Source: an optimization exercise on an open RTL-to-GDS flow (aim: a short achievable clock period and few clock cycles). Production flows keep margins and buffers that such runs may drop.
Where RTL was checked, it was by simulation tests only, not by an equivalence proof against the original.
Some runs may be left out. An edit can pass the tests and still lose a function that they never use.
Only the layout flow was run in runs 2 and 4; the RTL was not checked for function there.
Power figures rest on the tool's default switching activity, not on a simulated workload.

===== flow/config.mk =====
export PLATFORM = sky130hd
export DESIGN_NAME = rv32
export DESIGN_NICKNAME = rv32
export VERILOG_FILES = /design/flow/design.v
export SDC_FILE = /design/flow/constraint.sdc
export NUM_CORES = 4
export LEC_CHECK = 0
export CAP_MARGIN = 20
export CORE_MARGIN = 2
export CORE_UTILIZATION = 40
export SLEW_MARGIN = 20

===== flow/constraint.sdc =====
create_clock -name core_clock -period 11.0 [get_ports {i_clk}]
set_input_delay 2.2000 -clock core_clock [delete_from_list [all_inputs] [get_ports {i_clk}]]
set_output_delay 2.2000 -clock core_clock [all_outputs]
set_load 0.01 [all_outputs]

===== flow/design.v =====
`default_nettype none
module vma(
	input		i_clk,
	input		i_rst,
	input	[31:0]	i_v_addr,
	input		i_v_stb,
	input	[3:0]	i_v_we,
	output		o_v_ack,
	output	[31:0]	o_p_addr,
	output		o_p_stb,
	output	[3:0]	o_p_we,
	input		i_p_ack,
	input	[31:0]	i_p_dat_r,
	input	[31:0]	i_satp,
	input		i_smode,
	input		i_sfence_vma,
	output		o_exception
);
wire [21:0] 	satp_ppn  = i_satp[21:0];
wire 		satp_mode = i_satp[31] & i_smode;
wire rst = i_rst|i_sfence_vma|exception;
assign o_exception=0;
assign o_p_addr[11:0]  = ~satp_mode? i_v_addr[11:0]: walk1? {i_v_addr[31:22],2'd0} : walk2? {i_v_addr[21:12],2'd0} : i_v_addr[11:0];
assign o_p_addr[31:12] = ~satp_mode? i_v_addr[31:12] : walk1? satp_ppn[19:0] : pte[29:10];
wire exception = (walk1|walk2) & i_p_ack & ~i_p_dat_r[0];
assign o_p_stb = ~satp_mode? i_v_stb: (walk3_stb|walk1_stb|walk2_stb);
assign o_v_ack = ~satp_mode? i_p_ack: (walk3 & i_p_ack);
assign o_p_we  = (~satp_mode | walk3)? i_v_we: 4'd0;
wire start_walk = satp_mode & i_v_stb;
reg walk1;
always @(posedge i_clk)
	if (rst) walk1 <= 0;
	else if (start_walk) walk1 <= 1;
	else if (walk1 & i_p_ack) walk1 <= 0;
reg walk2;
always @(posedge i_clk)
	if (rst) walk2 <= 0;
	else if (walk1 & i_p_ack) walk2 <= 1;
	else if (walk2 & i_p_ack) walk2 <= 0;
reg walk3;
always @(posedge i_clk)
	if (rst) walk3 <= 0;
	else if (walk2 & i_p_ack) walk3 <= 1;
	else if (walk3 & i_p_ack) walk3 <= 0;
reg walk1_stb;
always @(posedge i_clk)
	if (rst | walk1_stb) walk1_stb <= 0;
	else if (start_walk) walk1_stb <= 1;
reg walk2_stb;
always @(posedge i_clk)
	if (rst | walk2_stb) walk2_stb <= 0;
	else if (walk1 & i_p_ack) walk2_stb <= 1;
reg walk3_stb;
always @(posedge i_clk)
	if (rst | walk3_stb) walk3_stb <= 0;
	else if (walk2 & i_p_ack) walk3_stb <= 1;
reg [31:0] pte;
always @(posedge i_clk)
	if (rst) pte <= 0;
	else if ((walk1|walk2) & i_p_ack) pte <= i_p_dat_r;
endmodule
`default_nettype none
module rv32(
	input     		i_rst, 
	input	 		i_clk,
	output [31:0]	o_addr,
	output [31:0]	o_dat_w,
	output 	[3:0]   o_we, 
	input  [31:0]   i_dat_r,
	output	 		o_stb,
	output [1:0]	o_led,
	input      		i_ack,
	input      		i_mtip,
	input      		i_msip,
	input      		i_meip,
	input			i_seip
);
assign o_led=privileged_mode;
parameter RESET_ADDR       = 32'h00001000;
reg r_stb;					 
always @(posedge i_clk)
	if (i_rst | r_decode | (r_load | r_store) & virtual_memory_ack) r_stb <= 1;
	else r_stb <= 0;
wire fetch=(r_decode & ~(instr_Load|instr_Store|instr_Amoswap)) | ((r_load&~instr_Amoswap|r_store)&virtual_memory_ack); 
reg r_fetch;					 
always @(posedge i_clk)
	if (i_rst | fetch) r_fetch <= 1;
	else if (r_fetch & virtual_memory_ack) r_fetch <= 0;
wire decode = (r_fetch & virtual_memory_ack); 
reg r_decode;					 
always @(posedge i_clk)
	if (i_rst | r_decode) r_decode <= 0;
	else if (decode) r_decode <= 1;
reg r_load;					 
always @(posedge i_clk)
	if (i_rst | (r_load & virtual_memory_ack)) r_load <= 0;
	else if (r_decode & (instr_Load|instr_Amoswap)) r_load <= 1;
reg r_store;					 
always @(posedge i_clk)
	if (i_rst | (r_store & virtual_memory_ack)) r_store <= 0;
	else if ((r_decode & instr_Store) | (r_load & instr_Amoswap & virtual_memory_ack)) r_store <= 1;
reg  [31:0] r_pc;				 
always @(posedge i_clk)
	if (i_rst) r_pc <= RESET_ADDR;
	else if (interrupt_m) r_pc <= csr_mtvec;
	else if (interrupt_s) r_pc <= csr_stvec;
	else if (fetch) r_pc <= PC_new;
reg [31:0] r_instruction;			 
always @(posedge i_clk)
	if (i_rst) r_instruction <= 3;
	else if (decode) r_instruction <= i_dat_r;
reg [31:0] r_reg[31:0];
reg [31:0] r_rs1;						 
always @(posedge i_clk)
	if (decode) r_rs1 <= (i_dat_r[19:15] == 5'd0) ? 32'd0 : r_reg[i_dat_r[19:15]];	 
reg [31:0] r_rs2;						 
always @(posedge i_clk)
	if (decode) r_rs2 <= (i_dat_r[24:20] == 5'd0) ? 32'd0 : r_reg[i_dat_r[24:20]];	 
reg [4:0] r_rs2_r;						 
always @(posedge i_clk)
	if (decode) r_rs2_r <= i_dat_r[24:20];
wire [4:0] instr_rd = r_instruction[11:7];		 
wire [7:0] instr_funct3 = 8'b00000001 << r_instruction[14:12];
wire [31:0] instr_Uimm={    r_instruction[31],   r_instruction[30:12], {12{1'b0}}};
wire [31:0] instr_Iimm={{21{r_instruction[31]}}, r_instruction[30:20]};
wire [31:0] instr_Simm={{21{r_instruction[31]}}, r_instruction[30:25],r_instruction[11:7]};
wire [31:0] instr_Bimm={{20{r_instruction[31]}}, r_instruction[7],r_instruction[30:25],r_instruction[11:8],1'b0};
wire [31:0] instr_Jimm={{12{r_instruction[31]}}, r_instruction[19:12],r_instruction[20],r_instruction[30:21],1'b0};
wire [6:0] instr_opcode = r_instruction[6:0];
wire instr_Load    =  (instr_opcode[6:2] == 5'b00000);  
wire instr_ALUimm  =  (instr_opcode[6:2] == 5'b00100);  
wire instr_AUIPC   =  (instr_opcode[6:2] == 5'b00101);  
wire instr_Store   =  (instr_opcode[6:2] == 5'b01000);  
wire instr_ALUreg  =  (instr_opcode[6:2] == 5'b01100);  
wire instr_LUI     =  (instr_opcode[6:2] == 5'b01101);  
wire instr_Branch  =  (instr_opcode[6:2] == 5'b11000);  
wire instr_JALR    =  (instr_opcode[6:2] == 5'b11001);  
wire instr_JAL     =  (instr_opcode[6:2] == 5'b11011);  
wire instr_SYSTEM  =  (instr_opcode[6:2] == 5'b11100);  
wire instr_FENCE   =  (instr_opcode[6:2] == 5'b00011);  
wire instr_Amoswap =  (instr_opcode[6:2] == 5'b01011);  
wire instr_ALU = instr_ALUimm | instr_ALUreg;
wire [31:0] alu_In1 = r_rs1;
wire [31:0] alu_In2 = instr_ALUreg | instr_Branch ? r_rs2 : instr_Iimm;
wire [31:0] alu_Plus = alu_In1 + alu_In2;
wire [32:0] alu_Minus = {1'b1, ~alu_In2} + {1'b0,alu_In1} + 33'b1;
wire alu_lt  = (alu_In1[31]^alu_In2[31])? alu_In1[31] : alu_Minus[32];
wire alu_ltu = alu_Minus[32];
wire alu_eq  = (alu_Minus[31:0] == 0);
wire [31:0] alu_leftShift0 = alu_In1;
wire [31:0] alu_rightShift0 = alu_In1;
wire alu_rightShiftIn = r_instruction[30] & alu_rightShift0[31];
wire [31:0] alu_rightShift1 = alu_In2[4]? {{16{alu_rightShiftIn}},alu_rightShift0[31:16]} : alu_rightShift0;
wire [31:0] alu_rightShift2 = alu_In2[3]? {{ 8{alu_rightShiftIn}},alu_rightShift1[31: 8]} : alu_rightShift1;
wire [31:0] alu_rightShift3 = alu_In2[2]? {{ 4{alu_rightShiftIn}},alu_rightShift2[31: 4]} : alu_rightShift2;
wire [31:0] alu_rightShift4 = alu_In2[1]? {{ 2{alu_rightShiftIn}},alu_rightShift3[31: 2]} : alu_rightShift3;
wire [31:0] alu_rightShift5 = alu_In2[0]? {{ 1{alu_rightShiftIn}},alu_rightShift4[31: 1]} : alu_rightShift4;
wire [31:0] alu_leftShift1 = alu_In2[4]? (alu_leftShift0 << 16) : alu_leftShift0;
wire [31:0] alu_leftShift2 = alu_In2[3]? (alu_leftShift1 <<  8) : alu_leftShift1;
wire [31:0] alu_leftShift3 = alu_In2[2]? (alu_leftShift2 <<  4) : alu_leftShift2;
wire [31:0] alu_leftShift4 = alu_In2[1]? (alu_leftShift3 <<  2) : alu_leftShift3;
wire [31:0] alu_leftShift5 = alu_In2[0]? (alu_leftShift4 <<  1) : alu_leftShift4;
wire [31:0] alu_Out =
     (instr_funct3[0]  ? r_instruction[30] & r_instruction[5] ? alu_Minus[31:0] : alu_Plus : 32'b0) |
     (instr_funct3[1]  ? alu_leftShift5                                                    : 32'b0) |
     (instr_funct3[2]  ? {31'b0, alu_lt}                                                   : 32'b0) |
     (instr_funct3[3]  ? {31'b0, alu_ltu}                                                  : 32'b0) |
     (instr_funct3[4]  ? alu_In1 ^ alu_In2                                                 : 32'b0) |
     (instr_funct3[5]  ? alu_rightShift5                                                   : 32'b0) |
     (instr_funct3[6]  ? alu_In1 | alu_In2                                                 : 32'b0) |
     (instr_funct3[7]  ? alu_In1 & alu_In2                                                 : 32'b0) ;
wire alu_predicate =
        instr_funct3[0] &  alu_eq  |  
        instr_funct3[1] & !alu_eq  |  
        instr_funct3[4] &  alu_lt  |  
        instr_funct3[5] & !alu_lt  |  
        instr_funct3[6] &  alu_ltu |  
        instr_funct3[7] & !alu_ltu ;  
wire [31:0] load_store_addr = instr_Amoswap ? r_rs1 : r_rs1[31:0] + (r_instruction[5] ? instr_Simm[31:0] : instr_Iimm[31:0]);
wire load_store_byteAccess     = r_instruction[13:12] == 2'b00;
wire load_store_halfwordAccess = r_instruction[13:12] == 2'b01;
wire load_sign = !r_instruction[14] & (load_store_byteAccess ? load_byte[7] : load_halfword[15]);
wire [31:0] load_data     = load_store_byteAccess ? {{24{load_sign}},     load_byte} :
                            load_store_halfwordAccess ? {{16{load_sign}}, load_halfword} :  i_dat_r;
wire [15:0] load_halfword = load_store_addr[1] ? i_dat_r[31:16] : i_dat_r[15:0];
wire  [7:0] load_byte     = load_store_addr[0] ? load_halfword[15:8] : load_halfword[7:0];
assign o_dat_w[ 7: 0] = r_rs2[7:0];
assign o_dat_w[15: 8] = load_store_addr[0] ? r_rs2[7:0]  : r_rs2[15: 8];
assign o_dat_w[23:16] = load_store_addr[1] ? r_rs2[7:0]  : r_rs2[23:16];
assign o_dat_w[31:24] = load_store_addr[0] ? r_rs2[7:0]  :
                        load_store_addr[1] ? r_rs2[15:8] : r_rs2[31:24];
wire [3:0] store_wmask = load_store_byteAccess ?
								(load_store_addr[1] ?
									(load_store_addr[0] ? 4'b1000 : 4'b0100) :
									(load_store_addr[0] ? 4'b0010 : 4'b0001)
							) :
								load_store_halfwordAccess ?
									(load_store_addr[1] ? 4'b1100 : 4'b0011) :
									4'b1111;
wire[3:0] virtual_memory_we = {4{r_store}} & store_wmask;
wire [31:0] pc_plusImm = r_pc + ( r_instruction[3] ? instr_Jimm[31:0] : r_instruction[4] ? instr_Uimm[31:0] : instr_Bimm[31:0] );
wire [31:0] pc_plus4 = r_pc + 4;
wire writeBack = (r_decode & ~(instr_Branch | instr_Store | instr_Load | instr_Amoswap)) | (r_load & virtual_memory_ack);
wire [31:0] writeBackData  =
      (instr_SYSTEM                ? CSR_read    : 32'b0) |   
      (instr_LUI                   ? instr_Uimm  : 32'b0) |   
      (instr_ALU                   ? alu_Out     : 32'b0) |   
      (instr_AUIPC                 ? pc_plusImm  : 32'b0) |   
      (instr_JALR | instr_JAL      ? pc_plus4    : 32'b0) |   
      (instr_Load | instr_Amoswap  ? load_data   : 32'b0) ;   
reg [31:0] r_amo;
always @(posedge i_clk)
	if (i_rst) r_amo <= 0;
	else if (writeBack) r_amo <= writeBackData;
always @(posedge i_clk)
	if (writeBack & (instr_rd != 5'd0)) r_reg[instr_rd] <= writeBackData;
	else if ((r_rs2_r!=5'd0) & instr_Amoswap & r_store & r_stb) r_reg[r_rs2_r] <= r_amo; 
wire instr_Jump      =   instr_JAL | (instr_Branch & alu_predicate);
wire [31:0] PC_new   =   instr_ECALL ? csr_stvec :
						 instr_JALR ? {alu_Plus[31:1],1'b0} :
                         instr_Jump ? pc_plusImm :
                         instr_MRET ? csr_mepc :
                         instr_SRET ? csr_sepc :
                         pc_plus4;
wire [11:0] instr_csr = r_instruction[31:20];
wire csr_write = instr_CSRW & ~exception_csr & r_decode;
wire [31:0] CSR_modifier = r_instruction[14] ? {27'd0, r_instruction[19:15]} : r_rs1; 
wire [31:0] CSR_write = (r_instruction[13:12] == 2'b10) ? CSR_modifier | CSR_read  :
                        (r_instruction[13:12] == 2'b11) ? ~CSR_modifier & CSR_read :
                        CSR_modifier ;
wire exception_page_fault;
wire exception_csr = instr_CSRW & |(instr_csr[9:8] & ~privileged_mode);
wire exception_illegal_instruction = 0; 
wire [31:0] csr_mep = {16'd0,exception_page_fault&r_store,1'b0,exception_page_fault&r_load,exception_page_fault&r_fetch,r_decode&instr_ECALL&privileged_mode[1],1'b0,r_decode&instr_ECALL&~privileged_mode[1]&privileged_mode[0],r_decode&instr_ECALL&~privileged_mode[0],5'd0,exception_illegal_instruction&r_decode,2'b0};
wire exception_m = 0; 
wire exception_s = 0; 
wire interrupt_m = fetch & (|(csr_mip & csr_mie & ~csr_mideleg)) & (~privileged_mode[1] | (privileged_mode[1]&r_mie));        
wire interrupt_s = fetch & (|(csr_sip & csr_sie )) & (~privileged_mode[0] | (~privileged_mode[1]&privileged_mode[0]&r_sie));
wire instr_ECALL = instr_SYSTEM & instr_funct3[0] & (r_instruction[31:20]==12'h000) & r_decode;
wire instr_MRET = instr_SYSTEM & instr_funct3[0] & (r_instruction[31:20]==12'h302) & r_decode;
wire instr_SRET = instr_SYSTEM & instr_funct3[0] & (r_instruction[31:20]==12'h102) & r_decode;
wire instr_SFENCE_VMA = instr_SYSTEM & instr_funct3[0] & (r_instruction[31:25]==7'h09) & r_decode;
wire instr_CSRW = instr_SYSTEM & (r_instruction[14:12] != 0) & r_decode;
reg [1:0] privileged_mode;					 
always @(posedge i_clk)
	if (i_rst) privileged_mode <=2'b11;
	else if (exception_m) privileged_mode <= 2'b11;
	else if (exception_s) privileged_mode <= 2'b01;
	else if (interrupt_m) privileged_mode <= 2'b11;
	else if (interrupt_s) privileged_mode <= 2'b01;
	else if (instr_ECALL) privileged_mode <= 2'b01;
	else if (instr_MRET) privileged_mode <= r_mpp;
	else if (instr_SRET & ~privileged_mode[1]) privileged_mode <= {1'b0,r_spp};
reg r_sie;
always @(posedge i_clk)
	if (i_rst) r_sie <= 0;
	else if (exception_m) r_sie <= r_sie;
	else if (exception_s) r_sie <= 0;
	else if (interrupt_m) r_sie <= r_sie;
	else if (interrupt_s) r_sie <= 0;
	else if (csr_write & sel_mstatus) r_sie <= CSR_write[1];
	else if (csr_write & sel_sstatus) r_sie <= CSR_write[1];
reg r_mie;
always @(posedge i_clk)
	if (i_rst) r_mie <= 0;
	else if (exception_m) r_mie <= 0;
	else if (exception_s) r_mie <= r_mie;
	else if (interrupt_m) r_mie <= 0;
	else if (interrupt_s) r_mie <= r_mie;
	else if (csr_write & sel_mstatus) r_mie <= CSR_write[3];
reg r_spie;
always @(posedge i_clk)
	if (i_rst) r_spie <= 0;
	else if (exception_m) r_spie <= r_spie;
	else if (exception_s) r_spie <= r_sie;
	else if (interrupt_m) r_spie <= r_spie;
	else if (interrupt_s) r_spie <= r_sie;
reg r_mpie;
always @(posedge i_clk)
	if (i_rst) r_mpie <= 0;
	else if (exception_m) r_mpie <= r_mie;
	else if (exception_s) r_mpie <= r_mpie;
	else if (interrupt_m) r_mpie <= r_mie;
	else if (interrupt_s) r_mpie <= r_mpie;
	else if (csr_write & sel_mstatus) r_mpie <= CSR_write[7];
reg r_spp;
always @(posedge i_clk)
	if (i_rst) r_spp <= 0;
	else if (exception_m) r_spp <= r_spp;
	else if (exception_s) r_spp <= privileged_mode[0];
	else if (interrupt_m) r_spp <= r_spp;
	else if (interrupt_s) r_spp <= privileged_mode[0];
	else if (csr_write & sel_mstatus) r_spp <= CSR_write[8];
	else if (csr_write & sel_sstatus) r_spp <= CSR_write[8];
reg [1:0] r_mpp;
always @(posedge i_clk)
	if (i_rst) r_mpp <= 0;
	else if (exception_m) r_mpp <= privileged_mode;
	else if (exception_s) r_mpp <= r_mpp;
	else if (interrupt_m) r_mpp <= privileged_mode;
	else if (interrupt_s) r_mpp <= r_mpp;
	else if (instr_MRET) r_mpp <= 0;
	else if (csr_write & sel_mstatus) r_mpp <= CSR_write[12:11];
wire sel_mstatus = (instr_csr == 12'h300);
wire [31:0] csr_mstatus={19'd0,r_mpp,2'b00,r_spp,r_mpie,1'b0,r_spie,1'b0,r_mie,1'b0,r_sie,1'b0};
wire [31:0] csr_sstatus={19'd0,2'b00,2'b00,r_spp,1'b0,1'b0,r_spie,1'b0,1'b0,1'b0,r_sie,1'b0};
wire sel_sstatus = (instr_csr == 12'h100);
reg  [31:0] csr_medeleg;	 
wire sel_medeleg = (instr_csr == 12'h302);
always @(posedge i_clk)
	if (i_rst) csr_medeleg <= 0;
	else if (csr_write & sel_medeleg) csr_medeleg <= CSR_write[31:0];
reg  [31:0] csr_mideleg;	 
wire sel_mideleg = (instr_csr == 12'h303);
always @(posedge i_clk)
	if (i_rst) csr_mideleg <= 0;
	else if (csr_write & sel_mideleg) csr_mideleg <= CSR_write[31:0] & 32'b00000000000000000000_0010_0010_0010;
reg [31:0] csr_mie;
wire sel_mie = (instr_csr == 12'h304);
always @(posedge i_clk)
	if (i_rst) csr_mie <= 0;
	else if (csr_write & sel_mie) csr_mie <= CSR_write;
	else if (csr_write & sel_sie) csr_mie <= (csr_mie   & ~csr_mideleg) | (CSR_write & csr_mideleg);
wire  [31:0] csr_sie = csr_mie & csr_mideleg;	 
wire sel_sie     = (instr_csr == 12'h104);
reg r_ssip;
reg r_stip;
reg r_seip;
wire sel_mip = (instr_csr == 12'h344);
wire [31:0] csr_mip = {20'd0,i_meip,1'b0,r_seip|i_seip,1'b0,i_mtip,1'b0,r_stip,1'b0,i_msip,1'b0,r_ssip,1'b0};
always @(posedge i_clk)
	if (i_rst) r_ssip <= 0;
	else if (csr_write & sel_mip) r_ssip <= CSR_write[1];
	else if (csr_write & sel_sip & csr_mideleg[1]) r_ssip <= CSR_write[1];
always @(posedge i_clk)
	if (i_rst) r_stip <= 0;
	else if (csr_write & sel_mip) r_stip <= CSR_write[5];
always @(posedge i_clk)
	if (i_rst) r_seip <= 0;
	else if (csr_write & sel_mip) r_seip <= CSR_write[9];
wire  [31:0] csr_sip = csr_mip & csr_mideleg;
wire sel_sip     = (instr_csr == 12'h144);
reg  [31:0] csr_mtvec;    
wire sel_mtvec   = (instr_csr == 12'h305);
always @(posedge i_clk)
	if (i_rst) csr_mtvec <= 0;
	else if (csr_write & sel_mtvec) csr_mtvec <= CSR_write[31:0];
reg  [31:0] csr_stvec;	 
wire sel_stvec   = (instr_csr == 12'h105);
always @(posedge i_clk)
	if (i_rst) csr_stvec <= 0;
	else if (csr_write & sel_stvec) csr_stvec <= CSR_write[31:0];
reg  [31:0] csr_mscratch;	 
wire sel_mscratch= (instr_csr == 12'h340);
always @(posedge i_clk)
	if (i_rst) csr_mscratch <= 0;
	else if (csr_write & sel_mscratch) csr_mscratch <= CSR_write[31:0];
reg  [31:0] csr_sscratch;	 
wire sel_sscratch= (instr_csr == 12'h140);
always @(posedge i_clk)
	if (i_rst) csr_sscratch <= 0;
	else if (csr_write & sel_sscratch) csr_sscratch <= CSR_write[31:0];
reg  [31:0] csr_mepc;     
wire sel_mepc    = (instr_csr == 12'h341);
always @(posedge i_clk)
	if (i_rst) csr_mepc <= 0;
	else if (exception_m) csr_mepc <= PC_new; 
	else if (exception_s) csr_mepc <= csr_mepc;
	else if (interrupt_m) csr_mepc <= PC_new;
	else if (interrupt_s) csr_mepc <= csr_mepc;
	else if (csr_write & sel_mepc) csr_mepc <= CSR_write[31:0];
reg  [31:0] csr_sepc;	 
wire sel_sepc    = (instr_csr == 12'h141);
always @(posedge i_clk)
	if (i_rst) csr_sepc <= 0;
	else if (exception_m) csr_sepc <= csr_sepc;
	else if (exception_s) csr_sepc <= r_pc;
	else if (interrupt_m) csr_sepc <= csr_sepc;
	else if (interrupt_s) csr_sepc <= PC_new;
	else if (instr_ECALL) csr_sepc <= r_pc;
	else if (csr_write & sel_sepc) csr_sepc <= CSR_write[31:0];
reg  [31:0] csr_mcause;   
wire sel_mcause  = (instr_csr == 12'h342);
always @(posedge i_clk)
	if (i_rst) csr_mcause <= 0;
	else if (exception_m) csr_mcause <= 32'd42; 
	else if (exception_s) csr_mcause <= csr_mcause;
	else if (interrupt_m) csr_mcause <= csr_mip[7]? {1'b1,31'd7}: csr_mip[11]? {1'b1,31'd11}:csr_mip[9]?{1'b1,31'd9}:32'd42;
	else if (interrupt_s) csr_mcause <= csr_mcause;
reg  [31:0] csr_scause;	 
wire sel_scause  = (instr_csr == 12'h142);
always @(posedge i_clk)
	if (i_rst) csr_scause <= 0;
	else if (exception_m) csr_scause <= csr_scause; 
	else if (exception_s) csr_scause <= 32'd42;
	else if (interrupt_m) csr_scause <= csr_scause;
	else if (interrupt_s) csr_scause <= csr_mip[1]? {1'b1,31'd1}: csr_mip[9]?{1'b1,31'd9}:32'd41;
	else if (instr_ECALL) csr_scause <= 32'd8;
reg  [31:0] csr_mtval;    
wire sel_mtval   = (instr_csr == 12'h343);
always @(posedge i_clk)
	if (i_rst) csr_mtval <= 0;
	else if (exception_m) csr_mtval <= exception_illegal_instruction?r_instruction: exception_page_fault?virtual_memory_addr:32'd42;
	else if (exception_s) csr_mtval <= csr_mtval;
	else if (csr_write & sel_mtval) csr_mtval <= CSR_write[31:0];
reg  [31:0] csr_stval;	 
wire sel_stval   = (instr_csr == 12'h143);
always @(posedge i_clk)
	if (i_rst) csr_stval <= 0;
	else if (exception_m) csr_stval <= csr_stval;
	else if (exception_s) csr_stval <= exception_illegal_instruction?r_instruction: exception_page_fault?virtual_memory_addr:32'd42;
	else if (csr_write & sel_stval) csr_stval <= CSR_write[31:0];
reg  [31:0] csr_satp;	 
wire sel_satp    = (instr_csr == 12'h180);
always @(posedge i_clk)
	if (i_rst) csr_satp <= 0;
	else if (csr_write & sel_satp) csr_satp <= CSR_write[31:0];
reg  [63:0] csr_cycles;   
wire sel_cycles  = (instr_csr == 12'hC00);
wire sel_cyclesh = (instr_csr == 12'hC80);
always @(posedge i_clk)
	if(i_rst) csr_cycles <= 0;
	else csr_cycles <= csr_cycles + 1;
wire [31:0] CSR_read =
     (sel_sstatus ? csr_sstatus         : 32'b0) |
     (sel_sie     ? csr_sie             : 32'b0) |
     (sel_stvec   ? csr_stvec           : 32'b0) |
     (sel_sscratch? csr_sscratch        : 32'b0) |
     (sel_sepc    ? csr_sepc            : 32'b0) |
     (sel_scause  ? csr_scause          : 32'b0) |
     (sel_stval   ? csr_stval           : 32'b0) |
     (sel_sip     ? csr_sip             : 32'b0) |
     (sel_satp    ? csr_satp            : 32'b0) |
     (sel_mstatus ? csr_mstatus         : 32'b0) |
     (sel_medeleg ? csr_medeleg         : 32'b0) |
     (sel_mideleg ? csr_mideleg         : 32'b0) |
     (sel_mie     ? csr_mie             : 32'b0) |
     (sel_mtvec   ? csr_mtvec           : 32'b0) |
     (sel_mscratch? csr_mscratch        : 32'b0) |
     (sel_mepc    ? csr_mepc            : 32'b0) |
     (sel_mcause  ? csr_mcause          : 32'b0) |
     (sel_mtval   ? csr_mtval           : 32'b0) |
     (sel_mip     ? csr_mip             : 32'b0) |
     (sel_cycles  ? csr_cycles[31:0]    : 32'b0) |
     (sel_cyclesh ? csr_cycles[63:32]   : 32'b0) ;
wire [31:0] virtual_memory_addr = (r_fetch) ? r_pc: (r_load | r_store)? load_store_addr:r_pc;
wire virtual_memory_ack;
vma VMA(
	.i_rst(i_rst),
	.i_clk(i_clk),
	.i_v_addr(virtual_memory_addr),
	.i_v_stb(r_stb),
	.i_v_we(virtual_memory_we),
	.o_v_ack(virtual_memory_ack),
	.o_p_addr(o_addr),
	.o_p_stb(o_stb),
	.o_p_we(o_we),
	.i_p_ack(i_ack),
	.i_p_dat_r(i_dat_r),
	.i_satp(csr_satp),
	.i_smode(~privileged_mode[1]),
	.i_sfence_vma(instr_SFENCE_VMA),
	.o_exception(exception_page_fault)
);
endmodule

===== flow/run.sh =====
#!/bin/bash
# synth_recipe.tcl (not shown) runs the flow's synth.tcl, then flattens the netlist and writes it again
# the make line also repeats each setting of config.mk as NAME=value (left out here)
make -C /OpenROAD-flow-scripts/flow DESIGN_CONFIG=/design/flow/config.mk WORK_HOME=/design/flow/orfs CLKGATE_MAP_FILE= SYNTH_SCRIPT=/design/flow/synth_recipe.tcl finish

==> run_1/met1.png <==
Scale: 1 px per um. Supply wires on this layer in gray.
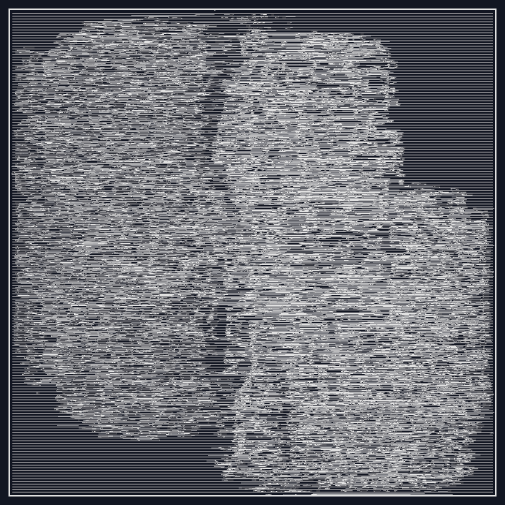
The longest straight run is 142 um. 8,190 nets have wire on it. The layer holds 38% of the routed length.

==> run_1/met2.png <==
Scale: 1.5 px per um.
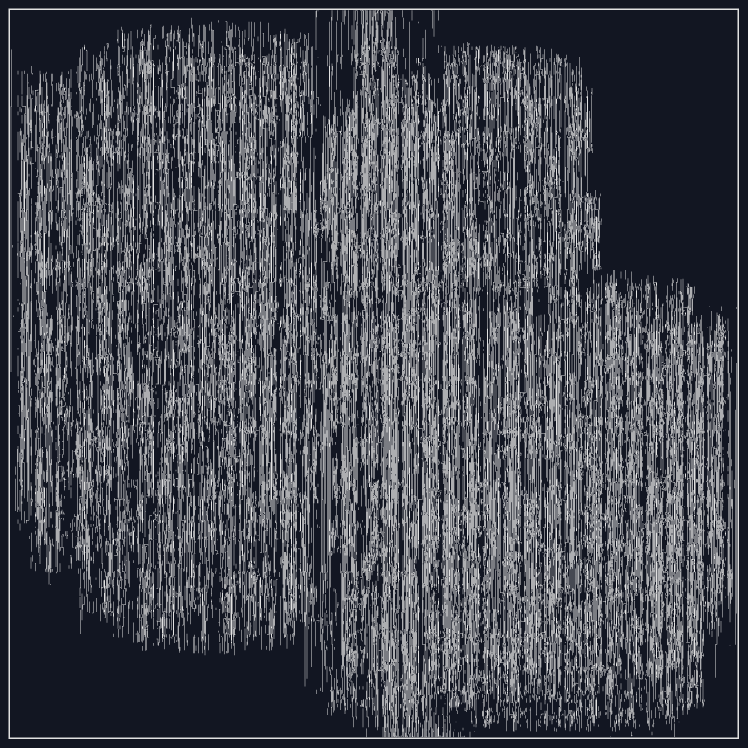
The wires run mostly vertical. 7,050 nets have wire on it. The layer holds 44% of the routed length. The layer carries 183 mm of wire. The longest straight run is 177 um.
Vias: 77,030
GR Util met2: 52.0%
total routed wirelength: 413,000 um

==> run_1/met3.png <==
Scale: 1 px per um.
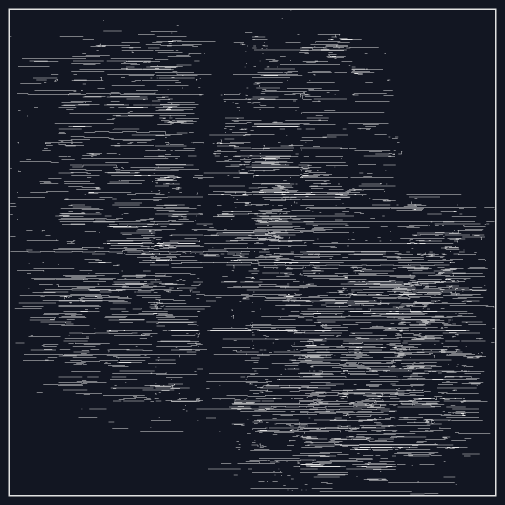
The longest straight run is 170 um. 1,134 nets have wire on it.
met3 Track Usage GR: 6.78%

==> impl_metrics.env, run 1 <==
export IMPL_criticalPathCategory="flip-flop to output port"
export IMPL_place_area_um2=97600
export IMPL_rsz0062_at_grt="false"
export IMPL_synth_area_leaders="edfxtp_1 (35%), mux4_2 (14%), dfxtp_1 (12%), nand2_1 (5.1%), a21oi_1 (4.1%)"
export IMPL_path_buf_inv=1
export IMPL_power_density_nw_per_um2=156
export IMPL_peakVddDrop_uv=131
export IMPL_design_core_area_um2=230000
export IMPL_power_switching_mw=4.91
export IMPL_clk_pin_slew_ps=60
export IMPL_syn_to_final_growth_pct=12.0
export IMPL_cp_slowest_cell="dfxtp_1"
export IMPL_grt_pass1_vias=72962
export IMPL_numCtsBuffers=178
export IMPL_ctsResizeCount=0
export IMPL_netlist_area_um2=92600
export IMPL_clockRootBuffer="clkbuf_16"
export IMPL_cts_sinks=1658
export IMPL_dr_pass1_iters=13
export IMPL_synth_cell_types=106
export IMPL_die_w_um=485
export IMPL_viasPerCell=6.66
export IMPL_final_setup_skew_ps=105
export IMPL_end_kind="output port"
export IMPL_period_minus_slack_ps=9510
export IMPL_grt_pass1_wl_um=572000
export IMPL_fmax_mhz=105
export IMPL_startpoint_type="flip-flop"
export IMPL_cp_required_ps=8800
export IMPL_crit_arrival_ps=7310
export IMPL_ios=110
export IMPL_drc=0
export IMPL_portBuffers=109
export IMPL_synth_fa_ha_area_share_pct=2.12
export IMPL_critical_path_most_common_cell="a21oi_1"
export IMPL_post_dp_hpwl_um=283000
export IMPL_antenna_found_initial=26
export IMPL_die_area_um2=235000
export IMPL_post_synth_xor_area_fraction_pct=1.81
export IMPL_n_fill_cell=21026
export IMPL_netlist_area_leader_share_pct=35.5
export IMPL_wl_per_cell_um=35.7
export IMPL_fin_cells=11571
export IMPL_tns_ps=0
export IMPL_final_max_slew_viol_count=0
export IMPL_cts_tree="yes"
export IMPL_p_leak_nw=35.3
export IMPL_slowest_delay_ps=840
export IMPL_largest_reg_flops=1024
export IMPL_status="no timing/DRC/antenna violations"
export IMPL_r2r_slack_ps=2550
export IMPL_post_cts_buffers=0
export IMPL_yosysWarnings=2
export IMPL_drt_antenna_violating_nets=0
export IMPL_synthSimpleGateAreaFrac_pct=11.8
export IMPL_grt_max_degree=245
Testbench counts for the RTL of run 1, summed over its fixed seeds: cycles 300,594.
-- run 1: logic make-up after synthesis --
family,after synthesis
flip-flops,1658
buffers and inverters,849
AO/OA/AOI/OAI,2194
other,1
XOR/XNOR,190
multiplexers,909
AND/OR/NAND/NOR,2552
adder cells (fa/ha/maj),155
-- run 1: layout by cell type (no fill, tap or decap), types with 84 or more instances in the layout --
cell type,netlist,layout
buf_4,11,265
a221oi_1,84,84
edfxtp_1,1093,1093
o211ai_1,89,89
mux2i_1,265,261
nor2_1,708,655
o21ai_0,375,364
nor3_1,123,112
a21oi_1,758,736
nand3_1,115,115
dfxtp_1,565,562
clkdlybuf4s50_1,0,98
ha_1,152,152
xnor2_1,104,102
inv_1,127,126
a21o_1,92,92
a211oi_1,147,147
nand2_1,1258,1247
clkbuf_16,0,178
mux4_2,577,577
a22oi_1,101,101
xor2_1,85,85
-- run 1: path summary, 6_finish.rpt --
kind	depth (start not counted)	startpoint	to
max	19	r_instruction[5]$_SDFFE_PP0P_	o_addr[30]
min	1	VMA.walk2_stb$_SDFFE_PP0P_	VMA.walk2_stb$_SDFFE_PP0P_
max reg2reg	21	r_instruction[5]$_SDFFE_PP0P_	csr_sepc[5]$_SDFFE_PP0P_
min reg2reg	1	VMA.walk2_stb$_SDFFE_PP0P_	VMA.walk2_stb$_SDFFE_PP0P_
-- run 1: power by group through the flow --
stage | combinational (mW) | clock (mW) | sequential (mW)
2_1_floorplan | 1.68 | 0 | 7.16
3_3_place_gp | 2.87 | 0 | 7.19
3_5_place_dp | 2.90 | 0 | 7.20
4_1_cts | 2.90 | 6.18 | 7.06
5_1_grt | 3.11 | 6.43 | 7.07
6_report | 2.99 | 6.14 | 7.07
-- run 1: metrics by stage --
| step | hold slack, ps | setup WS [ps] |
|---|---|---|
| final | 426 | 1490 |
| after global routing | 439 | 1200 |
| after CTS | 429 | 1550 |
| after detailed placement | 420 | 2410 |
| after global placement | 409 | 2040 |
| after floorplan | 398 | 4090 |
-- run 1: layout make-up --
cell class	count	share of cell area (%)
clock inverters	98	1.11
flip-flops and latches	1658	42.6
inverters	141	0.513
diodes	11	0.0266
repair buffers	381	3.17
multi-input cells	6032	44.4
clock buffers	224	4.57
well taps	3026	3.65
-- run 1: per-layer routing --
layer	global-route usage [%]	wire, um	vias to the layer above
li1	-	-	32107
met1	44.0	155000	38797
met2	52.0	183000	4965
met3	6.78	41100	1133
met4	23.1	33300	28
met5	0	177	-
-- run 1: worst register-to-register path, cell delays in order, from the launching register on --
cell       delay [ps]
dfxtp_1           840
or3b_4            550
nor2_4            480
buf_4             420
mux2_2            410
inv_1              80
ha_1              520
o2111ai_1         240
a311o_1           430
a211oi_2          530
o211ai_1          220
xnor2_1           210
a2111oi_0         470
nor4b_2           410
nand4_2           280
o32a_4            430
a21oi_2           130
buf_4             240
or2_1             590
a221oi_1          280
or4_1             520
a21oi_1           140
==> run_1/met4.png <==
Scale: 1 px per um. Supply wires on this layer in gray.
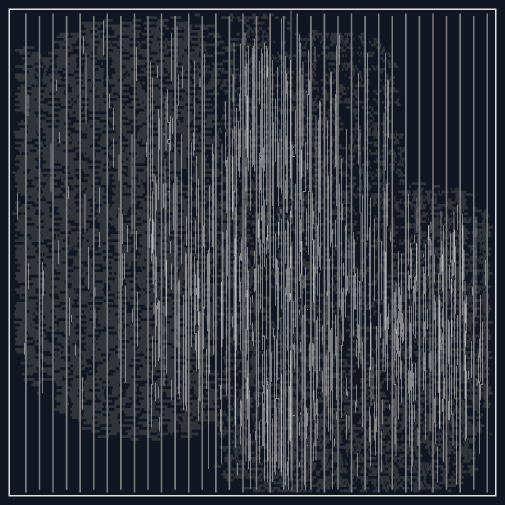

==> run 2: a larger rewrite; changed files in full <==
==> flow/design.v <==
`default_nettype none
module vma(
	input	[31:0]	i_v_addr,
	input		i_pg,
	input	[31:0]	i_satp,
	output	[31:0]	o_p_addr
);
assign o_p_addr = i_pg ? {i_satp[19:0], i_v_addr[31:22], 2'd0} : i_v_addr;
endmodule
`default_nettype none
module rv32_ctl(
	input  ack,		 
	input  busy,
	input  b_fetch,
	input  b_kill,
	input  b_last,
	input  f_act,
	input  f_paused,
	input  nb_v,
	input  ir_v,
	input  mem,		 
	input  x_started,
	input  amo,
	input  d_wr,
	input  redirect,
	input  d_rdy,		 
	output stb,
	output cont,		 
	output cont_d,
	output f_cont,
	output f_pause,
	output data_new,	 
	output f_resume,
	output f_new,		 
	output fin_fetch,
	output fin_data,
	output x_mem_done,
	output x_done,
	output ir_free,
	output nb_to_ir,
	output arr_ir,
	output arr_nb
);
wire ackb      = ack & busy;
wire free      = ~busy | ack;
wire ack_f     = ackb & b_fetch & ~b_kill;
assign fin_fetch = ack_f & b_last;
wire cont_f    = ack_f & ~b_last;
wire ack_d     = ackb & ~b_fetch;
assign fin_data  = ack_d & b_last;
assign cont_d    = ack_d & ~b_last;
wire sel_d     = ir_v & mem & d_rdy & (~x_started | (amo & ~d_wr));
wire x_go      = ir_v & ~mem;
assign x_mem_done = fin_data & ~(amo & ~d_wr);
assign x_done  = x_go | x_mem_done;
assign ir_free = ~ir_v | x_done;
assign data_new = free & sel_d & ~cont_d;
assign f_cont  = cont_f & ~data_new & ~redirect;
assign f_pause = cont_f & data_new;
assign cont    = cont_d | f_cont;
wire arr       = fin_fetch & ~redirect;
assign nb_to_ir = nb_v & ir_free;
assign arr_ir  = arr & ir_free & ~nb_v;
assign arr_nb  = fin_fetch & ~(ir_free & ~nb_v);
wire nb_next   = (nb_v & ~ir_free) | arr_nb;
wire f_busy_after = f_act & ~fin_fetch & ~redirect;
assign f_resume = free & f_act & f_paused & ~data_new & ~cont_d & ~redirect;
assign f_new   = free & ~data_new & ~cont_d & ~f_busy_after & ~nb_next;
assign stb     = cont | data_new | f_resume | f_new;
endmodule
module rv32(
	input     		i_rst,
	input	 		i_clk,
	output [31:0]	o_addr,
	output [31:0]	o_dat_w,
	output 	[3:0]   o_we,
	input  [31:0]   i_dat_r,
	output	 		o_stb,
	output [1:0]	o_led,
	input      		i_ack,
	input      		i_mtip,
	input      		i_msip,
	input      		i_meip,
	input			i_seip
);
parameter RESET_ADDR       = 32'h00001000;
reg [1:0] privileged_mode;		 
assign o_led = privileged_mode;
reg        ir_v;
reg [31:0] ir;
reg [31:0] ir_pc;
reg [31:0] op1, op2;		 
reg [31:0] x_dva;		 
reg [31:0] x_tgt;		 
reg        x_taken;		 
reg [31:0] sd_q;		 
reg [3:0]  swm_q;		 
reg        x_started;		 
reg        d_wr;		 
reg        nb_v;
reg [31:0] nb;
reg [31:0] nb_pc;
reg [31:0] nb_op1, nb_op2;
reg        busy;		 
reg        b_fetch;		 
reg        b_kill;		 
reg [1:0]  b_ph;		 
reg        b_wr;
reg [31:0] h_addr;
reg [3:0]  h_we;
reg        f_act;		 
reg        f_paused;		 
reg [1:0]  f_nph;
reg [19:0] pte_sv;
reg [31:0] f_va;
reg [31:0] nf_va;		 
reg        nf_ok;		 
reg [19:0] nf_ppn;
reg [19:0] f_ppn;		 
reg [19:0] ir_ppn, nb_ppn;	 
reg        x_tsame;		 
reg        d_lk;		 
reg        d_hit;
reg [19:0] d_ppn;
reg  [7:0] t_v;
reg [19:0] t_vpn[0:7];
reg [19:0] t_ppn[0:7];
reg  [2:0] t_rr;
reg [31:0] amo_q;
reg [31:0] r_reg[31:1];
wire [7:0] instr_funct3 = 8'b00000001 << ir[14:12];
wire [31:0] instr_Uimm={    ir[31],   ir[30:12], {12{1'b0}}};
wire [31:0] instr_Iimm={{21{ir[31]}}, ir[30:20]};
wire [4:0] opc = ir[6:2];
wire instr_Load    =  (opc == 5'b00000);
wire instr_ALUimm  =  (opc == 5'b00100);
wire instr_AUIPC   =  (opc == 5'b00101);
wire instr_Store   =  (opc == 5'b01000);
wire instr_ALUreg  =  (opc == 5'b01100);
wire instr_LUI     =  (opc == 5'b01101);
wire instr_Branch  =  (opc == 5'b11000);
wire instr_JALR    =  (opc == 5'b11001);
wire instr_JAL     =  (opc == 5'b11011);
wire instr_SYSTEM  =  (opc == 5'b11100);
wire instr_Amoswap =  (opc == 5'b01011);
wire instr_Mem     =  instr_Load | instr_Store | instr_Amoswap;
wire [4:0] instr_rd  = ir[11:7];
wire [4:0] instr_rs2 = ir[24:20];
wire instr_ALU = instr_ALUimm | instr_ALUreg;
wire [31:0] alu_In1 = op1;
wire [31:0] alu_In2 = instr_ALUreg ? op2 : instr_Iimm;
wire [31:0] alu_Plus  = alu_In1 + alu_In2;
wire [31:0] alu_Minus = alu_In1 - alu_In2;
wire alu_ltu = alu_In1 < alu_In2;
wire alu_lt  = $signed(alu_In1) < $signed(alu_In2);
wire alu_rightShiftIn = ir[30] & alu_In1[31];
wire [31:0] alu_rightShift = $signed({alu_rightShiftIn, alu_In1}) >>> alu_In2[4:0];
wire [31:0] alu_leftShift  = alu_In1 << alu_In2[4:0];
wire [31:0] alu_Out =
     (instr_funct3[0]  ? ir[30] & ir[5] ? alu_Minus : alu_Plus : 32'b0) |
     (instr_funct3[1]  ? alu_leftShift                         : 32'b0) |
     (instr_funct3[2]  ? {31'b0, alu_lt}                       : 32'b0) |
     (instr_funct3[3]  ? {31'b0, alu_ltu}                      : 32'b0) |
     (instr_funct3[4]  ? alu_In1 ^ alu_In2                     : 32'b0) |
     (instr_funct3[5]  ? alu_rightShift                        : 32'b0) |
     (instr_funct3[6]  ? alu_In1 | alu_In2                     : 32'b0) |
     (instr_funct3[7]  ? alu_In1 & alu_In2                     : 32'b0) ;
wire redirect = ir_v & ~instr_Mem & x_taken;	 
wire x_go     = ir_v & ~instr_Mem;		 
wire cA_stb, cA_cont, cA_cont_d, cA_f_cont, cA_f_pause, cA_data_new, cA_f_resume, cA_f_new,
     cA_fin_fetch, cA_fin_data, cA_x_mem_done, cA_x_done, cA_ir_free, cA_nb_to_ir, cA_arr_ir, cA_arr_nb;
wire cI_stb, cI_cont, cI_cont_d, cI_f_cont, cI_f_pause, cI_data_new, cI_f_resume, cI_f_new,
     cI_fin_fetch, cI_fin_data, cI_x_mem_done, cI_x_done, cI_ir_free, cI_nb_to_ir, cI_arr_ir, cI_arr_nb;
wire b_last = (b_ph == 2'd3);
rv32_ctl CTL_A(.ack(1'b1), .busy(1'b1), .b_fetch(b_fetch), .b_kill(b_kill), .b_last(b_last),
	.f_act(f_act), .f_paused(f_paused), .nb_v(nb_v), .ir_v(ir_v), .mem(instr_Mem), .x_started(x_started),
	.amo(instr_Amoswap), .d_wr(d_wr), .redirect(redirect), .d_rdy(d_rdy),
	.stb(cA_stb), .cont(cA_cont), .cont_d(cA_cont_d), .f_cont(cA_f_cont), .f_pause(cA_f_pause),
	.data_new(cA_data_new), .f_resume(cA_f_resume), .f_new(cA_f_new), .fin_fetch(cA_fin_fetch),
	.fin_data(cA_fin_data), .x_mem_done(cA_x_mem_done), .x_done(cA_x_done), .ir_free(cA_ir_free),
	.nb_to_ir(cA_nb_to_ir), .arr_ir(cA_arr_ir), .arr_nb(cA_arr_nb));
rv32_ctl CTL_I(.ack(1'b0), .busy(1'b0), .b_fetch(b_fetch), .b_kill(b_kill), .b_last(b_last),
	.f_act(f_act), .f_paused(f_paused), .nb_v(nb_v), .ir_v(ir_v), .mem(instr_Mem), .x_started(x_started),
	.amo(instr_Amoswap), .d_wr(d_wr), .redirect(redirect), .d_rdy(d_rdy),
	.stb(cI_stb), .cont(cI_cont), .cont_d(cI_cont_d), .f_cont(cI_f_cont), .f_pause(cI_f_pause),
	.data_new(cI_data_new), .f_resume(cI_f_resume), .f_new(cI_f_new), .fin_fetch(cI_fin_fetch),
	.fin_data(cI_fin_data), .x_mem_done(cI_x_mem_done), .x_done(cI_x_done), .ir_free(cI_ir_free),
	.nb_to_ir(cI_nb_to_ir), .arr_ir(cI_arr_ir), .arr_nb(cI_arr_nb));
wire ackc = busy & i_ack;		 
wire idle = ~busy;
wire c_stb        = ackc ? cA_stb        : idle & cI_stb;
wire c_cont       = ackc & cA_cont;
wire c_cont_d     = ackc & cA_cont_d;
wire c_f_cont     = ackc & cA_f_cont;
wire c_f_pause    = ackc & cA_f_pause;
wire c_data_new   = ackc ? cA_data_new   : idle & cI_data_new;
wire c_f_resume   = ackc ? cA_f_resume   : idle & cI_f_resume;
wire c_f_new      = ackc ? cA_f_new      : idle & cI_f_new;
wire fin_fetch    = ackc & cA_fin_fetch;
wire fin_data     = ackc & cA_fin_data;
wire x_mem_done   = ackc & cA_x_mem_done;
wire x_done       = ackc ? cA_x_done     : x_go;
wire ir_free      = ackc ? cA_ir_free    : (~ir_v | x_go);
wire nb_to_ir     = nb_v & ir_free;
wire arr_ir       = ackc & cA_arr_ir;
wire arr_nb       = ackc & cA_arr_nb;
wire amo_rd_done  = fin_data & instr_Amoswap & ~d_wr;
wire x_mem_start  = c_data_new & ~x_started;
wire load_store_byteAccess     = ir[13:12] == 2'b00;
wire load_store_halfwordAccess = ir[13:12] == 2'b01;
wire [15:0] load_halfword = x_dva[1] ? i_dat_r[31:16] : i_dat_r[15:0];
wire  [7:0] load_byte     = x_dva[0] ? load_halfword[15:8] : load_halfword[7:0];
wire load_sign = !ir[14] & (load_store_byteAccess ? load_byte[7] : load_halfword[15]);
wire [31:0] load_data     = load_store_byteAccess ? {{24{load_sign}},     load_byte} :
                            load_store_halfwordAccess ? {{16{load_sign}}, load_halfword} :  i_dat_r;
wire [31:0] pc_plus4 = ir_pc + 4;
wire [11:0] instr_csr = ir[31:20];
wire instr_ECALL = instr_SYSTEM & instr_funct3[0] & (ir[31:20]==12'h000) & x_go;
wire instr_MRET  = instr_SYSTEM & instr_funct3[0] & (ir[31:20]==12'h302) & x_go;
wire instr_SRET  = instr_SYSTEM & instr_funct3[0] & (ir[31:20]==12'h102) & x_go;
wire instr_CSRW  = instr_SYSTEM & (ir[14:12] != 0) & x_go;
wire exception_csr = instr_CSRW & |(instr_csr[9:8] & ~privileged_mode);
wire csr_write = instr_CSRW & ~exception_csr;
wire [31:0] CSR_read;
wire [31:0] CSR_modifier = ir[14] ? {27'd0, ir[19:15]} : op1;
wire [31:0] CSR_write = (ir[13:12] == 2'b10) ? CSR_modifier | CSR_read  :
                        (ir[13:12] == 2'b11) ? ~CSR_modifier & CSR_read :
                                               CSR_modifier ;
wire instr_Jump = x_taken;
wire [31:0] csr_stvec, csr_mepc, csr_sepc, csr_mtvec;
wire [31:0] PC_new   =   instr_ECALL ? csr_stvec :
						 instr_JALR ? {x_dva[31:1],1'b0} :
                         instr_Jump ? x_tgt :
                         instr_MRET ? csr_mepc :
                         instr_SRET ? csr_sepc :
                         pc_plus4;
wire [31:0] writeBackData  =
      (instr_SYSTEM                ? CSR_read    : 32'b0) |
      (instr_LUI                   ? instr_Uimm  : 32'b0) |
      (instr_ALU                   ? alu_Out     : 32'b0) |
      (instr_AUIPC                 ? x_tgt       : 32'b0) |
      (instr_JALR | instr_JAL      ? pc_plus4    : 32'b0) ;
wire wb_x   = x_go & ~instr_Branch & (instr_rd != 5'd0);
wire wb_ld  = fin_data & (instr_Load | instr_Amoswap & ~d_wr) & (instr_rd != 5'd0);
wire wb_amo = x_mem_done & instr_Amoswap & (instr_rs2 != 5'd0);
wire       w_en  = wb_x | wb_ld | wb_amo;
wire [4:0] w_idx = wb_amo ? instr_rs2 : instr_rd;
wire [31:0] w_dat = wb_x ? writeBackData : wb_ld ? load_data : amo_q;
always @(posedge i_clk)
	if (w_en) r_reg[w_idx] <= w_dat;
always @(posedge i_clk)
	if (amo_rd_done) amo_q <= load_data;
wire sel_satp = (instr_csr == 12'h180);
wire [31:0] csr_mip, csr_mie, csr_mideleg, csr_sip, csr_sie, csr_satp;
reg r_mie, r_sie;
wire interrupt_m = x_done & (|(csr_mip & csr_mie & ~csr_mideleg)) & (~privileged_mode[1] | (privileged_mode[1]&r_mie));
wire interrupt_s = x_done & (|(csr_sip & csr_sie )) & (~privileged_mode[0] | (~privileged_mode[1]&privileged_mode[0]&r_sie));
wire cur_pg = csr_satp[31] & ~privileged_mode[1];
wire x_hit = (x_dva[11:2] == pc_plus4[11:2]) | cur_pg & ((x_dva[11:2] == pc_plus4[21:12]) | (x_dva[11:2] == pc_plus4[31:22]));
wire lr_now = interrupt_m | interrupt_s |
              instr_ECALL | instr_MRET | instr_SRET | (x_go & instr_JALR) | (csr_write & sel_satp) | instr_SFENCE_VMA |
              (x_mem_done & d_wr & x_hit);
wire [31:0] lr_target = interrupt_m ? csr_mtvec : interrupt_s ? csr_stvec : PC_new;
wire d_rdy   = ~cur_pg | d_lk;
wire sel_d   = ir_v & instr_Mem & d_rdy & (~x_started | (instr_Amoswap & ~d_wr));
wire sel_res = ~sel_d & f_act & f_paused;
wire [31:0] nc_va  = sel_d ? x_dva : redirect ? x_tgt : nf_va;
wire [19:0] nc_ppn = sel_d ? d_ppn : redirect ? ir_ppn : nf_ppn;
wire        nc_dir = sel_d ? d_hit : redirect ? x_tsame : nf_ok;	 
wire [31:0] a_nc = ~cur_pg ? nc_va : nc_dir ? {nc_ppn, nc_va[11:0]} : {csr_satp[19:0], nc_va[31:22], 2'b00};
wire [31:0] a_res   = {pte_sv, (f_nph == 2'd2) ? {f_va[21:12], 2'b00} : f_va[11:0]};
wire [31:0] nc_addr = sel_res ? a_res : a_nc;
wire d_wr_now = instr_Store | (instr_Amoswap & x_started);
wire [3:0] nc_we = (sel_d & d_wr_now & (~cur_pg | d_hit)) ? swm_q : 4'd0;
wire [1:0] nc_ph = sel_res ? f_nph : (cur_pg & ~nc_dir) ? 2'd1 : 2'd3;
wire [31:0] cont_va = b_fetch ? f_va : x_dva;
wire [11:0] cont_lo = (b_ph == 2'd1) ? {cont_va[21:12], 2'b00} : cont_va[11:0];
wire [3:0]  cont_we = (b_ph == 2'd2 & b_wr) ? swm_q : 4'd0;
wire s_cont = ackc & cA_cont;
wire s_nc   = ackc ? (~cA_cont & cA_stb) : idle;
assign o_stb   = c_stb;
assign o_addr  = s_cont ? {i_dat_r[29:10], cont_lo} : s_nc ? nc_addr : h_addr;
assign o_we    = s_cont ? cont_we : s_nc ? nc_we : h_we;
assign o_dat_w = sd_q;
always @(posedge i_clk)
	if (i_rst) begin
		busy <= 0;
		b_kill <= 0;
	end else if (c_stb) begin
		busy    <= 1;
		b_fetch <= ~(c_cont_d | c_data_new);
		b_ph    <= c_cont ? b_ph + 2'd1 : nc_ph;
		b_wr    <= c_cont ? b_wr : (c_data_new & d_wr_now);
		b_kill  <= ~(c_cont_d | c_data_new) & lr_now;
		h_addr  <= o_addr;
		h_we    <= o_we;
	end else begin
		if (ackc) busy <= 0;
		b_kill <= b_kill | lr_now | redirect;
	end
wire c_fetch_iss = c_stb & ~(c_cont_d | c_data_new);
wire [1:0] c_ph  = c_cont ? b_ph + 2'd1 : nc_ph;
wire [31:0] new_va = redirect ? x_tgt : nf_va;
wire [31:0] fva_iss = c_f_new ? new_va : f_va;
wire lr_ok = x_go & instr_JALR & ~interrupt_m & ~interrupt_s & (x_dva[31:12] == ir_pc[31:12]);
always @(posedge i_clk)
	if (i_rst) begin
		f_act <= 0;
		f_paused <= 0;
		nf_va <= RESET_ADDR;
		nf_ok <= 0;
	end else if (lr_now) begin
		f_act <= 0;
		f_paused <= 0;
		nf_va <= lr_target;
		nf_ok <= lr_ok;
		nf_ppn <= ir_ppn;
	end else begin
		if (c_f_new) begin
			f_act <= 1;
			f_paused <= 0;
			f_va <= new_va;
			nf_va <= new_va + 4;
		end else if (redirect) begin
			f_act <= 0;
			f_paused <= 0;
			nf_va <= x_tgt;
		end else if (fin_fetch) begin
			f_act <= 0;
		end else if (c_f_pause) begin
			f_paused <= 1;
			f_nph <= b_ph + 2'd1;
			pte_sv <= i_dat_r[29:10];
		end else if (c_f_resume) begin
			f_paused <= 0;
		end
		if (c_fetch_iss & (c_ph == 2'd3)) begin
			f_ppn  <= o_addr[31:12];
			nf_ppn <= o_addr[31:12];
			nf_ok  <= (fva_iss[11:2] != 10'h3ff);
		end else if (c_f_new) begin
			nf_ok  <= 0;
		end else if (redirect) begin
			nf_ok  <= x_tsame;
			nf_ppn <= ir_ppn;
		end
	end
wire [7:0] t_hitv;
wire [7:0] t_inv;
genvar gi;
generate for (gi = 0; gi < 8; gi = gi + 1) begin : TLB
	assign t_hitv[gi] = t_v[gi] & (t_vpn[gi] == x_dva[31:12]);
	assign t_inv[gi]  = (x_dva[11:2] == t_vpn[gi][19:10]) | (x_dva[11:2] == t_vpn[gi][9:0]);
end endgenerate
reg [19:0] t_lk_ppn;
integer ti;
always @(*) begin
	t_lk_ppn = 20'd0;
	for (ti = 0; ti < 8; ti = ti + 1)
		t_lk_ppn = t_lk_ppn | ({20{t_hitv[ti]}} & t_ppn[ti]);
end
wire c_wr_iss = c_stb & (c_cont_d | c_data_new) & (c_ph == 2'd3) & (c_cont ? b_wr : d_wr_now);
wire t_fill = c_cont_d & (b_ph == 2'd2);
wire t_fill_ok = ~(c_wr_iss & ((x_dva[11:2] == x_dva[31:22]) | (x_dva[11:2] == x_dva[21:12])));
wire instr_SFENCE_VMA = instr_SYSTEM & instr_funct3[0] & (ir[31:25]==7'h09) & x_go;
always @(posedge i_clk)
	if (i_rst | (csr_write & sel_satp) | instr_SFENCE_VMA) begin
		t_v <= 0;
	end else begin
		if (c_wr_iss) t_v <= t_v & ~t_inv;
		if (t_fill) begin
			t_v[t_rr]   <= t_fill_ok;
			t_vpn[t_rr] <= x_dva[31:12];
			t_ppn[t_rr] <= i_dat_r[29:10];
			t_rr <= t_rr + 3'd1;
		end
	end
always @(posedge i_clk) begin
	if (ir_v & instr_Mem & ~d_lk) begin
		d_lk  <= 1;
		d_hit <= |t_hitv;
		d_ppn <= t_lk_ppn;
	end
	if (t_fill) begin
		d_hit <= 1;
		d_ppn <= i_dat_r[29:10];
	end
	if (i_rst | lr_now | ir_load) d_lk <= 0;
end
wire [4:0] rs1_in = i_dat_r[19:15];
wire [4:0] rs2_in = i_dat_r[24:20];
wire [31:0] rf1 = r_reg[rs1_in];
wire [31:0] rf2 = r_reg[rs2_in];
wire [31:0] rd1 = (rs1_in == 5'd0) ? 32'd0 : (wb_x & (instr_rd == rs1_in)) ? writeBackData : rf1;
wire [31:0] rd2 = (rs2_in == 5'd0) ? 32'd0 : (wb_x & (instr_rd == rs2_in)) ? writeBackData : rf2;
wire [31:0] nb_op1_s = (w_en & (w_idx == nb[19:15])) ? w_dat : nb_op1;
wire [31:0] nb_op2_s = (w_en & (w_idx == nb[24:20])) ? w_dat : nb_op2;
wire [31:0] inw = nb_v ? nb : i_dat_r;
wire [31:0] inpc = nb_v ? nb_pc : f_va;
wire [31:0] in1 = nb_v ? nb_op1_s : rd1;
wire [31:0] in2 = nb_v ? nb_op2_s : rd2;
wire [31:0] inw_I = {{21{inw[31]}}, inw[30:20]};
wire [31:0] inw_S = {{21{inw[31]}}, inw[30:25], inw[11:7]};
wire [31:0] inw_B = {{20{inw[31]}}, inw[7], inw[30:25], inw[11:8], 1'b0};
wire [31:0] inw_J = {{12{inw[31]}}, inw[19:12], inw[20], inw[30:21], 1'b0};
wire [31:0] inw_U = {inw[31:12], 12'd0};
wire inw_store = (inw[6:2] == 5'b01000);
wire inw_amo   = (inw[6:2] == 5'b01011);
wire [31:0] inw_immA = inw_store ? inw_S : inw_amo ? 32'd0 : inw_I;
wire [31:0] inw_immT = inw[3] ? inw_J : inw[4] ? inw_U : inw_B;
wire [31:0] in_dva = in1 + inw_immA;
wire [31:0] in_tgt = inpc + inw_immT;
wire in_tsame = (in_tgt[31:12] == inpc[31:12]);
wire [19:0] inppn = nb_v ? nb_ppn : f_ppn;
wire [7:0]  in_f3 = 8'b00000001 << inw[14:12];
wire in_eq  = in1 == in2;
wire in_lt  = $signed(in1) < $signed(in2);
wire in_ltu = in1 < in2;
wire in_pred =
        in_f3[0] &  in_eq  |
        in_f3[1] & !in_eq  |
        in_f3[4] &  in_lt  |
        in_f3[5] & !in_lt  |
        in_f3[6] &  in_ltu |
        in_f3[7] & !in_ltu ;
wire in_taken = (inw[6:2] == 5'b11011) | ((inw[6:2] == 5'b11000) & in_pred);
wire in_byte = inw[13:12] == 2'b00;
wire in_half = inw[13:12] == 2'b01;
wire [31:0] in_sdat;
assign in_sdat[ 7: 0] = in2[7:0];
assign in_sdat[15: 8] = in_dva[0] ? in2[7:0]  : in2[15: 8];
assign in_sdat[23:16] = in_dva[1] ? in2[7:0]  : in2[23:16];
assign in_sdat[31:24] = in_dva[0] ? in2[7:0]  :
                        in_dva[1] ? in2[15:8] : in2[31:24];
wire [3:0] in_wmask = in_byte ?
							(in_dva[1] ? (in_dva[0] ? 4'b1000 : 4'b0100) :
							             (in_dva[0] ? 4'b0010 : 4'b0001)) :
						in_half ?
							(in_dva[1] ? 4'b1100 : 4'b0011) :
							4'b1111;
wire ir_load = nb_to_ir | arr_ir;
always @(posedge i_clk)
	if (i_rst | lr_now) begin
		ir_v <= 0;
		nb_v <= 0;
		x_started <= 0;
	end else begin
		if (c_data_new) x_started <= 1;
		if (ir_free) begin
			x_started <= 0;
			ir_v <= ir_load;
		end
		if (ir_load) begin
			ir    <= inw;
			ir_pc <= inpc;
			op1   <= in1;
			op2   <= in2;
			x_dva <= in_dva;
			x_tgt <= in_tgt;
			x_taken <= in_taken;
			x_tsame <= in_tsame;
			ir_ppn <= inppn;
			sd_q  <= in_sdat;
			swm_q <= in_wmask;
			d_wr  <= inw_store;
		end else if (c_data_new & instr_Amoswap & x_started)
			d_wr  <= 1;
		if (nb_to_ir) nb_v <= 0;
		if (arr_nb) begin
			nb_v   <= 1;
			nb     <= i_dat_r;
			nb_pc  <= f_va;
			nb_ppn <= f_ppn;
			nb_op1 <= rd1;
			nb_op2 <= rd2;
		end else if (nb_v) begin
			nb_op1 <= nb_op1_s;
			nb_op2 <= nb_op2_s;
		end
	end
always @(posedge i_clk)
	if (i_rst) privileged_mode <=2'b11;
	else if (interrupt_m) privileged_mode <= 2'b11;
	else if (interrupt_s) privileged_mode <= 2'b01;
	else if (instr_ECALL) privileged_mode <= 2'b01;
	else if (instr_MRET) privileged_mode <= r_mpp;
	else if (instr_SRET & ~privileged_mode[1]) privileged_mode <= {1'b0,r_spp};
always @(posedge i_clk)
	if (i_rst) r_sie <= 0;
	else if (interrupt_m) r_sie <= r_sie;
	else if (interrupt_s) r_sie <= 0;
	else if (csr_write & sel_mstatus) r_sie <= CSR_write[1];
	else if (csr_write & sel_sstatus) r_sie <= CSR_write[1];
always @(posedge i_clk)
	if (i_rst) r_mie <= 0;
	else if (interrupt_m) r_mie <= 0;
	else if (interrupt_s) r_mie <= r_mie;
	else if (csr_write & sel_mstatus) r_mie <= CSR_write[3];
reg r_spie;
always @(posedge i_clk)
	if (i_rst) r_spie <= 0;
	else if (interrupt_m) r_spie <= r_spie;
	else if (interrupt_s) r_spie <= r_sie;
reg r_mpie;
always @(posedge i_clk)
	if (i_rst) r_mpie <= 0;
	else if (interrupt_m) r_mpie <= r_mie;
	else if (interrupt_s) r_mpie <= r_mpie;
	else if (csr_write & sel_mstatus) r_mpie <= CSR_write[7];
reg r_spp;
always @(posedge i_clk)
	if (i_rst) r_spp <= 0;
	else if (interrupt_m) r_spp <= r_spp;
	else if (interrupt_s) r_spp <= privileged_mode[0];
	else if (csr_write & sel_mstatus) r_spp <= CSR_write[8];
	else if (csr_write & sel_sstatus) r_spp <= CSR_write[8];
reg [1:0] r_mpp;
always @(posedge i_clk)
	if (i_rst) r_mpp <= 0;
	else if (interrupt_m) r_mpp <= privileged_mode;
	else if (interrupt_s) r_mpp <= r_mpp;
	else if (instr_MRET) r_mpp <= 0;
	else if (csr_write & sel_mstatus) r_mpp <= CSR_write[12:11];
wire sel_mstatus = (instr_csr == 12'h300);
wire [31:0] csr_mstatus={19'd0,r_mpp,2'b00,r_spp,r_mpie,1'b0,r_spie,1'b0,r_mie,1'b0,r_sie,1'b0};
wire [31:0] csr_sstatus={19'd0,2'b00,2'b00,r_spp,1'b0,1'b0,r_spie,1'b0,1'b0,1'b0,r_sie,1'b0};
wire sel_sstatus = (instr_csr == 12'h100);
reg  [31:0] r_medeleg;
wire sel_medeleg = (instr_csr == 12'h302);
always @(posedge i_clk)
	if (i_rst) r_medeleg <= 0;
	else if (csr_write & sel_medeleg) r_medeleg <= CSR_write[31:0];
reg  [31:0] r_mideleg;
wire sel_mideleg = (instr_csr == 12'h303);
always @(posedge i_clk)
	if (i_rst) r_mideleg <= 0;
	else if (csr_write & sel_mideleg) r_mideleg <= CSR_write[31:0] & 32'b00000000000000000000_0010_0010_0010;
assign csr_mideleg = r_mideleg;
reg [31:0] r_mie_csr;
wire sel_mie = (instr_csr == 12'h304);
wire sel_sie = (instr_csr == 12'h104);
always @(posedge i_clk)
	if (i_rst) r_mie_csr <= 0;
	else if (csr_write & sel_mie) r_mie_csr <= CSR_write;
	else if (csr_write & sel_sie) r_mie_csr <= (r_mie_csr & ~csr_mideleg) | (CSR_write & csr_mideleg);
assign csr_mie = r_mie_csr;
assign csr_sie = csr_mie & csr_mideleg;
reg r_ssip;
reg r_stip;
reg r_seip;
wire sel_mip = (instr_csr == 12'h344);
wire sel_sip = (instr_csr == 12'h144);
assign csr_mip = {20'd0,i_meip,1'b0,r_seip|i_seip,1'b0,i_mtip,1'b0,r_stip,1'b0,i_msip,1'b0,r_ssip,1'b0};
always @(posedge i_clk)
	if (i_rst) r_ssip <= 0;
	else if (csr_write & sel_mip) r_ssip <= CSR_write[1];
	else if (csr_write & sel_sip & csr_mideleg[1]) r_ssip <= CSR_write[1];
always @(posedge i_clk)
	if (i_rst) r_stip <= 0;
	else if (csr_write & sel_mip) r_stip <= CSR_write[5];
always @(posedge i_clk)
	if (i_rst) r_seip <= 0;
	else if (csr_write & sel_mip) r_seip <= CSR_write[9];
assign csr_sip = csr_mip & csr_mideleg;
reg  [31:0] r_mtvec;
wire sel_mtvec   = (instr_csr == 12'h305);
always @(posedge i_clk)
	if (i_rst) r_mtvec <= 0;
	else if (csr_write & sel_mtvec) r_mtvec <= CSR_write[31:0];
assign csr_mtvec = r_mtvec;
reg  [31:0] r_stvec;
wire sel_stvec   = (instr_csr == 12'h105);
always @(posedge i_clk)
	if (i_rst) r_stvec <= 0;
	else if (csr_write & sel_stvec) r_stvec <= CSR_write[31:0];
assign csr_stvec = r_stvec;
reg  [31:0] csr_mscratch;
wire sel_mscratch= (instr_csr == 12'h340);
always @(posedge i_clk)
	if (i_rst) csr_mscratch <= 0;
	else if (csr_write & sel_mscratch) csr_mscratch <= CSR_write[31:0];
reg  [31:0] csr_sscratch;
wire sel_sscratch= (instr_csr == 12'h140);
always @(posedge i_clk)
	if (i_rst) csr_sscratch <= 0;
	else if (csr_write & sel_sscratch) csr_sscratch <= CSR_write[31:0];
reg  [31:0] r_mepc;
wire sel_mepc    = (instr_csr == 12'h341);
always @(posedge i_clk)
	if (i_rst) r_mepc <= 0;
	else if (interrupt_m) r_mepc <= PC_new;
	else if (interrupt_s) r_mepc <= r_mepc;
	else if (csr_write & sel_mepc) r_mepc <= CSR_write[31:0];
assign csr_mepc = r_mepc;
reg  [31:0] r_sepc;
wire sel_sepc    = (instr_csr == 12'h141);
always @(posedge i_clk)
	if (i_rst) r_sepc <= 0;
	else if (interrupt_m) r_sepc <= r_sepc;
	else if (interrupt_s) r_sepc <= PC_new;
	else if (instr_ECALL) r_sepc <= ir_pc;
	else if (csr_write & sel_sepc) r_sepc <= CSR_write[31:0];
assign csr_sepc = r_sepc;
reg  [31:0] csr_mcause;
wire sel_mcause  = (instr_csr == 12'h342);
always @(posedge i_clk)
	if (i_rst) csr_mcause <= 0;
	else if (interrupt_m) csr_mcause <= csr_mip[7]? {1'b1,31'd7}: csr_mip[11]? {1'b1,31'd11}:csr_mip[9]?{1'b1,31'd9}:32'd42;
reg  [31:0] csr_scause;
wire sel_scause  = (instr_csr == 12'h142);
always @(posedge i_clk)
	if (i_rst) csr_scause <= 0;
	else if (interrupt_m) csr_scause <= csr_scause;
	else if (interrupt_s) csr_scause <= csr_mip[1]? {1'b1,31'd1}: csr_mip[9]?{1'b1,31'd9}:32'd41;
	else if (instr_ECALL) csr_scause <= 32'd8;
reg  [31:0] csr_mtval;
wire sel_mtval   = (instr_csr == 12'h343);
always @(posedge i_clk)
	if (i_rst) csr_mtval <= 0;
	else if (csr_write & sel_mtval) csr_mtval <= CSR_write[31:0];
reg  [31:0] csr_stval;
wire sel_stval   = (instr_csr == 12'h143);
always @(posedge i_clk)
	if (i_rst) csr_stval <= 0;
	else if (csr_write & sel_stval) csr_stval <= CSR_write[31:0];
reg  [31:0] r_satp;
always @(posedge i_clk)
	if (i_rst) r_satp <= 0;
	else if (csr_write & sel_satp) r_satp <= CSR_write[31:0];
assign csr_satp = r_satp;
reg  [63:0] csr_cycles;
wire sel_cycles  = (instr_csr == 12'hC00);
wire sel_cyclesh = (instr_csr == 12'hC80);
always @(posedge i_clk)
	if(i_rst) csr_cycles <= 0;
	else csr_cycles <= csr_cycles + 1;
assign CSR_read =
     (sel_sstatus ? csr_sstatus         : 32'b0) |
     (sel_sie     ? csr_sie             : 32'b0) |
     (sel_stvec   ? csr_stvec           : 32'b0) |
     (sel_sscratch? csr_sscratch        : 32'b0) |
     (sel_sepc    ? csr_sepc            : 32'b0) |
     (sel_scause  ? csr_scause          : 32'b0) |
     (sel_stval   ? csr_stval           : 32'b0) |
     (sel_sip     ? csr_sip             : 32'b0) |
     (sel_satp    ? csr_satp            : 32'b0) |
     (sel_mstatus ? csr_mstatus         : 32'b0) |
     (sel_medeleg ? r_medeleg           : 32'b0) |
     (sel_mideleg ? csr_mideleg         : 32'b0) |
     (sel_mie     ? csr_mie             : 32'b0) |
     (sel_mtvec   ? csr_mtvec           : 32'b0) |
     (sel_mscratch? csr_mscratch        : 32'b0) |
     (sel_mepc    ? csr_mepc            : 32'b0) |
     (sel_mcause  ? csr_mcause          : 32'b0) |
     (sel_mtval   ? csr_mtval           : 32'b0) |
     (sel_mip     ? csr_mip             : 32'b0) |
     (sel_cycles  ? csr_cycles[31:0]    : 32'b0) |
     (sel_cyclesh ? csr_cycles[63:32]   : 32'b0) ;
endmodule
==> flow/config.mk <==
export PLATFORM = sky130hd
export DESIGN_NAME = rv32
export DESIGN_NICKNAME = rv32
export VERILOG_FILES = /design/flow/design.v
export SDC_FILE = /design/flow/constraint.sdc
export NUM_CORES = 4
export LEC_CHECK = 0
export CAP_MARGIN = 20
export CORE_MARGIN = 2
export CORE_UTILIZATION = 40
export SETUP_SLACK_MARGIN = 5
export SLEW_MARGIN = 20
export TNS_END_PERCENT = 100
==> run_2/met4.png <==
Scale: 1 px per um. Supply wires on this layer in gray.
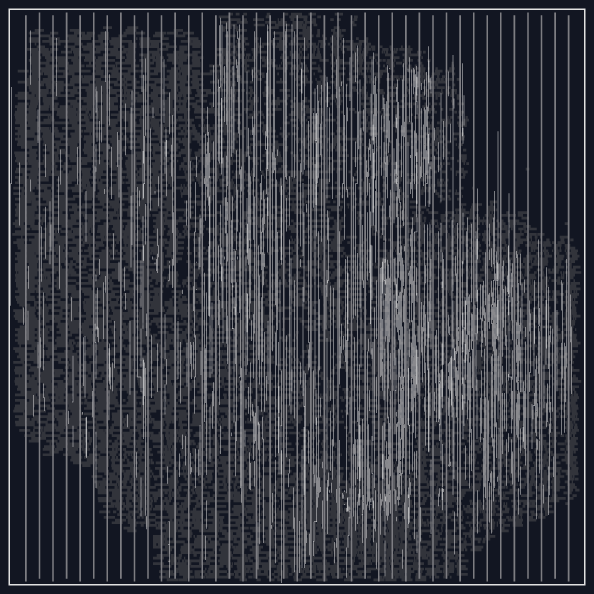
The layer holds 8.2% of the routed length. The longest straight run is 266 um. The layer carries 49.5 mm of wire. The wires run mostly vertical.
Vias: 108,949
total routed wirelength: 608,000 um

==> run_2/final_congestion.png <==
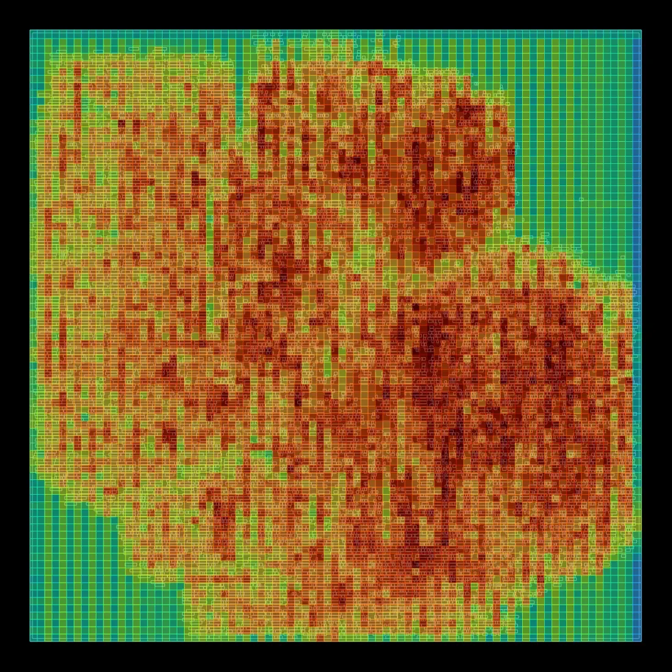
GR Util met2: 52.5%
M1 GR Usage: 45.5%

==> run 2 against run 1 <==
Final area up 51%. Global-route usage up 1.3 points. Utilization up 3.3 points. Via count up 41%. Largest power group unchanged. Largest cell class is now registers. Maximum frequency up 26%. Still clean. Sequential power up 41%.
==> impl_metrics.env, run 2 <==
export IMPL_drt_antenna_violating_nets=0
export IMPL_grt_max_degree=100
export IMPL_synth_cell_types=115
export IMPL_p_leak_nw=52.7
export IMPL_wl_per_cell_um=37.7
export IMPL_peakVddDrop_uv=144
export IMPL_final_cell_mix="edfxtp_1 (1,887), nor2_1 (1,089), nand2_1 (758)"
export IMPL_yosysWarnings=1
export IMPL_numCtsBuffers=278
export IMPL_crit_arrival_ps=8240
export IMPL_r2r_slack_ps=3440
export IMPL_cts_sinks=2377
export IMPL_clockRootBuffer="clkbuf_16"
export IMPL_fmax_mhz=132
export IMPL_drc=0
export IMPL_r2r_start="ir[6]$_DFFE_PP_"
export IMPL_fin_cells=16131
export IMPL_dr_pass1_iters=7
export IMPL_criticalPathCategory="flip-flop to flip-flop"
export IMPL_cp_required_ps=11680
export IMPL_critical_path_most_common_cell="buf_4"
export IMPL_r2r_cells=28
export IMPL_power_density_nw_per_um2=146
export IMPL_portBuffers=109
export IMPL_die_w_um=574
export IMPL_final_setup_skew_ps=55.8
export IMPL_grt_pass1_vias=102258
export IMPL_status="no timing/DRC/antenna violations"
export IMPL_final_max_slew_viol_count=0
export IMPL_hold_depth=0
export IMPL_startpoint_type="flip-flop"
export IMPL_grt_pass1_wl_um=828000
export IMPL_period_minus_slack_ps=7560
export IMPL_post_dp_hpwl_um=402000
export IMPL_final_common_cell="edfxtp_1"
export IMPL_netlist_area_um2=130000
[run 2: cells by family after synthesis]
| kind of cell | Yosys count | share of synthesized area, % |
|---|---|---|
| AOI/OAI and AO/OA | 2800 | 14.8 |
| xor gates and xnor gates | 609 | 4.10 |
| and+or+nand+nor | 2905 | 10.1 |
| muxes | 1107 | 14.4 |
| buffers and inverters | 1134 | 3.40 |
| DFF | 2377 | 51.2 |
| adders and majority gates | 202 | 1.97 |
[run 2: final cells by class]
type	count	share of cell area, %
Inverter	239	0.610
Tap cell	4325	3.46
Timing Repair inverter	1	0.00480
Clock inverter	131	0.950
Antenna cell	27	0.0432
Timing Repair Buffer	1035	6.42
Sequential cell	2377	42.5
Multi-Input combinational cell	7633	41.2
Clock buffer	363	4.80
[run 2: routing by layer]
metal | up-vias | global-route usage, % | wire length, um
li1 | 44064 | - | -
met1 | 54978 | 45.5 | 224000
met2 | 7872 | 52.5 | 262000
met3 | 1999 | 9.30 | 71200
met4 | 36 | 23.7 | 49500
met5 | - | 0 | 261
[run 2: stage by stage]
stage | cell area [um^2] | util, %
6_report | 157000 | 48.4
5_1_grt | 156000 | 48.3
4_1_cts | 154000 | 47.6
3_5_place_dp | 138000 | 42.7
3_3_place_gp | 138000 | 42.7
2_1_floorplan | 131000 | -
[run 2: worst max-delay path by stage]
stage / startpoint / endpoint
5_1_grt: ir[6]$_DFFE_PP_ / x_dva[28]$_DFFE_PP_
3_3_place_gp: ir[3]$_DFFE_PP_ / x_dva[30]$_DFFE_PP_
3_5_place_dp: ir[3]$_DFFE_PP_ / x_dva[30]$_DFFE_PP_
2_1_floorplan: i_seip / ir[10]$_DFFE_PP_
6_report: ir[6]$_DFFE_PP_ / x_dva[29]$_DFFE_PP_
4_1_cts: ir[6]$_DFFE_PP_ / x_dva[30]$_DFFE_PP_
[run 2: critical path, delay by kind of cell, from the launching register on]
| family | cells | cell delay [ps] |
|---|---|---|
| compound gates | 12 | 2940 |
| buf+inv | 6 | 1250 |
| mux | 3 | 1010 |
| simple gates | 5 | 960 |
| fa+ha+maj | 1 | 480 |
| flops | 1 | 440 |
| xor+xnor | 1 | 110 |
[run 2: repair_timing]
action,CTS,global route
endpoints found under the setup margin,1220,577
gates cloned,32,8
gates resized for setup,953,282
hold buffers,0,0
buffers inserted,299,96
pin swaps,181,128
[run 2: power by group]
| part | leakage [nW] | total, mW | switching, mW | internal (mW) |
|---|---|---|---|---|
| Combinational | 27.3 | 3.48 | 2.15 | 1.33 |
| Clock | 4.37 | 9.34 | 4.01 | 5.34 |
| Sequential | 21.1 | 9.99 | 0.126 | 9.87 |
| Total | 52.7 | 22.8 | 6.28 | 16.5 |
==> run_2/met1.png <==
Scale: 1 px per um. Supply wires on this layer in gray.
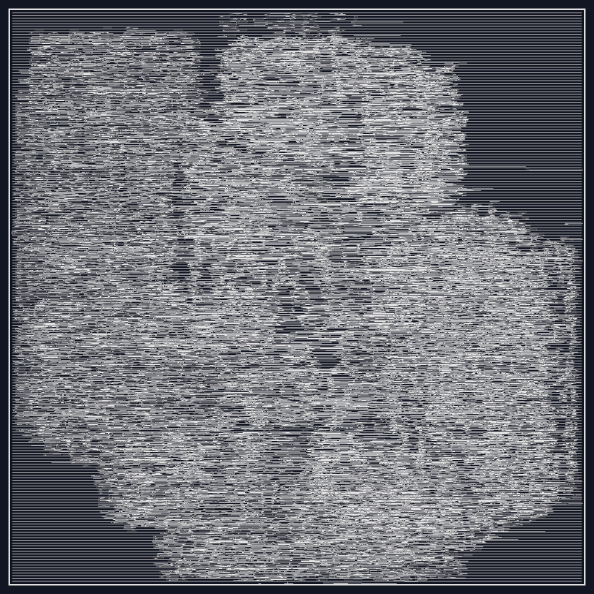

## Run 3: what changed since run 2
--- a/flow/design.v
+++ b/flow/design.v
@@ -152,9 +152,10 @@
 wire [31:0] alu_Plus  = alu_In1 + alu_In2;
 wire [31:0] alu_Minus = alu_In1 - alu_In2;
 wire alu_ltu = alu_In1 < alu_In2;
-wire alu_lt  = $signed(alu_In1) < $signed(alu_In2);
+wire alu_lt  = (alu_In1[31] ^ alu_In2[31]) ? alu_In1[31] : alu_ltu;
 wire alu_rightShiftIn = ir[30] & alu_In1[31];
-wire [31:0] alu_rightShift = $signed({alu_rightShiftIn, alu_In1}) >>> alu_In2[4:0];
+wire [63:0] alu_rightShiftW = {{32{alu_rightShiftIn}}, alu_In1} >> alu_In2[4:0];
+wire [31:0] alu_rightShift = alu_rightShiftW[31:0];
 wire [31:0] alu_leftShift  = alu_In1 << alu_In2[4:0];
 wire [31:0] alu_Out =
      (instr_funct3[0]  ? ir[30] & ir[5] ? alu_Minus : alu_Plus : 32'b0) |
@@ -414,8 +415,8 @@
 wire [19:0] inppn = nb_v ? nb_ppn : f_ppn;
 wire [7:0]  in_f3 = 8'b00000001 << inw[14:12];
 wire in_eq  = in1 == in2;
-wire in_lt  = $signed(in1) < $signed(in2);
 wire in_ltu = in1 < in2;
+wire in_lt  = (in1[31] ^ in2[31]) ? in1[31] : in_ltu;
 wire in_pred =
         in_f3[0] &  in_eq  |
         in_f3[1] & !in_eq  |
==> run_3/met1.png <==
Scale: 1 px per um. Supply wires on this layer in gray.
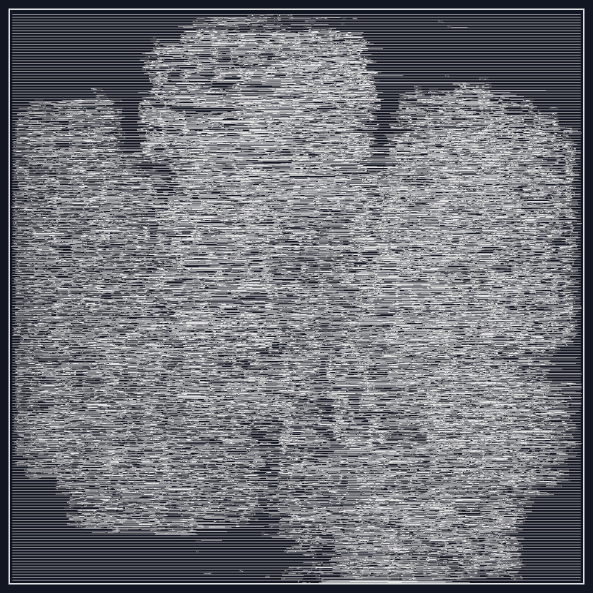
The layer carries 227 mm of wire. 11,305 nets have wire on it. The layer holds 37% of the routed length. The longest straight run is 150 um. The wires run mostly horizontal.
M1 GR Usage: 46.9%
Vias: 109,610
total routed wirelength: 620,000 um

==> run_3/met3.png <==
Scale: 1 px per um.
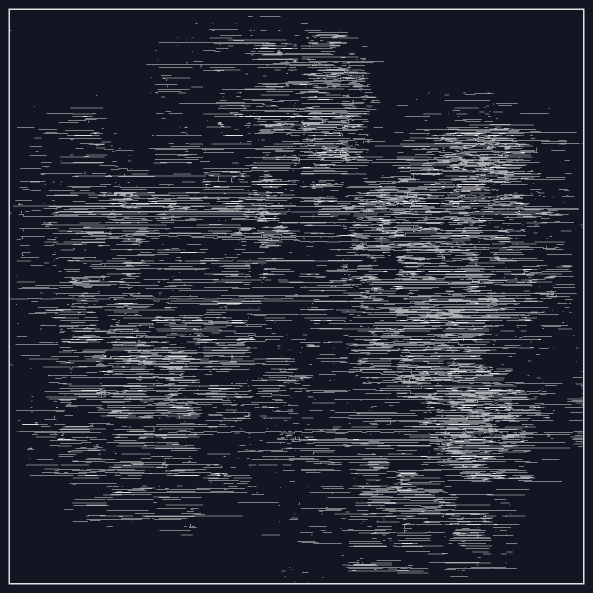
met3 Track Usage GR: 9.55%

==> run 3 against run 2 <==
Register-to-register slack worse by 330 ps. Final area fell by 1.3%. Clock power shrank 2%. Sequential power hardly changed. Critical path depth stayed put.
==> impl_metrics.env, run 3 <==
export IMPL_r2r_start="ir[6]$_DFFE_PP_"
export IMPL_period_minus_slack_ps=7890
export IMPL_finish_utilization_pct=48.0
export IMPL_wl_per_cell_um=38.4
export IMPL_fin_cells=16130
export IMPL_final_max_slew_viol_count=0
export IMPL_cts_tree="yes"
export IMPL_numCtsBuffers=272
export IMPL_crit_arrival_ps=8530
export IMPL_drc=0
export IMPL_synth_most_common_cell="edfxtp_1"
export IMPL_peakVddDrop_uv=146
export IMPL_clk_pin_slew_ps=60
export IMPL_status="no timing/DRC/antenna violations"
export IMPL_cap_violations=0
export IMPL_post_dp_hpwl_um=404000
export IMPL_clockRootBuffer="clkbuf_16"
export IMPL_hold_depth=0
export IMPL_criticalPathCategory="flip-flop to flip-flop"
export IMPL_cp_required_ps=11640
export IMPL_portBuffers=109
export IMPL_end_kind="flip-flop"
export IMPL_dr_pass1_iters=9
export IMPL_ys_seq_elements=2377
export IMPL_startpoint_type="flip-flop"
export IMPL_grt_pass1_vias=102523
export IMPL_final_cell_mix="edfxtp_1 (1,887), nor2_1 (1,139), nand2_1 (821)"
export IMPL_yosysWarnings=1
export IMPL_final_common_cell="edfxtp_1"
export IMPL_die_w_um=573
export IMPL_p_leak_nw=52.7
export IMPL_hold_path_endpoint="nb_ppn[4]$_DFFE_PP_"
export IMPL_grt_max_degree=181
export IMPL_r2r_cells=28
export IMPL_fmax_mhz=127
export IMPL_drt_antenna_violating_nets=0
export IMPL_netlist_area_um2=129000
export IMPL_final_setup_skew_ps=56.2
export IMPL_power_density_nw_per_um2=145
export IMPL_synth_edff_count=1887
export IMPL_synth_cell_types=121
export IMPL_r2r_slack_ps=3110
export IMPL_grt_pass1_wl_um=840000
export IMPL_cts_sinks=2377
Testbench counts for the RTL of run 3, summed over its fixed seeds: cycles 81,680.
[run 3: cell types whose count changed after synthesis, moves of 19 or more]
cell	delta
a211oi_1	-47
a21oi_1	+69
a22oi_1	+38
mux2i_1	+56
mux4_2	-48
nand2_1	+60
nor2_1	+46
nor3_1	+46
o21ai_0	-44
xnor2_1	+27
xor2_1	-19
[run 3: logic make-up (layout without fill, tap and decap cells)]
kind of cell | Yosys count | after routing | share of synthesized area (%)
simple gates | 3010 | 3019 | 10.4
compound gates | 2759 | 2774 | 14.5
flops | 2377 | 2377 | 51.3
buf+inv | 1152 | 1690 | 3.49
mux | 1126 | 1127 | 14.1
xor+xnor | 618 | 618 | 4.19
fa+ha+maj | 200 | 200 | 1.95
other cells | 0 | 20 | 0
[run 3: critical path: cells and delay by family, from the launching register on]
kind | cells | cell delay (ps)
flip-flops | 1 | 450
buffers and inverters | 7 | 1510
AO/OA/AOI/OAI | 10 | 2860
multiplexers | 1 | 170
AND/OR/NAND/NOR | 9 | 1970
adder cells (fa/ha/maj) | 1 | 540
[run 3: power breakdown]
part	internal [mW]	leakage, nW	switching [mW]
clock	5.28	4.27	3.91
combinational	1.20	27.3	2.02
sequential	9.83	21.1	0.128
[run 3: timing repair]
item / 4_1_cts / 5_1_grt
gates resized for setup: 850 / 240
setup endpoints to repair: 1701 / 367
hold buffers: 0 / 0
pin swaps: 176 / 145
gates cloned: 44 / 7
buffers inserted: 302 / 83
[run 3: metrics by stage]
stage                     area (um^2)  hold WS (ps)
after floorplan                131000           422
after global placement         137000           426
after detailed placement       137000           430
after CTS                      152000           434
after global routing           154000           447
final                          154000           423
[run 3: worst max-delay path by stage]
stage	to	depth (start not counted)	startpoint
floorplan	x_dva[30]$_DFFE_PP_	41	ir[6]$_DFFE_PP_
global placement	x_taken$_DFFE_PP_	29	ir[2]$_DFFE_PP_
detailed placement	x_taken$_DFFE_PP_	29	ir[2]$_DFFE_PP_
CTS	x_taken$_DFFE_PP_	31	ir[6]$_DFFE_PP_
global route	x_dva[31]$_DFFE_PP_	36	ir[6]$_DFFE_PP_
finish	x_taken$_DFFE_PP_	28	ir[6]$_DFFE_PP_
[run 3: layer usage]
layer | GRT usage (%) | up-vias | part of all wire, %
met2 | 53.7 | 8384 | 43
met1 | 46.9 | 55108 | 37
met5 | 0 | - | 0.041
met4 | 23.5 | 32 | 8.3
met3 | 9.55 | 2037 | 12
li1 | - | 44049 | -
[run 3: cell type report]
cell class,instances,area [um^2]
fill,28475,167000
sequential,2377,66500
multi-input combinational,7738,63400
timing repair buffer,972,9400
clock buffer,336,7360
tap,4305,5390
clock inverter,141,1410
inverter,241,957
antenna,20,50.0
==> run_3/final_congestion.png <==
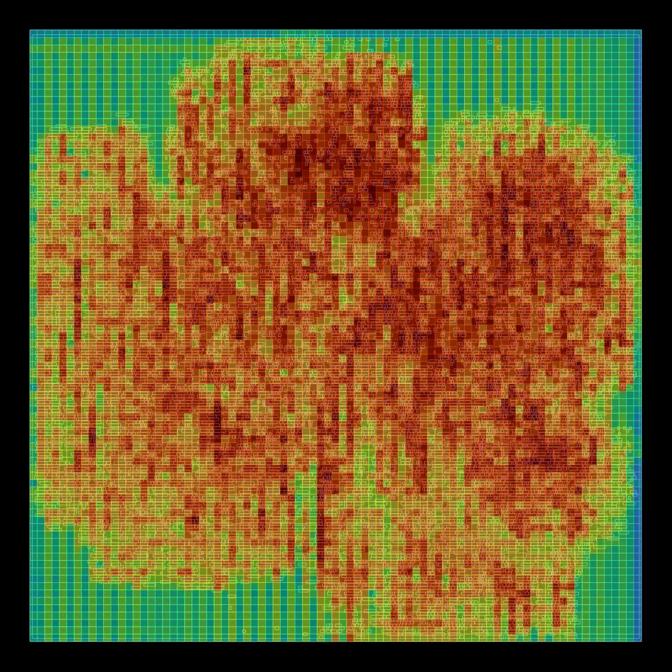

## Run 4: what changed since run 3
--- a/flow/design.v
+++ b/flow/design.v
@@ -23,7 +23,6 @@
 	input  amo,
 	input  d_wr,
 	input  redirect,
-	input  d_rdy,		 
 	output stb,
 	output cont,		 
 	output cont_d,
@@ -49,7 +48,7 @@
 wire ack_d     = ackb & ~b_fetch;
 assign fin_data  = ack_d & b_last;
 assign cont_d    = ack_d & ~b_last;
-wire sel_d     = ir_v & mem & d_rdy & (~x_started | (amo & ~d_wr));
+wire sel_d     = ir_v & mem & (~x_started | (amo & ~d_wr));
 wire x_go      = ir_v & ~mem;
 assign x_mem_done = fin_data & ~(amo & ~d_wr);
 assign x_done  = x_go | x_mem_done;
@@ -114,18 +113,6 @@
 reg [19:0] pte_sv;
 reg [31:0] f_va;
 reg [31:0] nf_va;		 
-reg        nf_ok;		 
-reg [19:0] nf_ppn;
-reg [19:0] f_ppn;		 
-reg [19:0] ir_ppn, nb_ppn;	 
-reg        x_tsame;		 
-reg        d_lk;		 
-reg        d_hit;
-reg [19:0] d_ppn;
-reg  [7:0] t_v;
-reg [19:0] t_vpn[0:7];
-reg [19:0] t_ppn[0:7];
-reg  [2:0] t_rr;
 reg [31:0] amo_q;
 reg [31:0] r_reg[31:1];
 wire [7:0] instr_funct3 = 8'b00000001 << ir[14:12];
@@ -152,10 +139,9 @@
 wire [31:0] alu_Plus  = alu_In1 + alu_In2;
 wire [31:0] alu_Minus = alu_In1 - alu_In2;
 wire alu_ltu = alu_In1 < alu_In2;
-wire alu_lt  = (alu_In1[31] ^ alu_In2[31]) ? alu_In1[31] : alu_ltu;
+wire alu_lt  = $signed(alu_In1) < $signed(alu_In2);
 wire alu_rightShiftIn = ir[30] & alu_In1[31];
-wire [63:0] alu_rightShiftW = {{32{alu_rightShiftIn}}, alu_In1} >> alu_In2[4:0];
-wire [31:0] alu_rightShift = alu_rightShiftW[31:0];
+wire [31:0] alu_rightShift = $signed({alu_rightShiftIn, alu_In1}) >>> alu_In2[4:0];
 wire [31:0] alu_leftShift  = alu_In1 << alu_In2[4:0];
 wire [31:0] alu_Out =
      (instr_funct3[0]  ? ir[30] & ir[5] ? alu_Minus : alu_Plus : 32'b0) |
@@ -175,14 +161,14 @@
 wire b_last = (b_ph == 2'd3);
 rv32_ctl CTL_A(.ack(1'b1), .busy(1'b1), .b_fetch(b_fetch), .b_kill(b_kill), .b_last(b_last),
 	.f_act(f_act), .f_paused(f_paused), .nb_v(nb_v), .ir_v(ir_v), .mem(instr_Mem), .x_started(x_started),
-	.amo(instr_Amoswap), .d_wr(d_wr), .redirect(redirect), .d_rdy(d_rdy),
+	.amo(instr_Amoswap), .d_wr(d_wr), .redirect(redirect),
 	.stb(cA_stb), .cont(cA_cont), .cont_d(cA_cont_d), .f_cont(cA_f_cont), .f_pause(cA_f_pause),
 	.data_new(cA_data_new), .f_resume(cA_f_resume), .f_new(cA_f_new), .fin_fetch(cA_fin_fetch),
 	.fin_data(cA_fin_data), .x_mem_done(cA_x_mem_done), .x_done(cA_x_done), .ir_free(cA_ir_free),
 	.nb_to_ir(cA_nb_to_ir), .arr_ir(cA_arr_ir), .arr_nb(cA_arr_nb));
 rv32_ctl CTL_I(.ack(1'b0), .busy(1'b0), .b_fetch(b_fetch), .b_kill(b_kill), .b_last(b_last),
 	.f_act(f_act), .f_paused(f_paused), .nb_v(nb_v), .ir_v(ir_v), .mem(instr_Mem), .x_started(x_started),
-	.amo(instr_Amoswap), .d_wr(d_wr), .redirect(redirect), .d_rdy(d_rdy),
+	.amo(instr_Amoswap), .d_wr(d_wr), .redirect(redirect),
 	.stb(cI_stb), .cont(cI_cont), .cont_d(cI_cont_d), .f_cont(cI_f_cont), .f_pause(cI_f_pause),
 	.data_new(cI_data_new), .f_resume(cI_f_resume), .f_new(cI_f_new), .fin_fetch(cI_fin_fetch),
 	.fin_data(cI_fin_data), .x_mem_done(cI_x_mem_done), .x_done(cI_x_done), .ir_free(cI_ir_free),
@@ -259,21 +245,19 @@
 wire cur_pg = csr_satp[31] & ~privileged_mode[1];
 wire x_hit = (x_dva[11:2] == pc_plus4[11:2]) | cur_pg & ((x_dva[11:2] == pc_plus4[21:12]) | (x_dva[11:2] == pc_plus4[31:22]));
 wire lr_now = interrupt_m | interrupt_s |
-              instr_ECALL | instr_MRET | instr_SRET | (x_go & instr_JALR) | (csr_write & sel_satp) | instr_SFENCE_VMA |
+              instr_ECALL | instr_MRET | instr_SRET | (x_go & instr_JALR) | (csr_write & sel_satp) |
               (x_mem_done & d_wr & x_hit);
 wire [31:0] lr_target = interrupt_m ? csr_mtvec : interrupt_s ? csr_stvec : PC_new;
-wire d_rdy   = ~cur_pg | d_lk;
-wire sel_d   = ir_v & instr_Mem & d_rdy & (~x_started | (instr_Amoswap & ~d_wr));
+wire sel_d   = ir_v & instr_Mem & (~x_started | (instr_Amoswap & ~d_wr));
 wire sel_res = ~sel_d & f_act & f_paused;
-wire [31:0] nc_va  = sel_d ? x_dva : redirect ? x_tgt : nf_va;
-wire [19:0] nc_ppn = sel_d ? d_ppn : redirect ? ir_ppn : nf_ppn;
-wire        nc_dir = sel_d ? d_hit : redirect ? x_tsame : nf_ok;	 
-wire [31:0] a_nc = ~cur_pg ? nc_va : nc_dir ? {nc_ppn, nc_va[11:0]} : {csr_satp[19:0], nc_va[31:22], 2'b00};
+wire [31:0] nc_va = sel_d ? x_dva : redirect ? x_tgt : nf_va;
+wire [31:0] a_nc;
+vma VMA(.i_v_addr(nc_va), .i_pg(cur_pg), .i_satp(csr_satp), .o_p_addr(a_nc));
 wire [31:0] a_res   = {pte_sv, (f_nph == 2'd2) ? {f_va[21:12], 2'b00} : f_va[11:0]};
 wire [31:0] nc_addr = sel_res ? a_res : a_nc;
 wire d_wr_now = instr_Store | (instr_Amoswap & x_started);
-wire [3:0] nc_we = (sel_d & d_wr_now & (~cur_pg | d_hit)) ? swm_q : 4'd0;
-wire [1:0] nc_ph = sel_res ? f_nph : (cur_pg & ~nc_dir) ? 2'd1 : 2'd3;
+wire [3:0] nc_we = (sel_d & d_wr_now & ~cur_pg) ? swm_q : 4'd0;
+wire [1:0] nc_ph = sel_res ? f_nph : cur_pg ? 2'd1 : 2'd3;
 wire [31:0] cont_va = b_fetch ? f_va : x_dva;
 wire [11:0] cont_lo = (b_ph == 2'd1) ? {cont_va[21:12], 2'b00} : cont_va[11:0];
 wire [3:0]  cont_we = (b_ph == 2'd2 & b_wr) ? swm_q : 4'd0;
@@ -299,95 +283,33 @@
 		if (ackc) busy <= 0;
 		b_kill <= b_kill | lr_now | redirect;
 	end
-wire c_fetch_iss = c_stb & ~(c_cont_d | c_data_new);
-wire [1:0] c_ph  = c_cont ? b_ph + 2'd1 : nc_ph;
-wire [31:0] new_va = redirect ? x_tgt : nf_va;
-wire [31:0] fva_iss = c_f_new ? new_va : f_va;
-wire lr_ok = x_go & instr_JALR & ~interrupt_m & ~interrupt_s & (x_dva[31:12] == ir_pc[31:12]);
 always @(posedge i_clk)
 	if (i_rst) begin
 		f_act <= 0;
 		f_paused <= 0;
 		nf_va <= RESET_ADDR;
-		nf_ok <= 0;
 	end else if (lr_now) begin
 		f_act <= 0;
 		f_paused <= 0;
 		nf_va <= lr_target;
-		nf_ok <= lr_ok;
-		nf_ppn <= ir_ppn;
-	end else begin
-		if (c_f_new) begin
-			f_act <= 1;
-			f_paused <= 0;
-			f_va <= new_va;
-			nf_va <= new_va + 4;
-		end else if (redirect) begin
-			f_act <= 0;
-			f_paused <= 0;
-			nf_va <= x_tgt;
-		end else if (fin_fetch) begin
-			f_act <= 0;
-		end else if (c_f_pause) begin
-			f_paused <= 1;
-			f_nph <= b_ph + 2'd1;
-			pte_sv <= i_dat_r[29:10];
-		end else if (c_f_resume) begin
-			f_paused <= 0;
-		end
-		if (c_fetch_iss & (c_ph == 2'd3)) begin
-			f_ppn  <= o_addr[31:12];
-			nf_ppn <= o_addr[31:12];
-			nf_ok  <= (fva_iss[11:2] != 10'h3ff);
-		end else if (c_f_new) begin
-			nf_ok  <= 0;
-		end else if (redirect) begin
-			nf_ok  <= x_tsame;
-			nf_ppn <= ir_ppn;
-		end
-	end
-wire [7:0] t_hitv;
-wire [7:0] t_inv;
-genvar gi;
-generate for (gi = 0; gi < 8; gi = gi + 1) begin : TLB
-	assign t_hitv[gi] = t_v[gi] & (t_vpn[gi] == x_dva[31:12]);
-	assign t_inv[gi]  = (x_dva[11:2] == t_vpn[gi][19:10]) | (x_dva[11:2] == t_vpn[gi][9:0]);
-end endgenerate
-reg [19:0] t_lk_ppn;
-integer ti;
-always @(*) begin
-	t_lk_ppn = 20'd0;
-	for (ti = 0; ti < 8; ti = ti + 1)
-		t_lk_ppn = t_lk_ppn | ({20{t_hitv[ti]}} & t_ppn[ti]);
-end
-wire c_wr_iss = c_stb & (c_cont_d | c_data_new) & (c_ph == 2'd3) & (c_cont ? b_wr : d_wr_now);
-wire t_fill = c_cont_d & (b_ph == 2'd2);
-wire t_fill_ok = ~(c_wr_iss & ((x_dva[11:2] == x_dva[31:22]) | (x_dva[11:2] == x_dva[21:12])));
-wire instr_SFENCE_VMA = instr_SYSTEM & instr_funct3[0] & (ir[31:25]==7'h09) & x_go;
-always @(posedge i_clk)
-	if (i_rst | (csr_write & sel_satp) | instr_SFENCE_VMA) begin
-		t_v <= 0;
-	end else begin
-		if (c_wr_iss) t_v <= t_v & ~t_inv;
-		if (t_fill) begin
-			t_v[t_rr]   <= t_fill_ok;
-			t_vpn[t_rr] <= x_dva[31:12];
-			t_ppn[t_rr] <= i_dat_r[29:10];
-			t_rr <= t_rr + 3'd1;
-		end
-	end
-always @(posedge i_clk) begin
-	if (ir_v & instr_Mem & ~d_lk) begin
-		d_lk  <= 1;
-		d_hit <= |t_hitv;
-		d_ppn <= t_lk_ppn;
-	end
-	if (t_fill) begin
-		d_hit <= 1;
-		d_ppn <= i_dat_r[29:10];
+	end else if (c_f_new) begin
+		f_act <= 1;
+		f_paused <= 0;
+		f_va <= redirect ? x_tgt : nf_va;
+		nf_va <= (redirect ? x_tgt : nf_va) + 4;
+	end else if (redirect) begin
+		f_act <= 0;
+		f_paused <= 0;
+		nf_va <= x_tgt;
+	end else if (fin_fetch) begin
+		f_act <= 0;
+	end else if (c_f_pause) begin
+		f_paused <= 1;
+		f_nph <= b_ph + 2'd1;
+		pte_sv <= i_dat_r[29:10];
+	end else if (c_f_resume) begin
+		f_paused <= 0;
 	end
-	if (i_rst | lr_now | ir_load) d_lk <= 0;
-end
 wire [4:0] rs1_in = i_dat_r[19:15];
 wire [4:0] rs2_in = i_dat_r[24:20];
 wire [31:0] rf1 = r_reg[rs1_in];
@@ -411,12 +333,10 @@
 wire [31:0] inw_immT = inw[3] ? inw_J : inw[4] ? inw_U : inw_B;
 wire [31:0] in_dva = in1 + inw_immA;
 wire [31:0] in_tgt = inpc + inw_immT;
-wire in_tsame = (in_tgt[31:12] == inpc[31:12]);
-wire [19:0] inppn = nb_v ? nb_ppn : f_ppn;
 wire [7:0]  in_f3 = 8'b00000001 << inw[14:12];
 wire in_eq  = in1 == in2;
+wire in_lt  = $signed(in1) < $signed(in2);
 wire in_ltu = in1 < in2;
-wire in_lt  = (in1[31] ^ in2[31]) ? in1[31] : in_ltu;
 wire in_pred =
         in_f3[0] &  in_eq  |
         in_f3[1] & !in_eq  |
@@ -459,8 +379,6 @@
 			x_dva <= in_dva;
 			x_tgt <= in_tgt;
 			x_taken <= in_taken;
-			x_tsame <= in_tsame;
-			ir_ppn <= inppn;
 			sd_q  <= in_sdat;
 			swm_q <= in_wmask;
 			d_wr  <= inw_store;
@@ -471,7 +389,6 @@
 			nb_v   <= 1;
 			nb     <= i_dat_r;
 			nb_pc  <= f_va;
-			nb_ppn <= f_ppn;
 			nb_op1 <= rd1;
 			nb_op2 <= rd2;
 		end else if (nb_v) begin
==> run_4/final_congestion.png <==
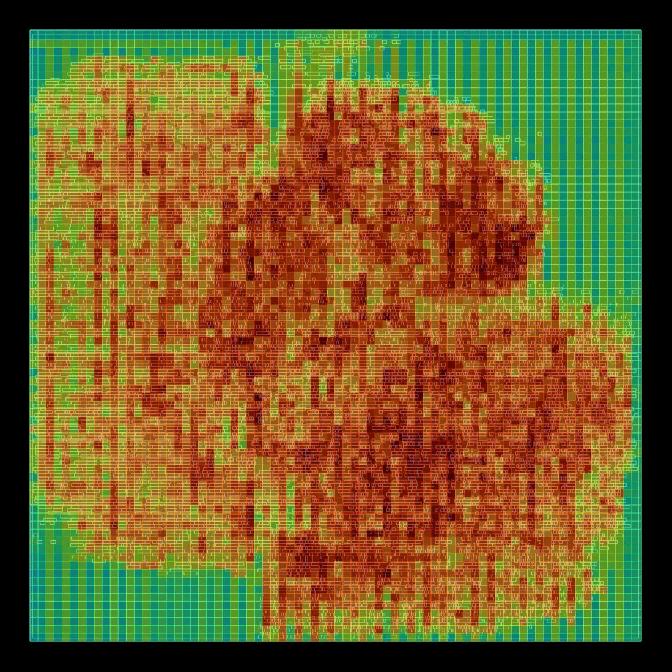
Total GRT Usage: 35.3%
Avg WL per Cell: 37.0 um
M1 GR Usage: 44.6%
final core utilization: 47.9%
Most Crowded Layer GR: met2

==> run 4 against run 3 <==
Still clean. Clock skew is 21 ps higher. Non-clock buffer count is 129 lower. Synthesized area down 16%. Global-route usage shrank 0.91 points. Combinational power is 22% lower. Wire length shrank 18%. Via count down 14%. Register-to-register slack improved by 40 ps. Critical path depth increased by 4. Hold slack improved by 6.6 ps. Worst setup slack improved by 42 ps. Clock-buffer cell count shrank 62. Largest cell class is now multi-input combinational cells.
==> impl_metrics.env, run 4 <==
export IMPL_grt_pass1_wl_um=696000
export IMPL_fin_cells=13717
export IMPL_synth_compound_area_share_pct=16.4
export IMPL_final_setup_skew_ps=77.5
export IMPL_yosysWarnings=1
export IMPL_cap_violations=0
export IMPL_final_area_um2=130000
export IMPL_post_synth_xor_area_fraction_pct=1.79
export IMPL_synth_fa_ha_area_share_pct=2.26
export IMPL_synth_edff_count=1463
export IMPL_dr_pass1_iters=9
export IMPL_cp_required_ps=11660
export IMPL_async_flop_share_pct=0
export IMPL_portBuffers=109
export IMPL_synth_most_common_cell="edfxtp_1"
export IMPL_synth_cell_types=108
export IMPL_clockRootBuffer="clkbuf_16"
export IMPL_hold_ws_ps=430
export IMPL_die_w_um=526
export IMPL_holdBufCountCts=0
export IMPL_peakVddDrop_uv=167
export IMPL_clk_pin_slew_ps=60
export IMPL_final_cell_mix="edfxtp_1 (1,463), nor2_1 (943), nand2_1 (650)"
export IMPL_r2r_slack_ps=3150
export IMPL_drt_antenna_violating_nets=0
export IMPL_synth_mux_area_share_pct=15.9
export IMPL_final_common_cell="edfxtp_1"
export IMPL_crit_family="compound AO/OA/AOI/OAI gates"
export IMPL_synthSimpleGateAreaFrac_pct=10.7
export IMPL_end_kind="flip-flop"
export IMPL_criticalPathCategory="flip-flop to flip-flop"
export IMPL_path_buf_inv=5
export IMPL_place_area_um2=115000
export IMPL_status="no timing/DRC/antenna violations"
export IMPL_cts_sinks=1942
export IMPL_grt_max_degree=100
export IMPL_drc=0
export IMPL_power_density_nw_per_um2=138
export IMPL_grt_pass1_vias=87427
export IMPL_crit_arrival_ps=8510
export IMPL_final_max_slew_viol_count=0
export IMPL_fmax_mhz=127
export IMPL_p_leak_nw=44.4
export IMPL_numCtsBuffers=216
export IMPL_synth_top_family_by_area="compound AO/OA/AOI/OAI gates"
export IMPL_ys_seq_elements=1942
==> run_4/met1.png <==
Scale: 1 px per um. Supply wires on this layer in gray.
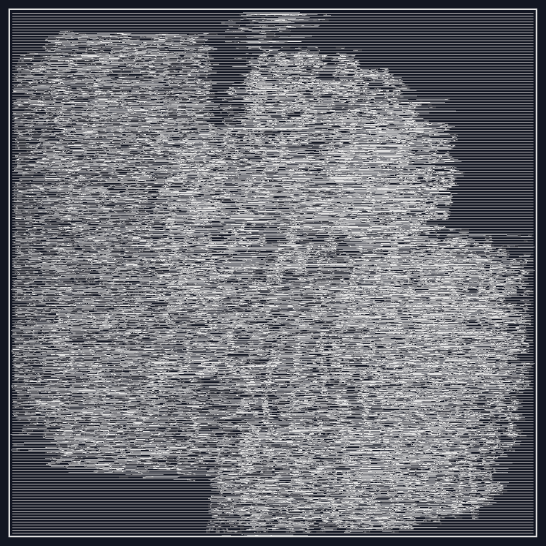
The layer carries 183 mm of wire. The wires run mostly horizontal. The longest straight run is 117 um.
total routed wirelength: 508,000 um
Vias: 93,964

[run 4: cell count changes after synthesis, sizes merged, moves of 36 or more]
cell | previous run | this run
nand3 | 225 | 272
a22o | 80 | 41
mux2i | 431 | 395
buf | 232 | 194
xor2 | 268 | 84
xnor2 | 349 | 139
nand4 | 110 | 63
nand2 | 841 | 690
a21oi | 617 | 547
clkbuf | 679 | 630
edfxtp | 1887 | 1463
nor2 | 1215 | 1018
nor4 | 93 | 36
[run 4: repair_timing]
| action | CTS | global route |
|---|---|---|
| cloned | 30 | 5 |
| endpoints found under the setup margin | 1408 | 559 |
| buffers inserted | 237 | 115 |
| gates resized for setup | 758 | 278 |
| pin swaps | 159 | 140 |
[run 4: routing by layer]
layer	GRT usage (%)	routed length, um
met5	0	139
met2	53.1	221000
met3	8.84	59700
met4	24.6	44500
met1	44.6	183000
[run 4: area by class of cell]
| type | instances | area, um^2 |
|---|---|---|
| fillers | 24001 | 141000 |
| inverters | 241 | 952 |
| clock buffers | 274 | 5730 |
| flip-flops and latches | 1942 | 53500 |
| repair buffers | 843 | 8070 |
| well taps | 3570 | 4470 |
| multi-input cells | 6712 | 55700 |
| repair inverters | 1 | 8.76 |
| clock inverters | 120 | 1270 |
| diodes | 14 | 35.0 |
[run 4: worst paths after layout]
path | depth (start not counted) | from | endpoint
setup / recovery | 32 | ir[3]$_DFFE_PP_ | x_dva[31]$_DFFE_PP_
hold / removal | 0 | f_va[26]$_DFFE_PP_ | nb_pc[26]$_DFFE_PP_
setup reg to reg | 32 | ir[3]$_DFFE_PP_ | x_dva[31]$_DFFE_PP_
hold reg to reg | 0 | f_va[26]$_DFFE_PP_ | nb_pc[26]$_DFFE_PP_
[run 4: cell families after synthesis]
kind of cell,Yosys count
flops,1942
mux,1045
compound gates,2636
simple gates,2598
xor+xnor,223
fa+ha+maj,195
buf+inv,1065
[run 4: report_power, final]
| part | switching (mW) | total (mW) | leakage, nW | internal, mW |
|---|---|---|---|---|
| Clock | 3.16 | 7.38 | 3.43 | 4.22 |
| Combinational | 1.54 | 2.51 | 23.9 | 0.969 |
| Sequential | 0.108 | 8.07 | 17.1 | 7.96 |
| Total | 4.81 | 18.0 | 44.4 | 13.1 |
==> run_4/met3.png <==
Scale: 1 px per um.
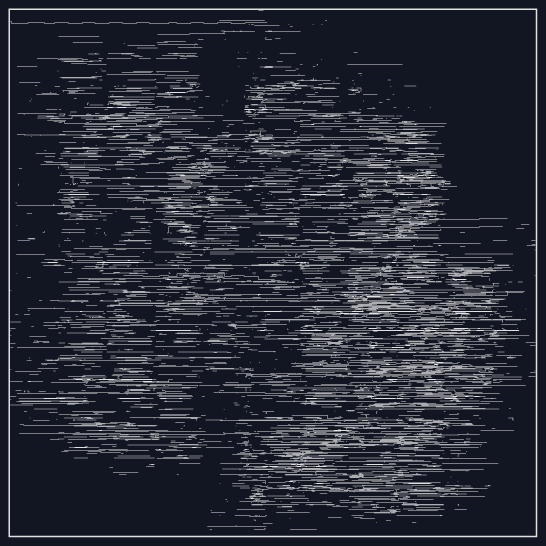

## Run 5: what changed since run 4
--- a/flow/design.v
+++ b/flow/design.v
@@ -139,9 +139,10 @@
 wire [31:0] alu_Plus  = alu_In1 + alu_In2;
 wire [31:0] alu_Minus = alu_In1 - alu_In2;
 wire alu_ltu = alu_In1 < alu_In2;
-wire alu_lt  = $signed(alu_In1) < $signed(alu_In2);
+wire alu_lt  = (alu_In1[31] ^ alu_In2[31]) ? alu_In1[31] : alu_ltu;
 wire alu_rightShiftIn = ir[30] & alu_In1[31];
-wire [31:0] alu_rightShift = $signed({alu_rightShiftIn, alu_In1}) >>> alu_In2[4:0];
+wire [63:0] alu_rightShiftW = {{32{alu_rightShiftIn}}, alu_In1} >> alu_In2[4:0];
+wire [31:0] alu_rightShift = alu_rightShiftW[31:0];
 wire [31:0] alu_leftShift  = alu_In1 << alu_In2[4:0];
 wire [31:0] alu_Out =
      (instr_funct3[0]  ? ir[30] & ir[5] ? alu_Minus : alu_Plus : 32'b0) |
@@ -335,8 +336,8 @@
 wire [31:0] in_tgt = inpc + inw_immT;
 wire [7:0]  in_f3 = 8'b00000001 << inw[14:12];
 wire in_eq  = in1 == in2;
-wire in_lt  = $signed(in1) < $signed(in2);
 wire in_ltu = in1 < in2;
+wire in_lt  = (in1[31] ^ in2[31]) ? in1[31] : in_ltu;
 wire in_pred =
         in_f3[0] &  in_eq  |
         in_f3[1] & !in_eq  |
==> run_5/met3.png <==
Scale: 1 px per um.
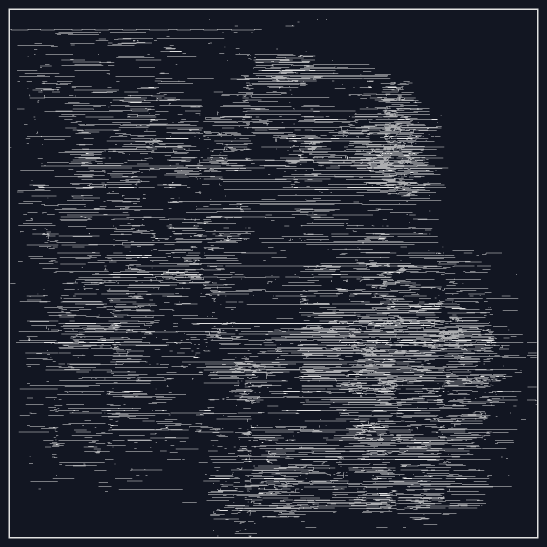
total routed wirelength: 520,000 um
Vias: 96,082
met3 Track Usage GR: 9.28%

==> run_5/final_congestion.png <==
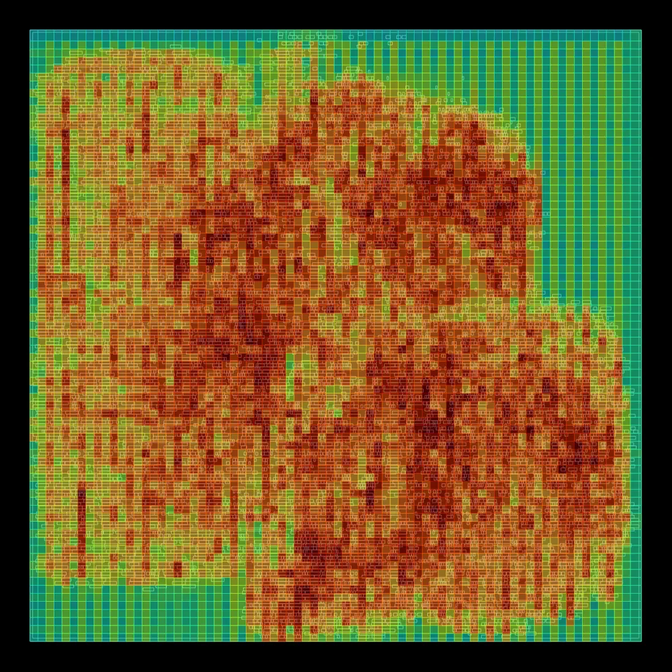
M1 GR Usage: 45.3%
Total GRT Usage: 35.8%
Avg WL per Cell: 36.9 um

==> run 5 against run 4 <==
Sequential share of layout area shrank 0.69 points. Global-route usage is 0.43 points higher. Critical path depth decreased by 5. Maximum frequency rose by 4.2%. Synthesized area grew 0.43%. Wire length increased by 2.5%. Still clean on timing, DRC and antenna. Largest power group unchanged. Final area rose by 1.7%. Critical path type unchanged. Hold slack improved by 11 ps.
==> impl_metrics.env, run 5 <==
export IMPL_crit_family="compound AO/OA/AOI/OAI gates"
export IMPL_grt_pass1_vias=89147
export IMPL_cap_violations=0
export IMPL_cts_sinks=1942
export IMPL_fmax_mhz=133
export IMPL_crit_arrival_ps=8220
export IMPL_die_w_um=527
export IMPL_grt_max_degree=130
export IMPL_p_leak_nw=45.4
export IMPL_numCtsBuffers=215
export IMPL_clk_pin_slew_ps=60
export IMPL_status="no timing/DRC/antenna violations"
export IMPL_power_density_nw_per_um2=138
export IMPL_grt_pass1_wl_um=707000
export IMPL_dr_pass1_iters=9
export IMPL_portBuffers=109
export IMPL_async_flop_share_pct=0
export IMPL_final_max_slew_viol_count=0
export IMPL_clockRootBuffer="clkbuf_16"
export IMPL_final_common_cell="edfxtp_1"
export IMPL_finish_utilization_pct=48.4
export IMPL_final_setup_skew_ps=117
export IMPL_peakVddDrop_uv=191
export IMPL_synth_edff_count=1463
export IMPL_drc=0
Testbench counts for the RTL of run 5, summed over its fixed seeds: cycles 119,695.
## run 5: cell count changes after synthesis, sizes merged, moves of 28 or more
cell    delta
nor2     +120
mux2      -28
o21ai    +116
nor3      +62
a211oi    +61
o211ai    -31
mux4      -54
nand3     -88
a221oi    +78
## run 5: what timing repair did
action                                  CTS  global route
gates cloned                             27            14
endpoints found under the setup margin  959           456
pin swaps                               176           171
buffers inserted                        308           154
resized for setup                       765           351
## run 5: final timing paths
check / start / to / slack (ps) / cells after the start
max reg2reg: ir[26]$_DFFE_PP_ / x_dva[31]$_DFFE_PP_ / 3470 / 27
min: f_va[31]$_DFFE_PP_ / nb_pc[31]$_DFFE_PP_ / 440 / 0
max: ir[26]$_DFFE_PP_ / x_dva[31]$_DFFE_PP_ / 3470 / 27
min reg2reg: f_va[31]$_DFFE_PP_ / nb_pc[31]$_DFFE_PP_ / 440 / 0
## run 5: power by group
part	leakage, nW	internal [mW]	switching, mW	total, mW
sequential	17.1	7.99	0.0874	8.07
clock	3.46	4.20	3.20	7.40
combinational	24.8	1.06	1.73	2.79
total	45.4	13.2	5.02	18.3
## run 5: stage by stage
stage	hold WS, ps	std cells	cell area, um^2
3_5_place_dp	435	13188	116000
3_3_place_gp	432	13187	116000
6_report	441	14101	132000
2_1_floorplan	422	9914	110000
5_1_grt	453	14091	132000
4_1_cts	448	13914	129000
## run 5: area by class of cell
type,count,area [um^2]
Clock buffer,271,5740
Fill cell,24208,141000
Inverter,229,902
Antenna cell,14,35.0
Tap cell,3589,4490
Timing Repair Buffer,994,9160
Multi-Input combinational cell,6942,56800
Clock inverter,120,1330
Sequential cell,1942,53500
## run 5: kinds of logic after synthesis
family | share of synthesized area, %
AND/OR/NAND/NOR | 11.1
XOR/XNOR | 1.81
flip-flops | 48.9
buffers and inverters | 3.79
multiplexers | 14.5
AO/OA/AOI/OAI | 17.6
adder cells (fa/ha/maj) | 2.24
## run 5: metal layers
metal / vias up / wire (um) / part of all wire (%) / GRT usage, %
met5: - / 163 / 0.031 / 0
li1: 39324 / - / - / -
met3: 1763 / 60200 / 12 / 9.28
met1: 47889 / 190000 / 36 / 45.3
met4: 24 / 44800 / 8.6 / 24.5
met2: 7082 / 225000 / 43 / 53.6
==> run_5/met2.png <==
Scale: 1.5 px per um.
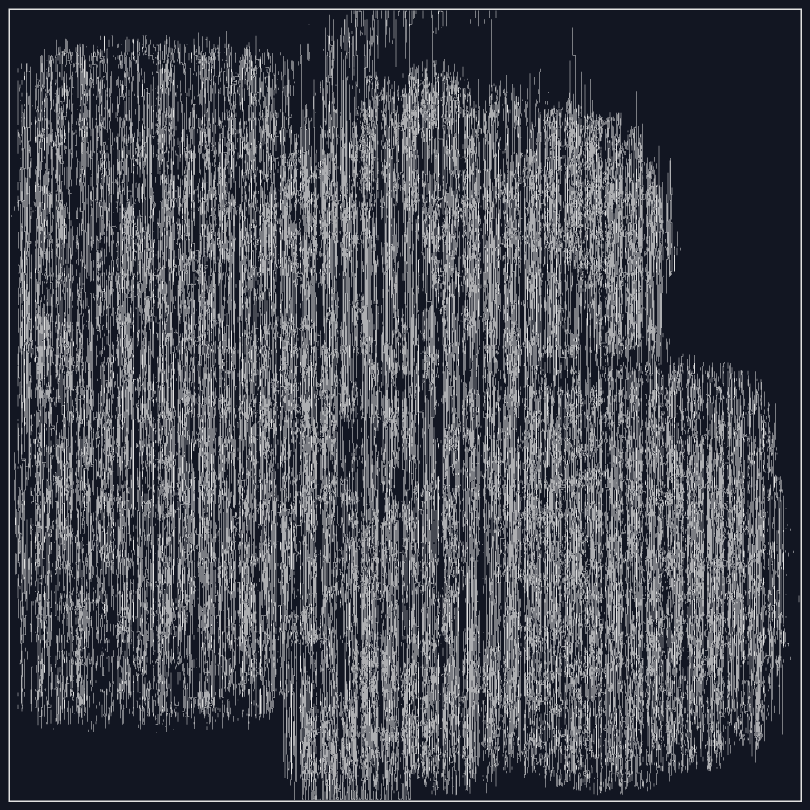

--- run 6: outline of the changes from run 5 ---
flow/design.v: 578 -> 674 lines; modules unchanged: 0
  rv32_bus: new, 23 lines
  rv32_add: new, 7 lines
  rv32_rfr: new, 8 lines
  rv32_brc: new, 14 lines
  rv32_alu: new, 23 lines
  rv32_tlbl: new, 34 lines
  rv32: edited, 509 -> 563 lines
  removed: vma, rv32_ctl
==> module rv32_brc as of run 6 <==
module rv32_brc(
	input	[31:0]	a,
	input	[31:0]	b,
	input	[2:0]	f3,
	output		y
);
wire [32:0] ds = {a[31], a} - {b[31], b};
wire [32:0] du = {1'b0, a} - {1'b0, b};
wire eq  = (a == b);
wire lt  = ds[32];
wire ltu = du[32];
assign y = (f3 == 3'd0) ? eq : (f3 == 3'd1) ? ~eq : (f3 == 3'd4) ? lt : (f3 == 3'd5) ? ~lt :
           (f3 == 3'd6) ? ltu : (f3 == 3'd7) ? ~ltu : 1'b0;
endmodule
==> module rv32_alu as of run 6 <==
module rv32_alu(
	input	[31:0]	a,
	input	[31:0]	b,
	input	[2:0]	f3,
	input		sub,
	input		arith,
	output	[31:0]	y
);
wire [31:0] plus = a + b;
wire [32:0] ds = {a[31], a} - {b[31], b};
wire [32:0] du = {1'b0, a} - {1'b0, b};
wire rsi = arith & a[31];
wire [63:0] srw = {{32{rsi}}, a} >> b[4:0];
wire [31:0] sr = srw[31:0];
wire [31:0] sl = a << b[4:0];
assign y = (f3 == 3'd0) ? (sub ? du[31:0] : plus) :
           (f3 == 3'd1) ? sl :
           (f3 == 3'd2) ? {31'd0, ds[32]} :
           (f3 == 3'd3) ? {31'd0, du[32]} :
           (f3 == 3'd4) ? a ^ b :
           (f3 == 3'd5) ? sr :
           (f3 == 3'd6) ? a | b : a & b;
endmodule
==> module rv32_tlbl as of run 6 <==
module rv32_tlbl(
	input	[19:0]	hi,
	input		d0,
	input		dp,
	input		dm,
	input	[7:0]	v,
	input	[159:0]	vpn,
	input	[159:0]	vpp,
	input	[159:0]	vpm,
	input	[159:0]	ppn,
	output		hit,
	output	[19:0]	q
);
wire [7:0] h0, hp, hm;
genvar i;
generate for (i = 0; i < 8; i = i + 1) begin : E
	assign h0[i] = v[i] & (hi == vpn[20*i +: 20]);
	assign hp[i] = v[i] & (hi == vpm[20*i +: 20]);
	assign hm[i] = v[i] & (hi == vpp[20*i +: 20]);
end endgenerate
function [19:0] sel8(input [7:0] h, input [159:0] p);
	integer k;
	begin
		sel8 = 20'd0;
		for (k = 0; k < 8; k = k + 1)
			sel8 = sel8 | ({20{h[k]}} & p[20*k +: 20]);
	end
endfunction
wire [19:0] q0 = sel8(h0, ppn);
wire [19:0] qp = sel8(hp, ppn);
wire [19:0] qm = sel8(hm, ppn);
assign hit = d0 ? |h0 : dp ? |hp : |hm;
assign q   = d0 ? q0 : dp ? qp : qm;
endmodule
==> module rv32_rfr as of run 6 <==
module rv32_rfr(
	input	[991:0]	regs,
	input	[4:0]	idx,
	output	[31:0]	q
);
wire [1023:0] all = {regs, 32'd0};
assign q = all[32*idx +: 32];
endmodule
==> module rv32_add as of run 6 <==
module rv32_add(
	input	[31:0]	a,
	input	[31:0]	b,
	output	[31:0]	s
);
assign s = a + b;
endmodule
==> run_6/met2.png <==
Scale: 1.5 px per um.
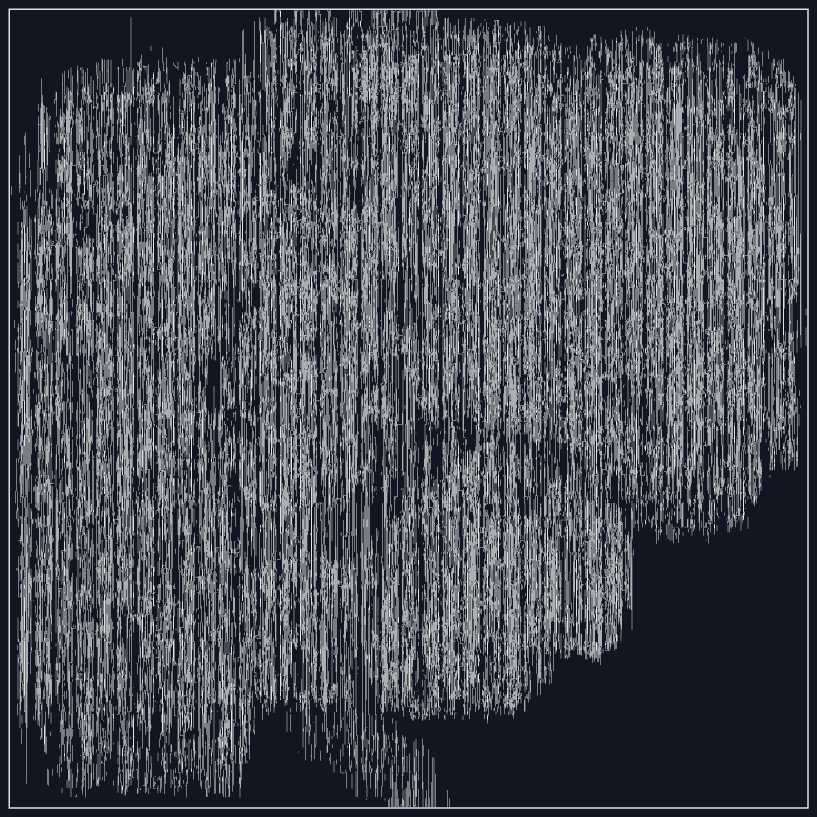
GR Util met2: 54.4%
Vias: 94,217
total routed wirelength: 528,000 um

==> run_6/met3.png <==
Scale: 1 px per um.
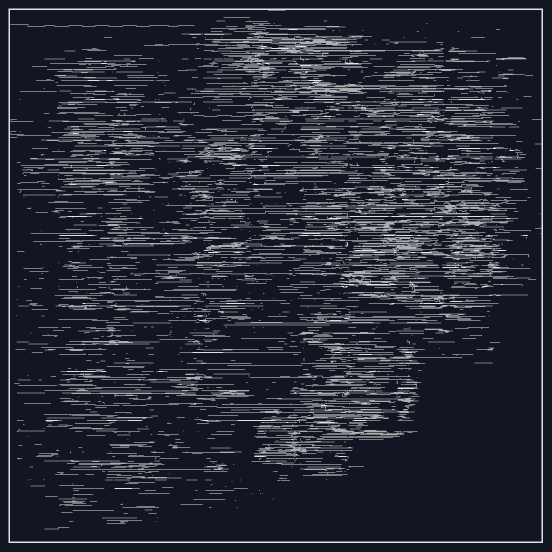
1,724 nets have wire on it. The layer holds 11% of the routed length.
met3 Track Usage GR: 7.82%

==> run 6 against run 5 <==
Cell count decreased by 2.0%. Global-route usage increased by 0.15 points. Sequential cell count increased by 11. Hold slack improved by 13 ps. Highest routed layer unchanged. Synthesized cell count is 1.7% lower. Critical path depth decreased by 6. Die area increased by 1.7%. Register-to-register slack better by 1100 ps. Non-clock buffer count shrank 266. Synthesized area rose by 1.7%. Utilization shrank 1.1 points. Power up 0.73%.
==> impl_metrics.env, run 6 <==
export IMPL_p_leak_nw=44.3
export IMPL_r2r_slack_ps=4580
export IMPL_status="no timing/DRC/antenna violations"
export IMPL_dr_pass1_iters=10
export IMPL_hold_ws_ps=454
export IMPL_multiInputGateArea_um2=56500
export IMPL_power_density_nw_per_um2=141
export IMPL_wl_per_cell_um=38.2
export IMPL_r2r_start="ir[21]$_DFFE_PP_"
export IMPL_drc=0
export IMPL_fmax_mhz=156
export IMPL_grt_pass1_vias=89002
export IMPL_grt_use_total_pct=35.9
export IMPL_async_flop_share_pct=0
export IMPL_place_inst=13143
export IMPL_peakVddDrop_uv=160
export IMPL_grt_max_degree=128
export IMPL_final_area_um2=131000
export IMPL_post_cts_buffers=158
export IMPL_synth_edff_count=1474
export IMPL_final_common_cell="edfxtp_1"
export IMPL_crit_arrival_ps=7160
export IMPL_r2r_cells=21
export IMPL_cap_violations=0
export IMPL_ctsResizeCount=508
export IMPL_numCtsBuffers=218
export IMPL_clk_pin_slew_ps=60
export IMPL_die_w_um=532
export IMPL_place_area_um2=118000
export IMPL_portBuffers=109
export IMPL_crit_family="compound AO/OA/AOI/OAI gates"
export IMPL_grt_pass1_wl_um=721000
export IMPL_n_fill_cell=24791
export IMPL_cts_sinks=1953
export IMPL_final_max_slew_viol_count=0
Testbench counts for the RTL of run 6, summed over its fixed seeds: cycles 119,568.
[run 6: cell families (layout without fill, tap and decap cells)]
kind of cell	after synthesis	count (layout)	share of synthesized area (%)
AOI/OAI and AO/OA	2366	2368	14.1
and+or+nand+nor	2795	2797	11.4
DFF	1953	1953	48.4
muxes	1221	1222	18.6
xor gates and xnor gates	215	215	1.76
adders and majority gates	200	200	2.28
buffers and inverters	996	1349	3.55
other	0	17	0
[run 6: per-layer routing]
metal | part of all wire, % | global-route usage, % | vias to the layer above | wire (um)
met5 | 0.028 | 0 | - | 146
met4 | 9.1 | 26.4 | 20 | 47900
met3 | 11 | 7.82 | 1744 | 59600
met2 | 44 | 54.4 | 7106 | 231000
met1 | 36 | 45.3 | 47309 | 189000
li1 | - | - | 38038 | -
[run 6: power breakdown]
group          total, mW  internal, mW  switching, mW
clock network       7.60          4.32           3.28
registers           8.20          8.09          0.113
logic               2.60         0.977           1.63
[run 6: how the worst min path moves through the flow]
stage / cells past startpoint / slack, ps / endpoint / from
final: 2 / 450 / csr_mscratch[25]$_SDFFE_PP0P_ / csr_mscratch[25]$_SDFFE_PP0P_
after global routing: 0 / 460 / nb_pc[23]$_DFFE_PP_ / f_va[23]$_DFFE_PP_
after CTS: 0 / 450 / nb_pc[22]$_DFFE_PP_ / f_va[22]$_DFFE_PP_
after detailed placement: 0 / 440 / nb_pc[24]$_DFFE_PP_ / f_va[24]$_DFFE_PP_
after global placement: 0 / 430 / nb_pc[22]$_DFFE_PP_ / f_va[22]$_DFFE_PP_
after floorplan: 0 / 420 / nb_pc[22]$_DFFE_PP_ / f_va[22]$_DFFE_PP_
[run 6: cell type report]
cell class              instances  area share, %
diodes                         17         0.0325
clock buffers                 258           4.36
clock inverters               144           1.17
inverters                     218          0.686
multi-input cells            6802           43.2
flip-flops and latches       1953           41.2
well taps                    3705           3.55
repair buffers                728           5.82
repair inverters                1        0.00670

==> notes/layouts.md <==
Pictures saved along the way, in no particular order.

Metal 2.
Scale: 1.5 px per um.
Plate I
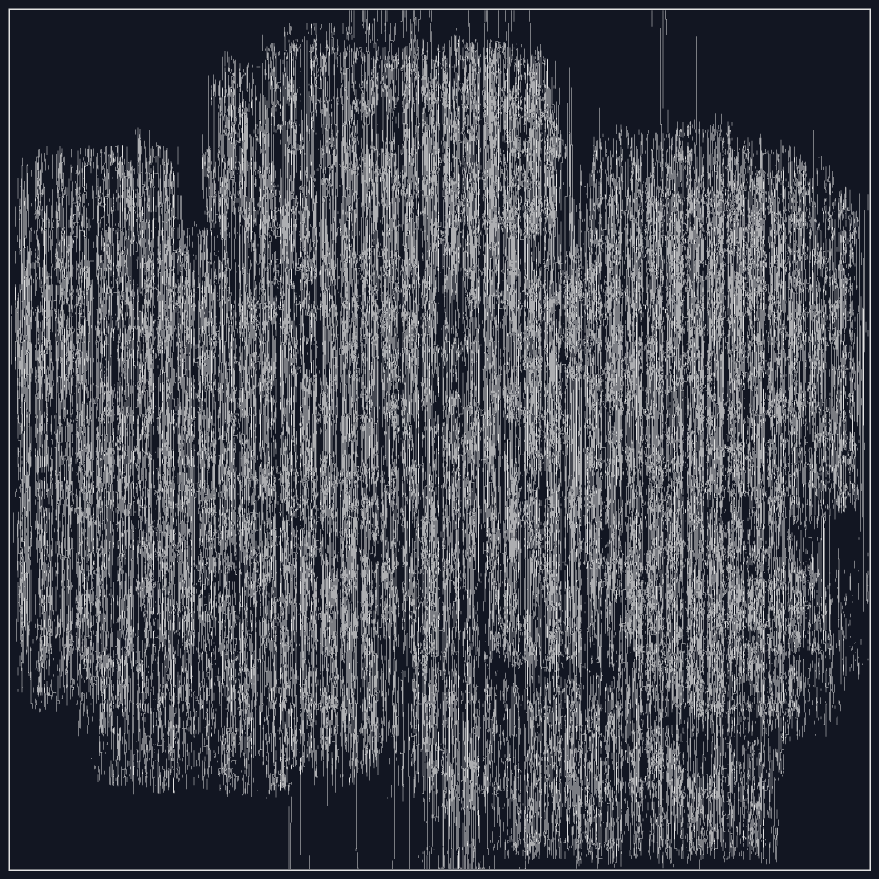
Plate II
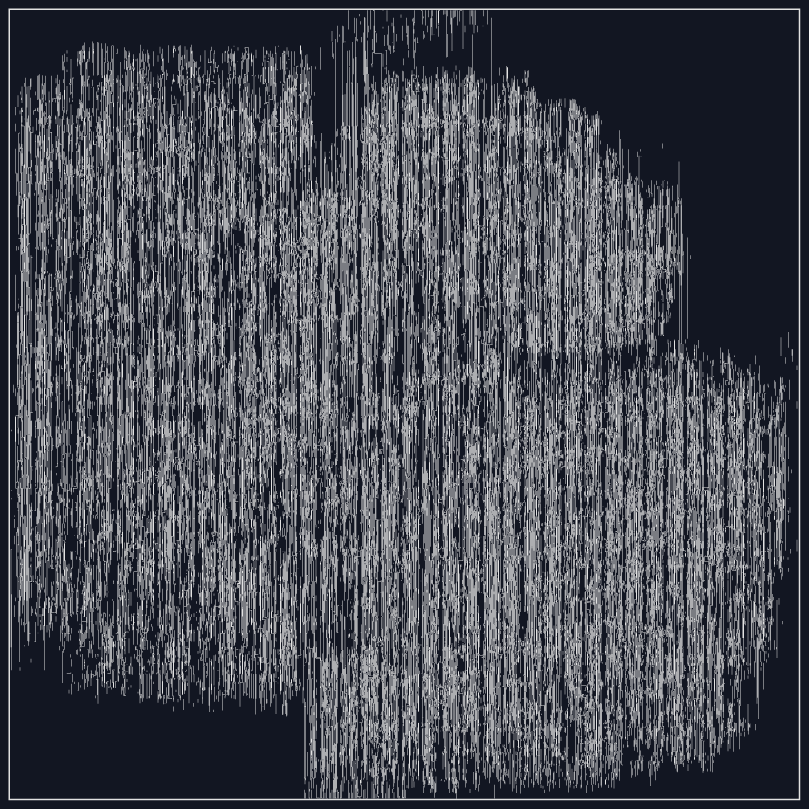
Plate II -> run 4
Plate I -> run 3
- largest die: Plate I

Key to Plate II:
The longest straight run is 137 um. The layer holds 43% of the routed length. 8,740 nets have wire on it.


==> screenshots <==
Signal wires on met4.
Scale: 1 px per um. Supply wires on this layer in gray.
panel A
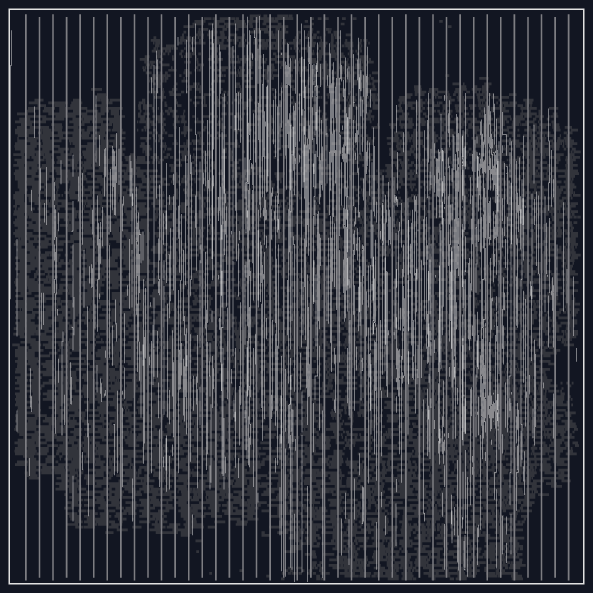
panel B
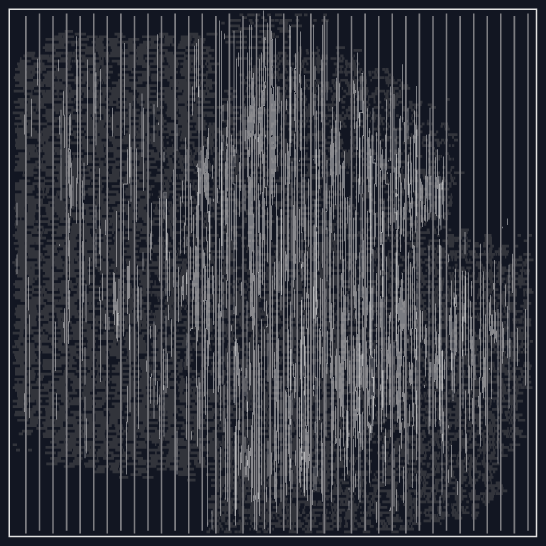
panel C
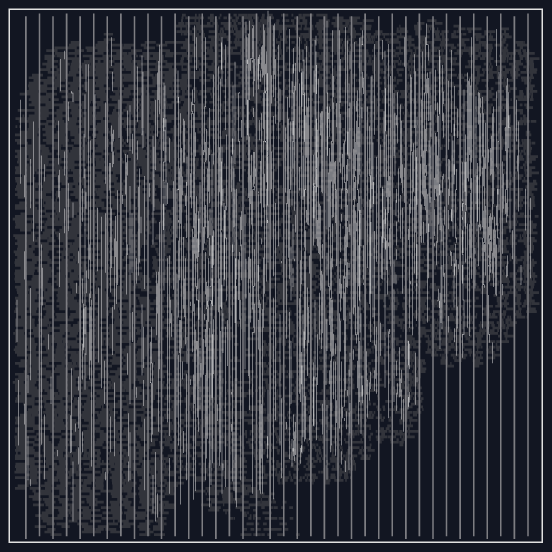
Of these, largest die: panel A
| from | picture |
|---|---|
| run 3 | panel A |
| run 6 | panel C |
| run 4 | panel B |

Key to panel B:
The layer carries 44.5 mm of wire. 548 nets have wire on it. The wires run mostly vertical.

==> static timing again, ports no longer ideal <==
How much do the figures lean on ideal ports? The routed layouts below were timed once more, with nothing changed but the port constraints. Step 1, drivers: a clkbuf_16 drives i_clk and a buf_2 each remaining input, both assumed. Step 2, shift: input delay + t, output delay - t, t = (earliest + latest rising clock arrival at the registers) / 2. This alone moves slack from input paths to output paths. Slacks: ideal ports / drivers / drivers and shift; pairs: ideal ports / drivers.
run	t, ns	setup slack, ns	worst setup path after step 2	worst register clock-pin slew, ns
run 1	0.944	1.486 / 1.405 / 2.349	register to output	0.07 / 0.07
run 2	1.020	3.438 / 3.438 / 2.605	input to register	0.08 / 0.08
run 3	1.028	3.112 / 3.112 / 2.378	input to register	0.07 / 0.07
run 4	1.003	3.154 / 3.154 / 2.271	input to register	0.07 / 0.07
run 5	1.031	3.474 / 3.474 / 2.622	input to register	0.07 / 0.07
run 6	1.020	4.580 / 4.531 / 3.511	input to register	0.08 / 0.08
After both steps every run listed still meets setup and hold. For run 6, which loses most, drivers alone change the setup slack by -0.049 ns; drivers and shift together by -1.069 ns.
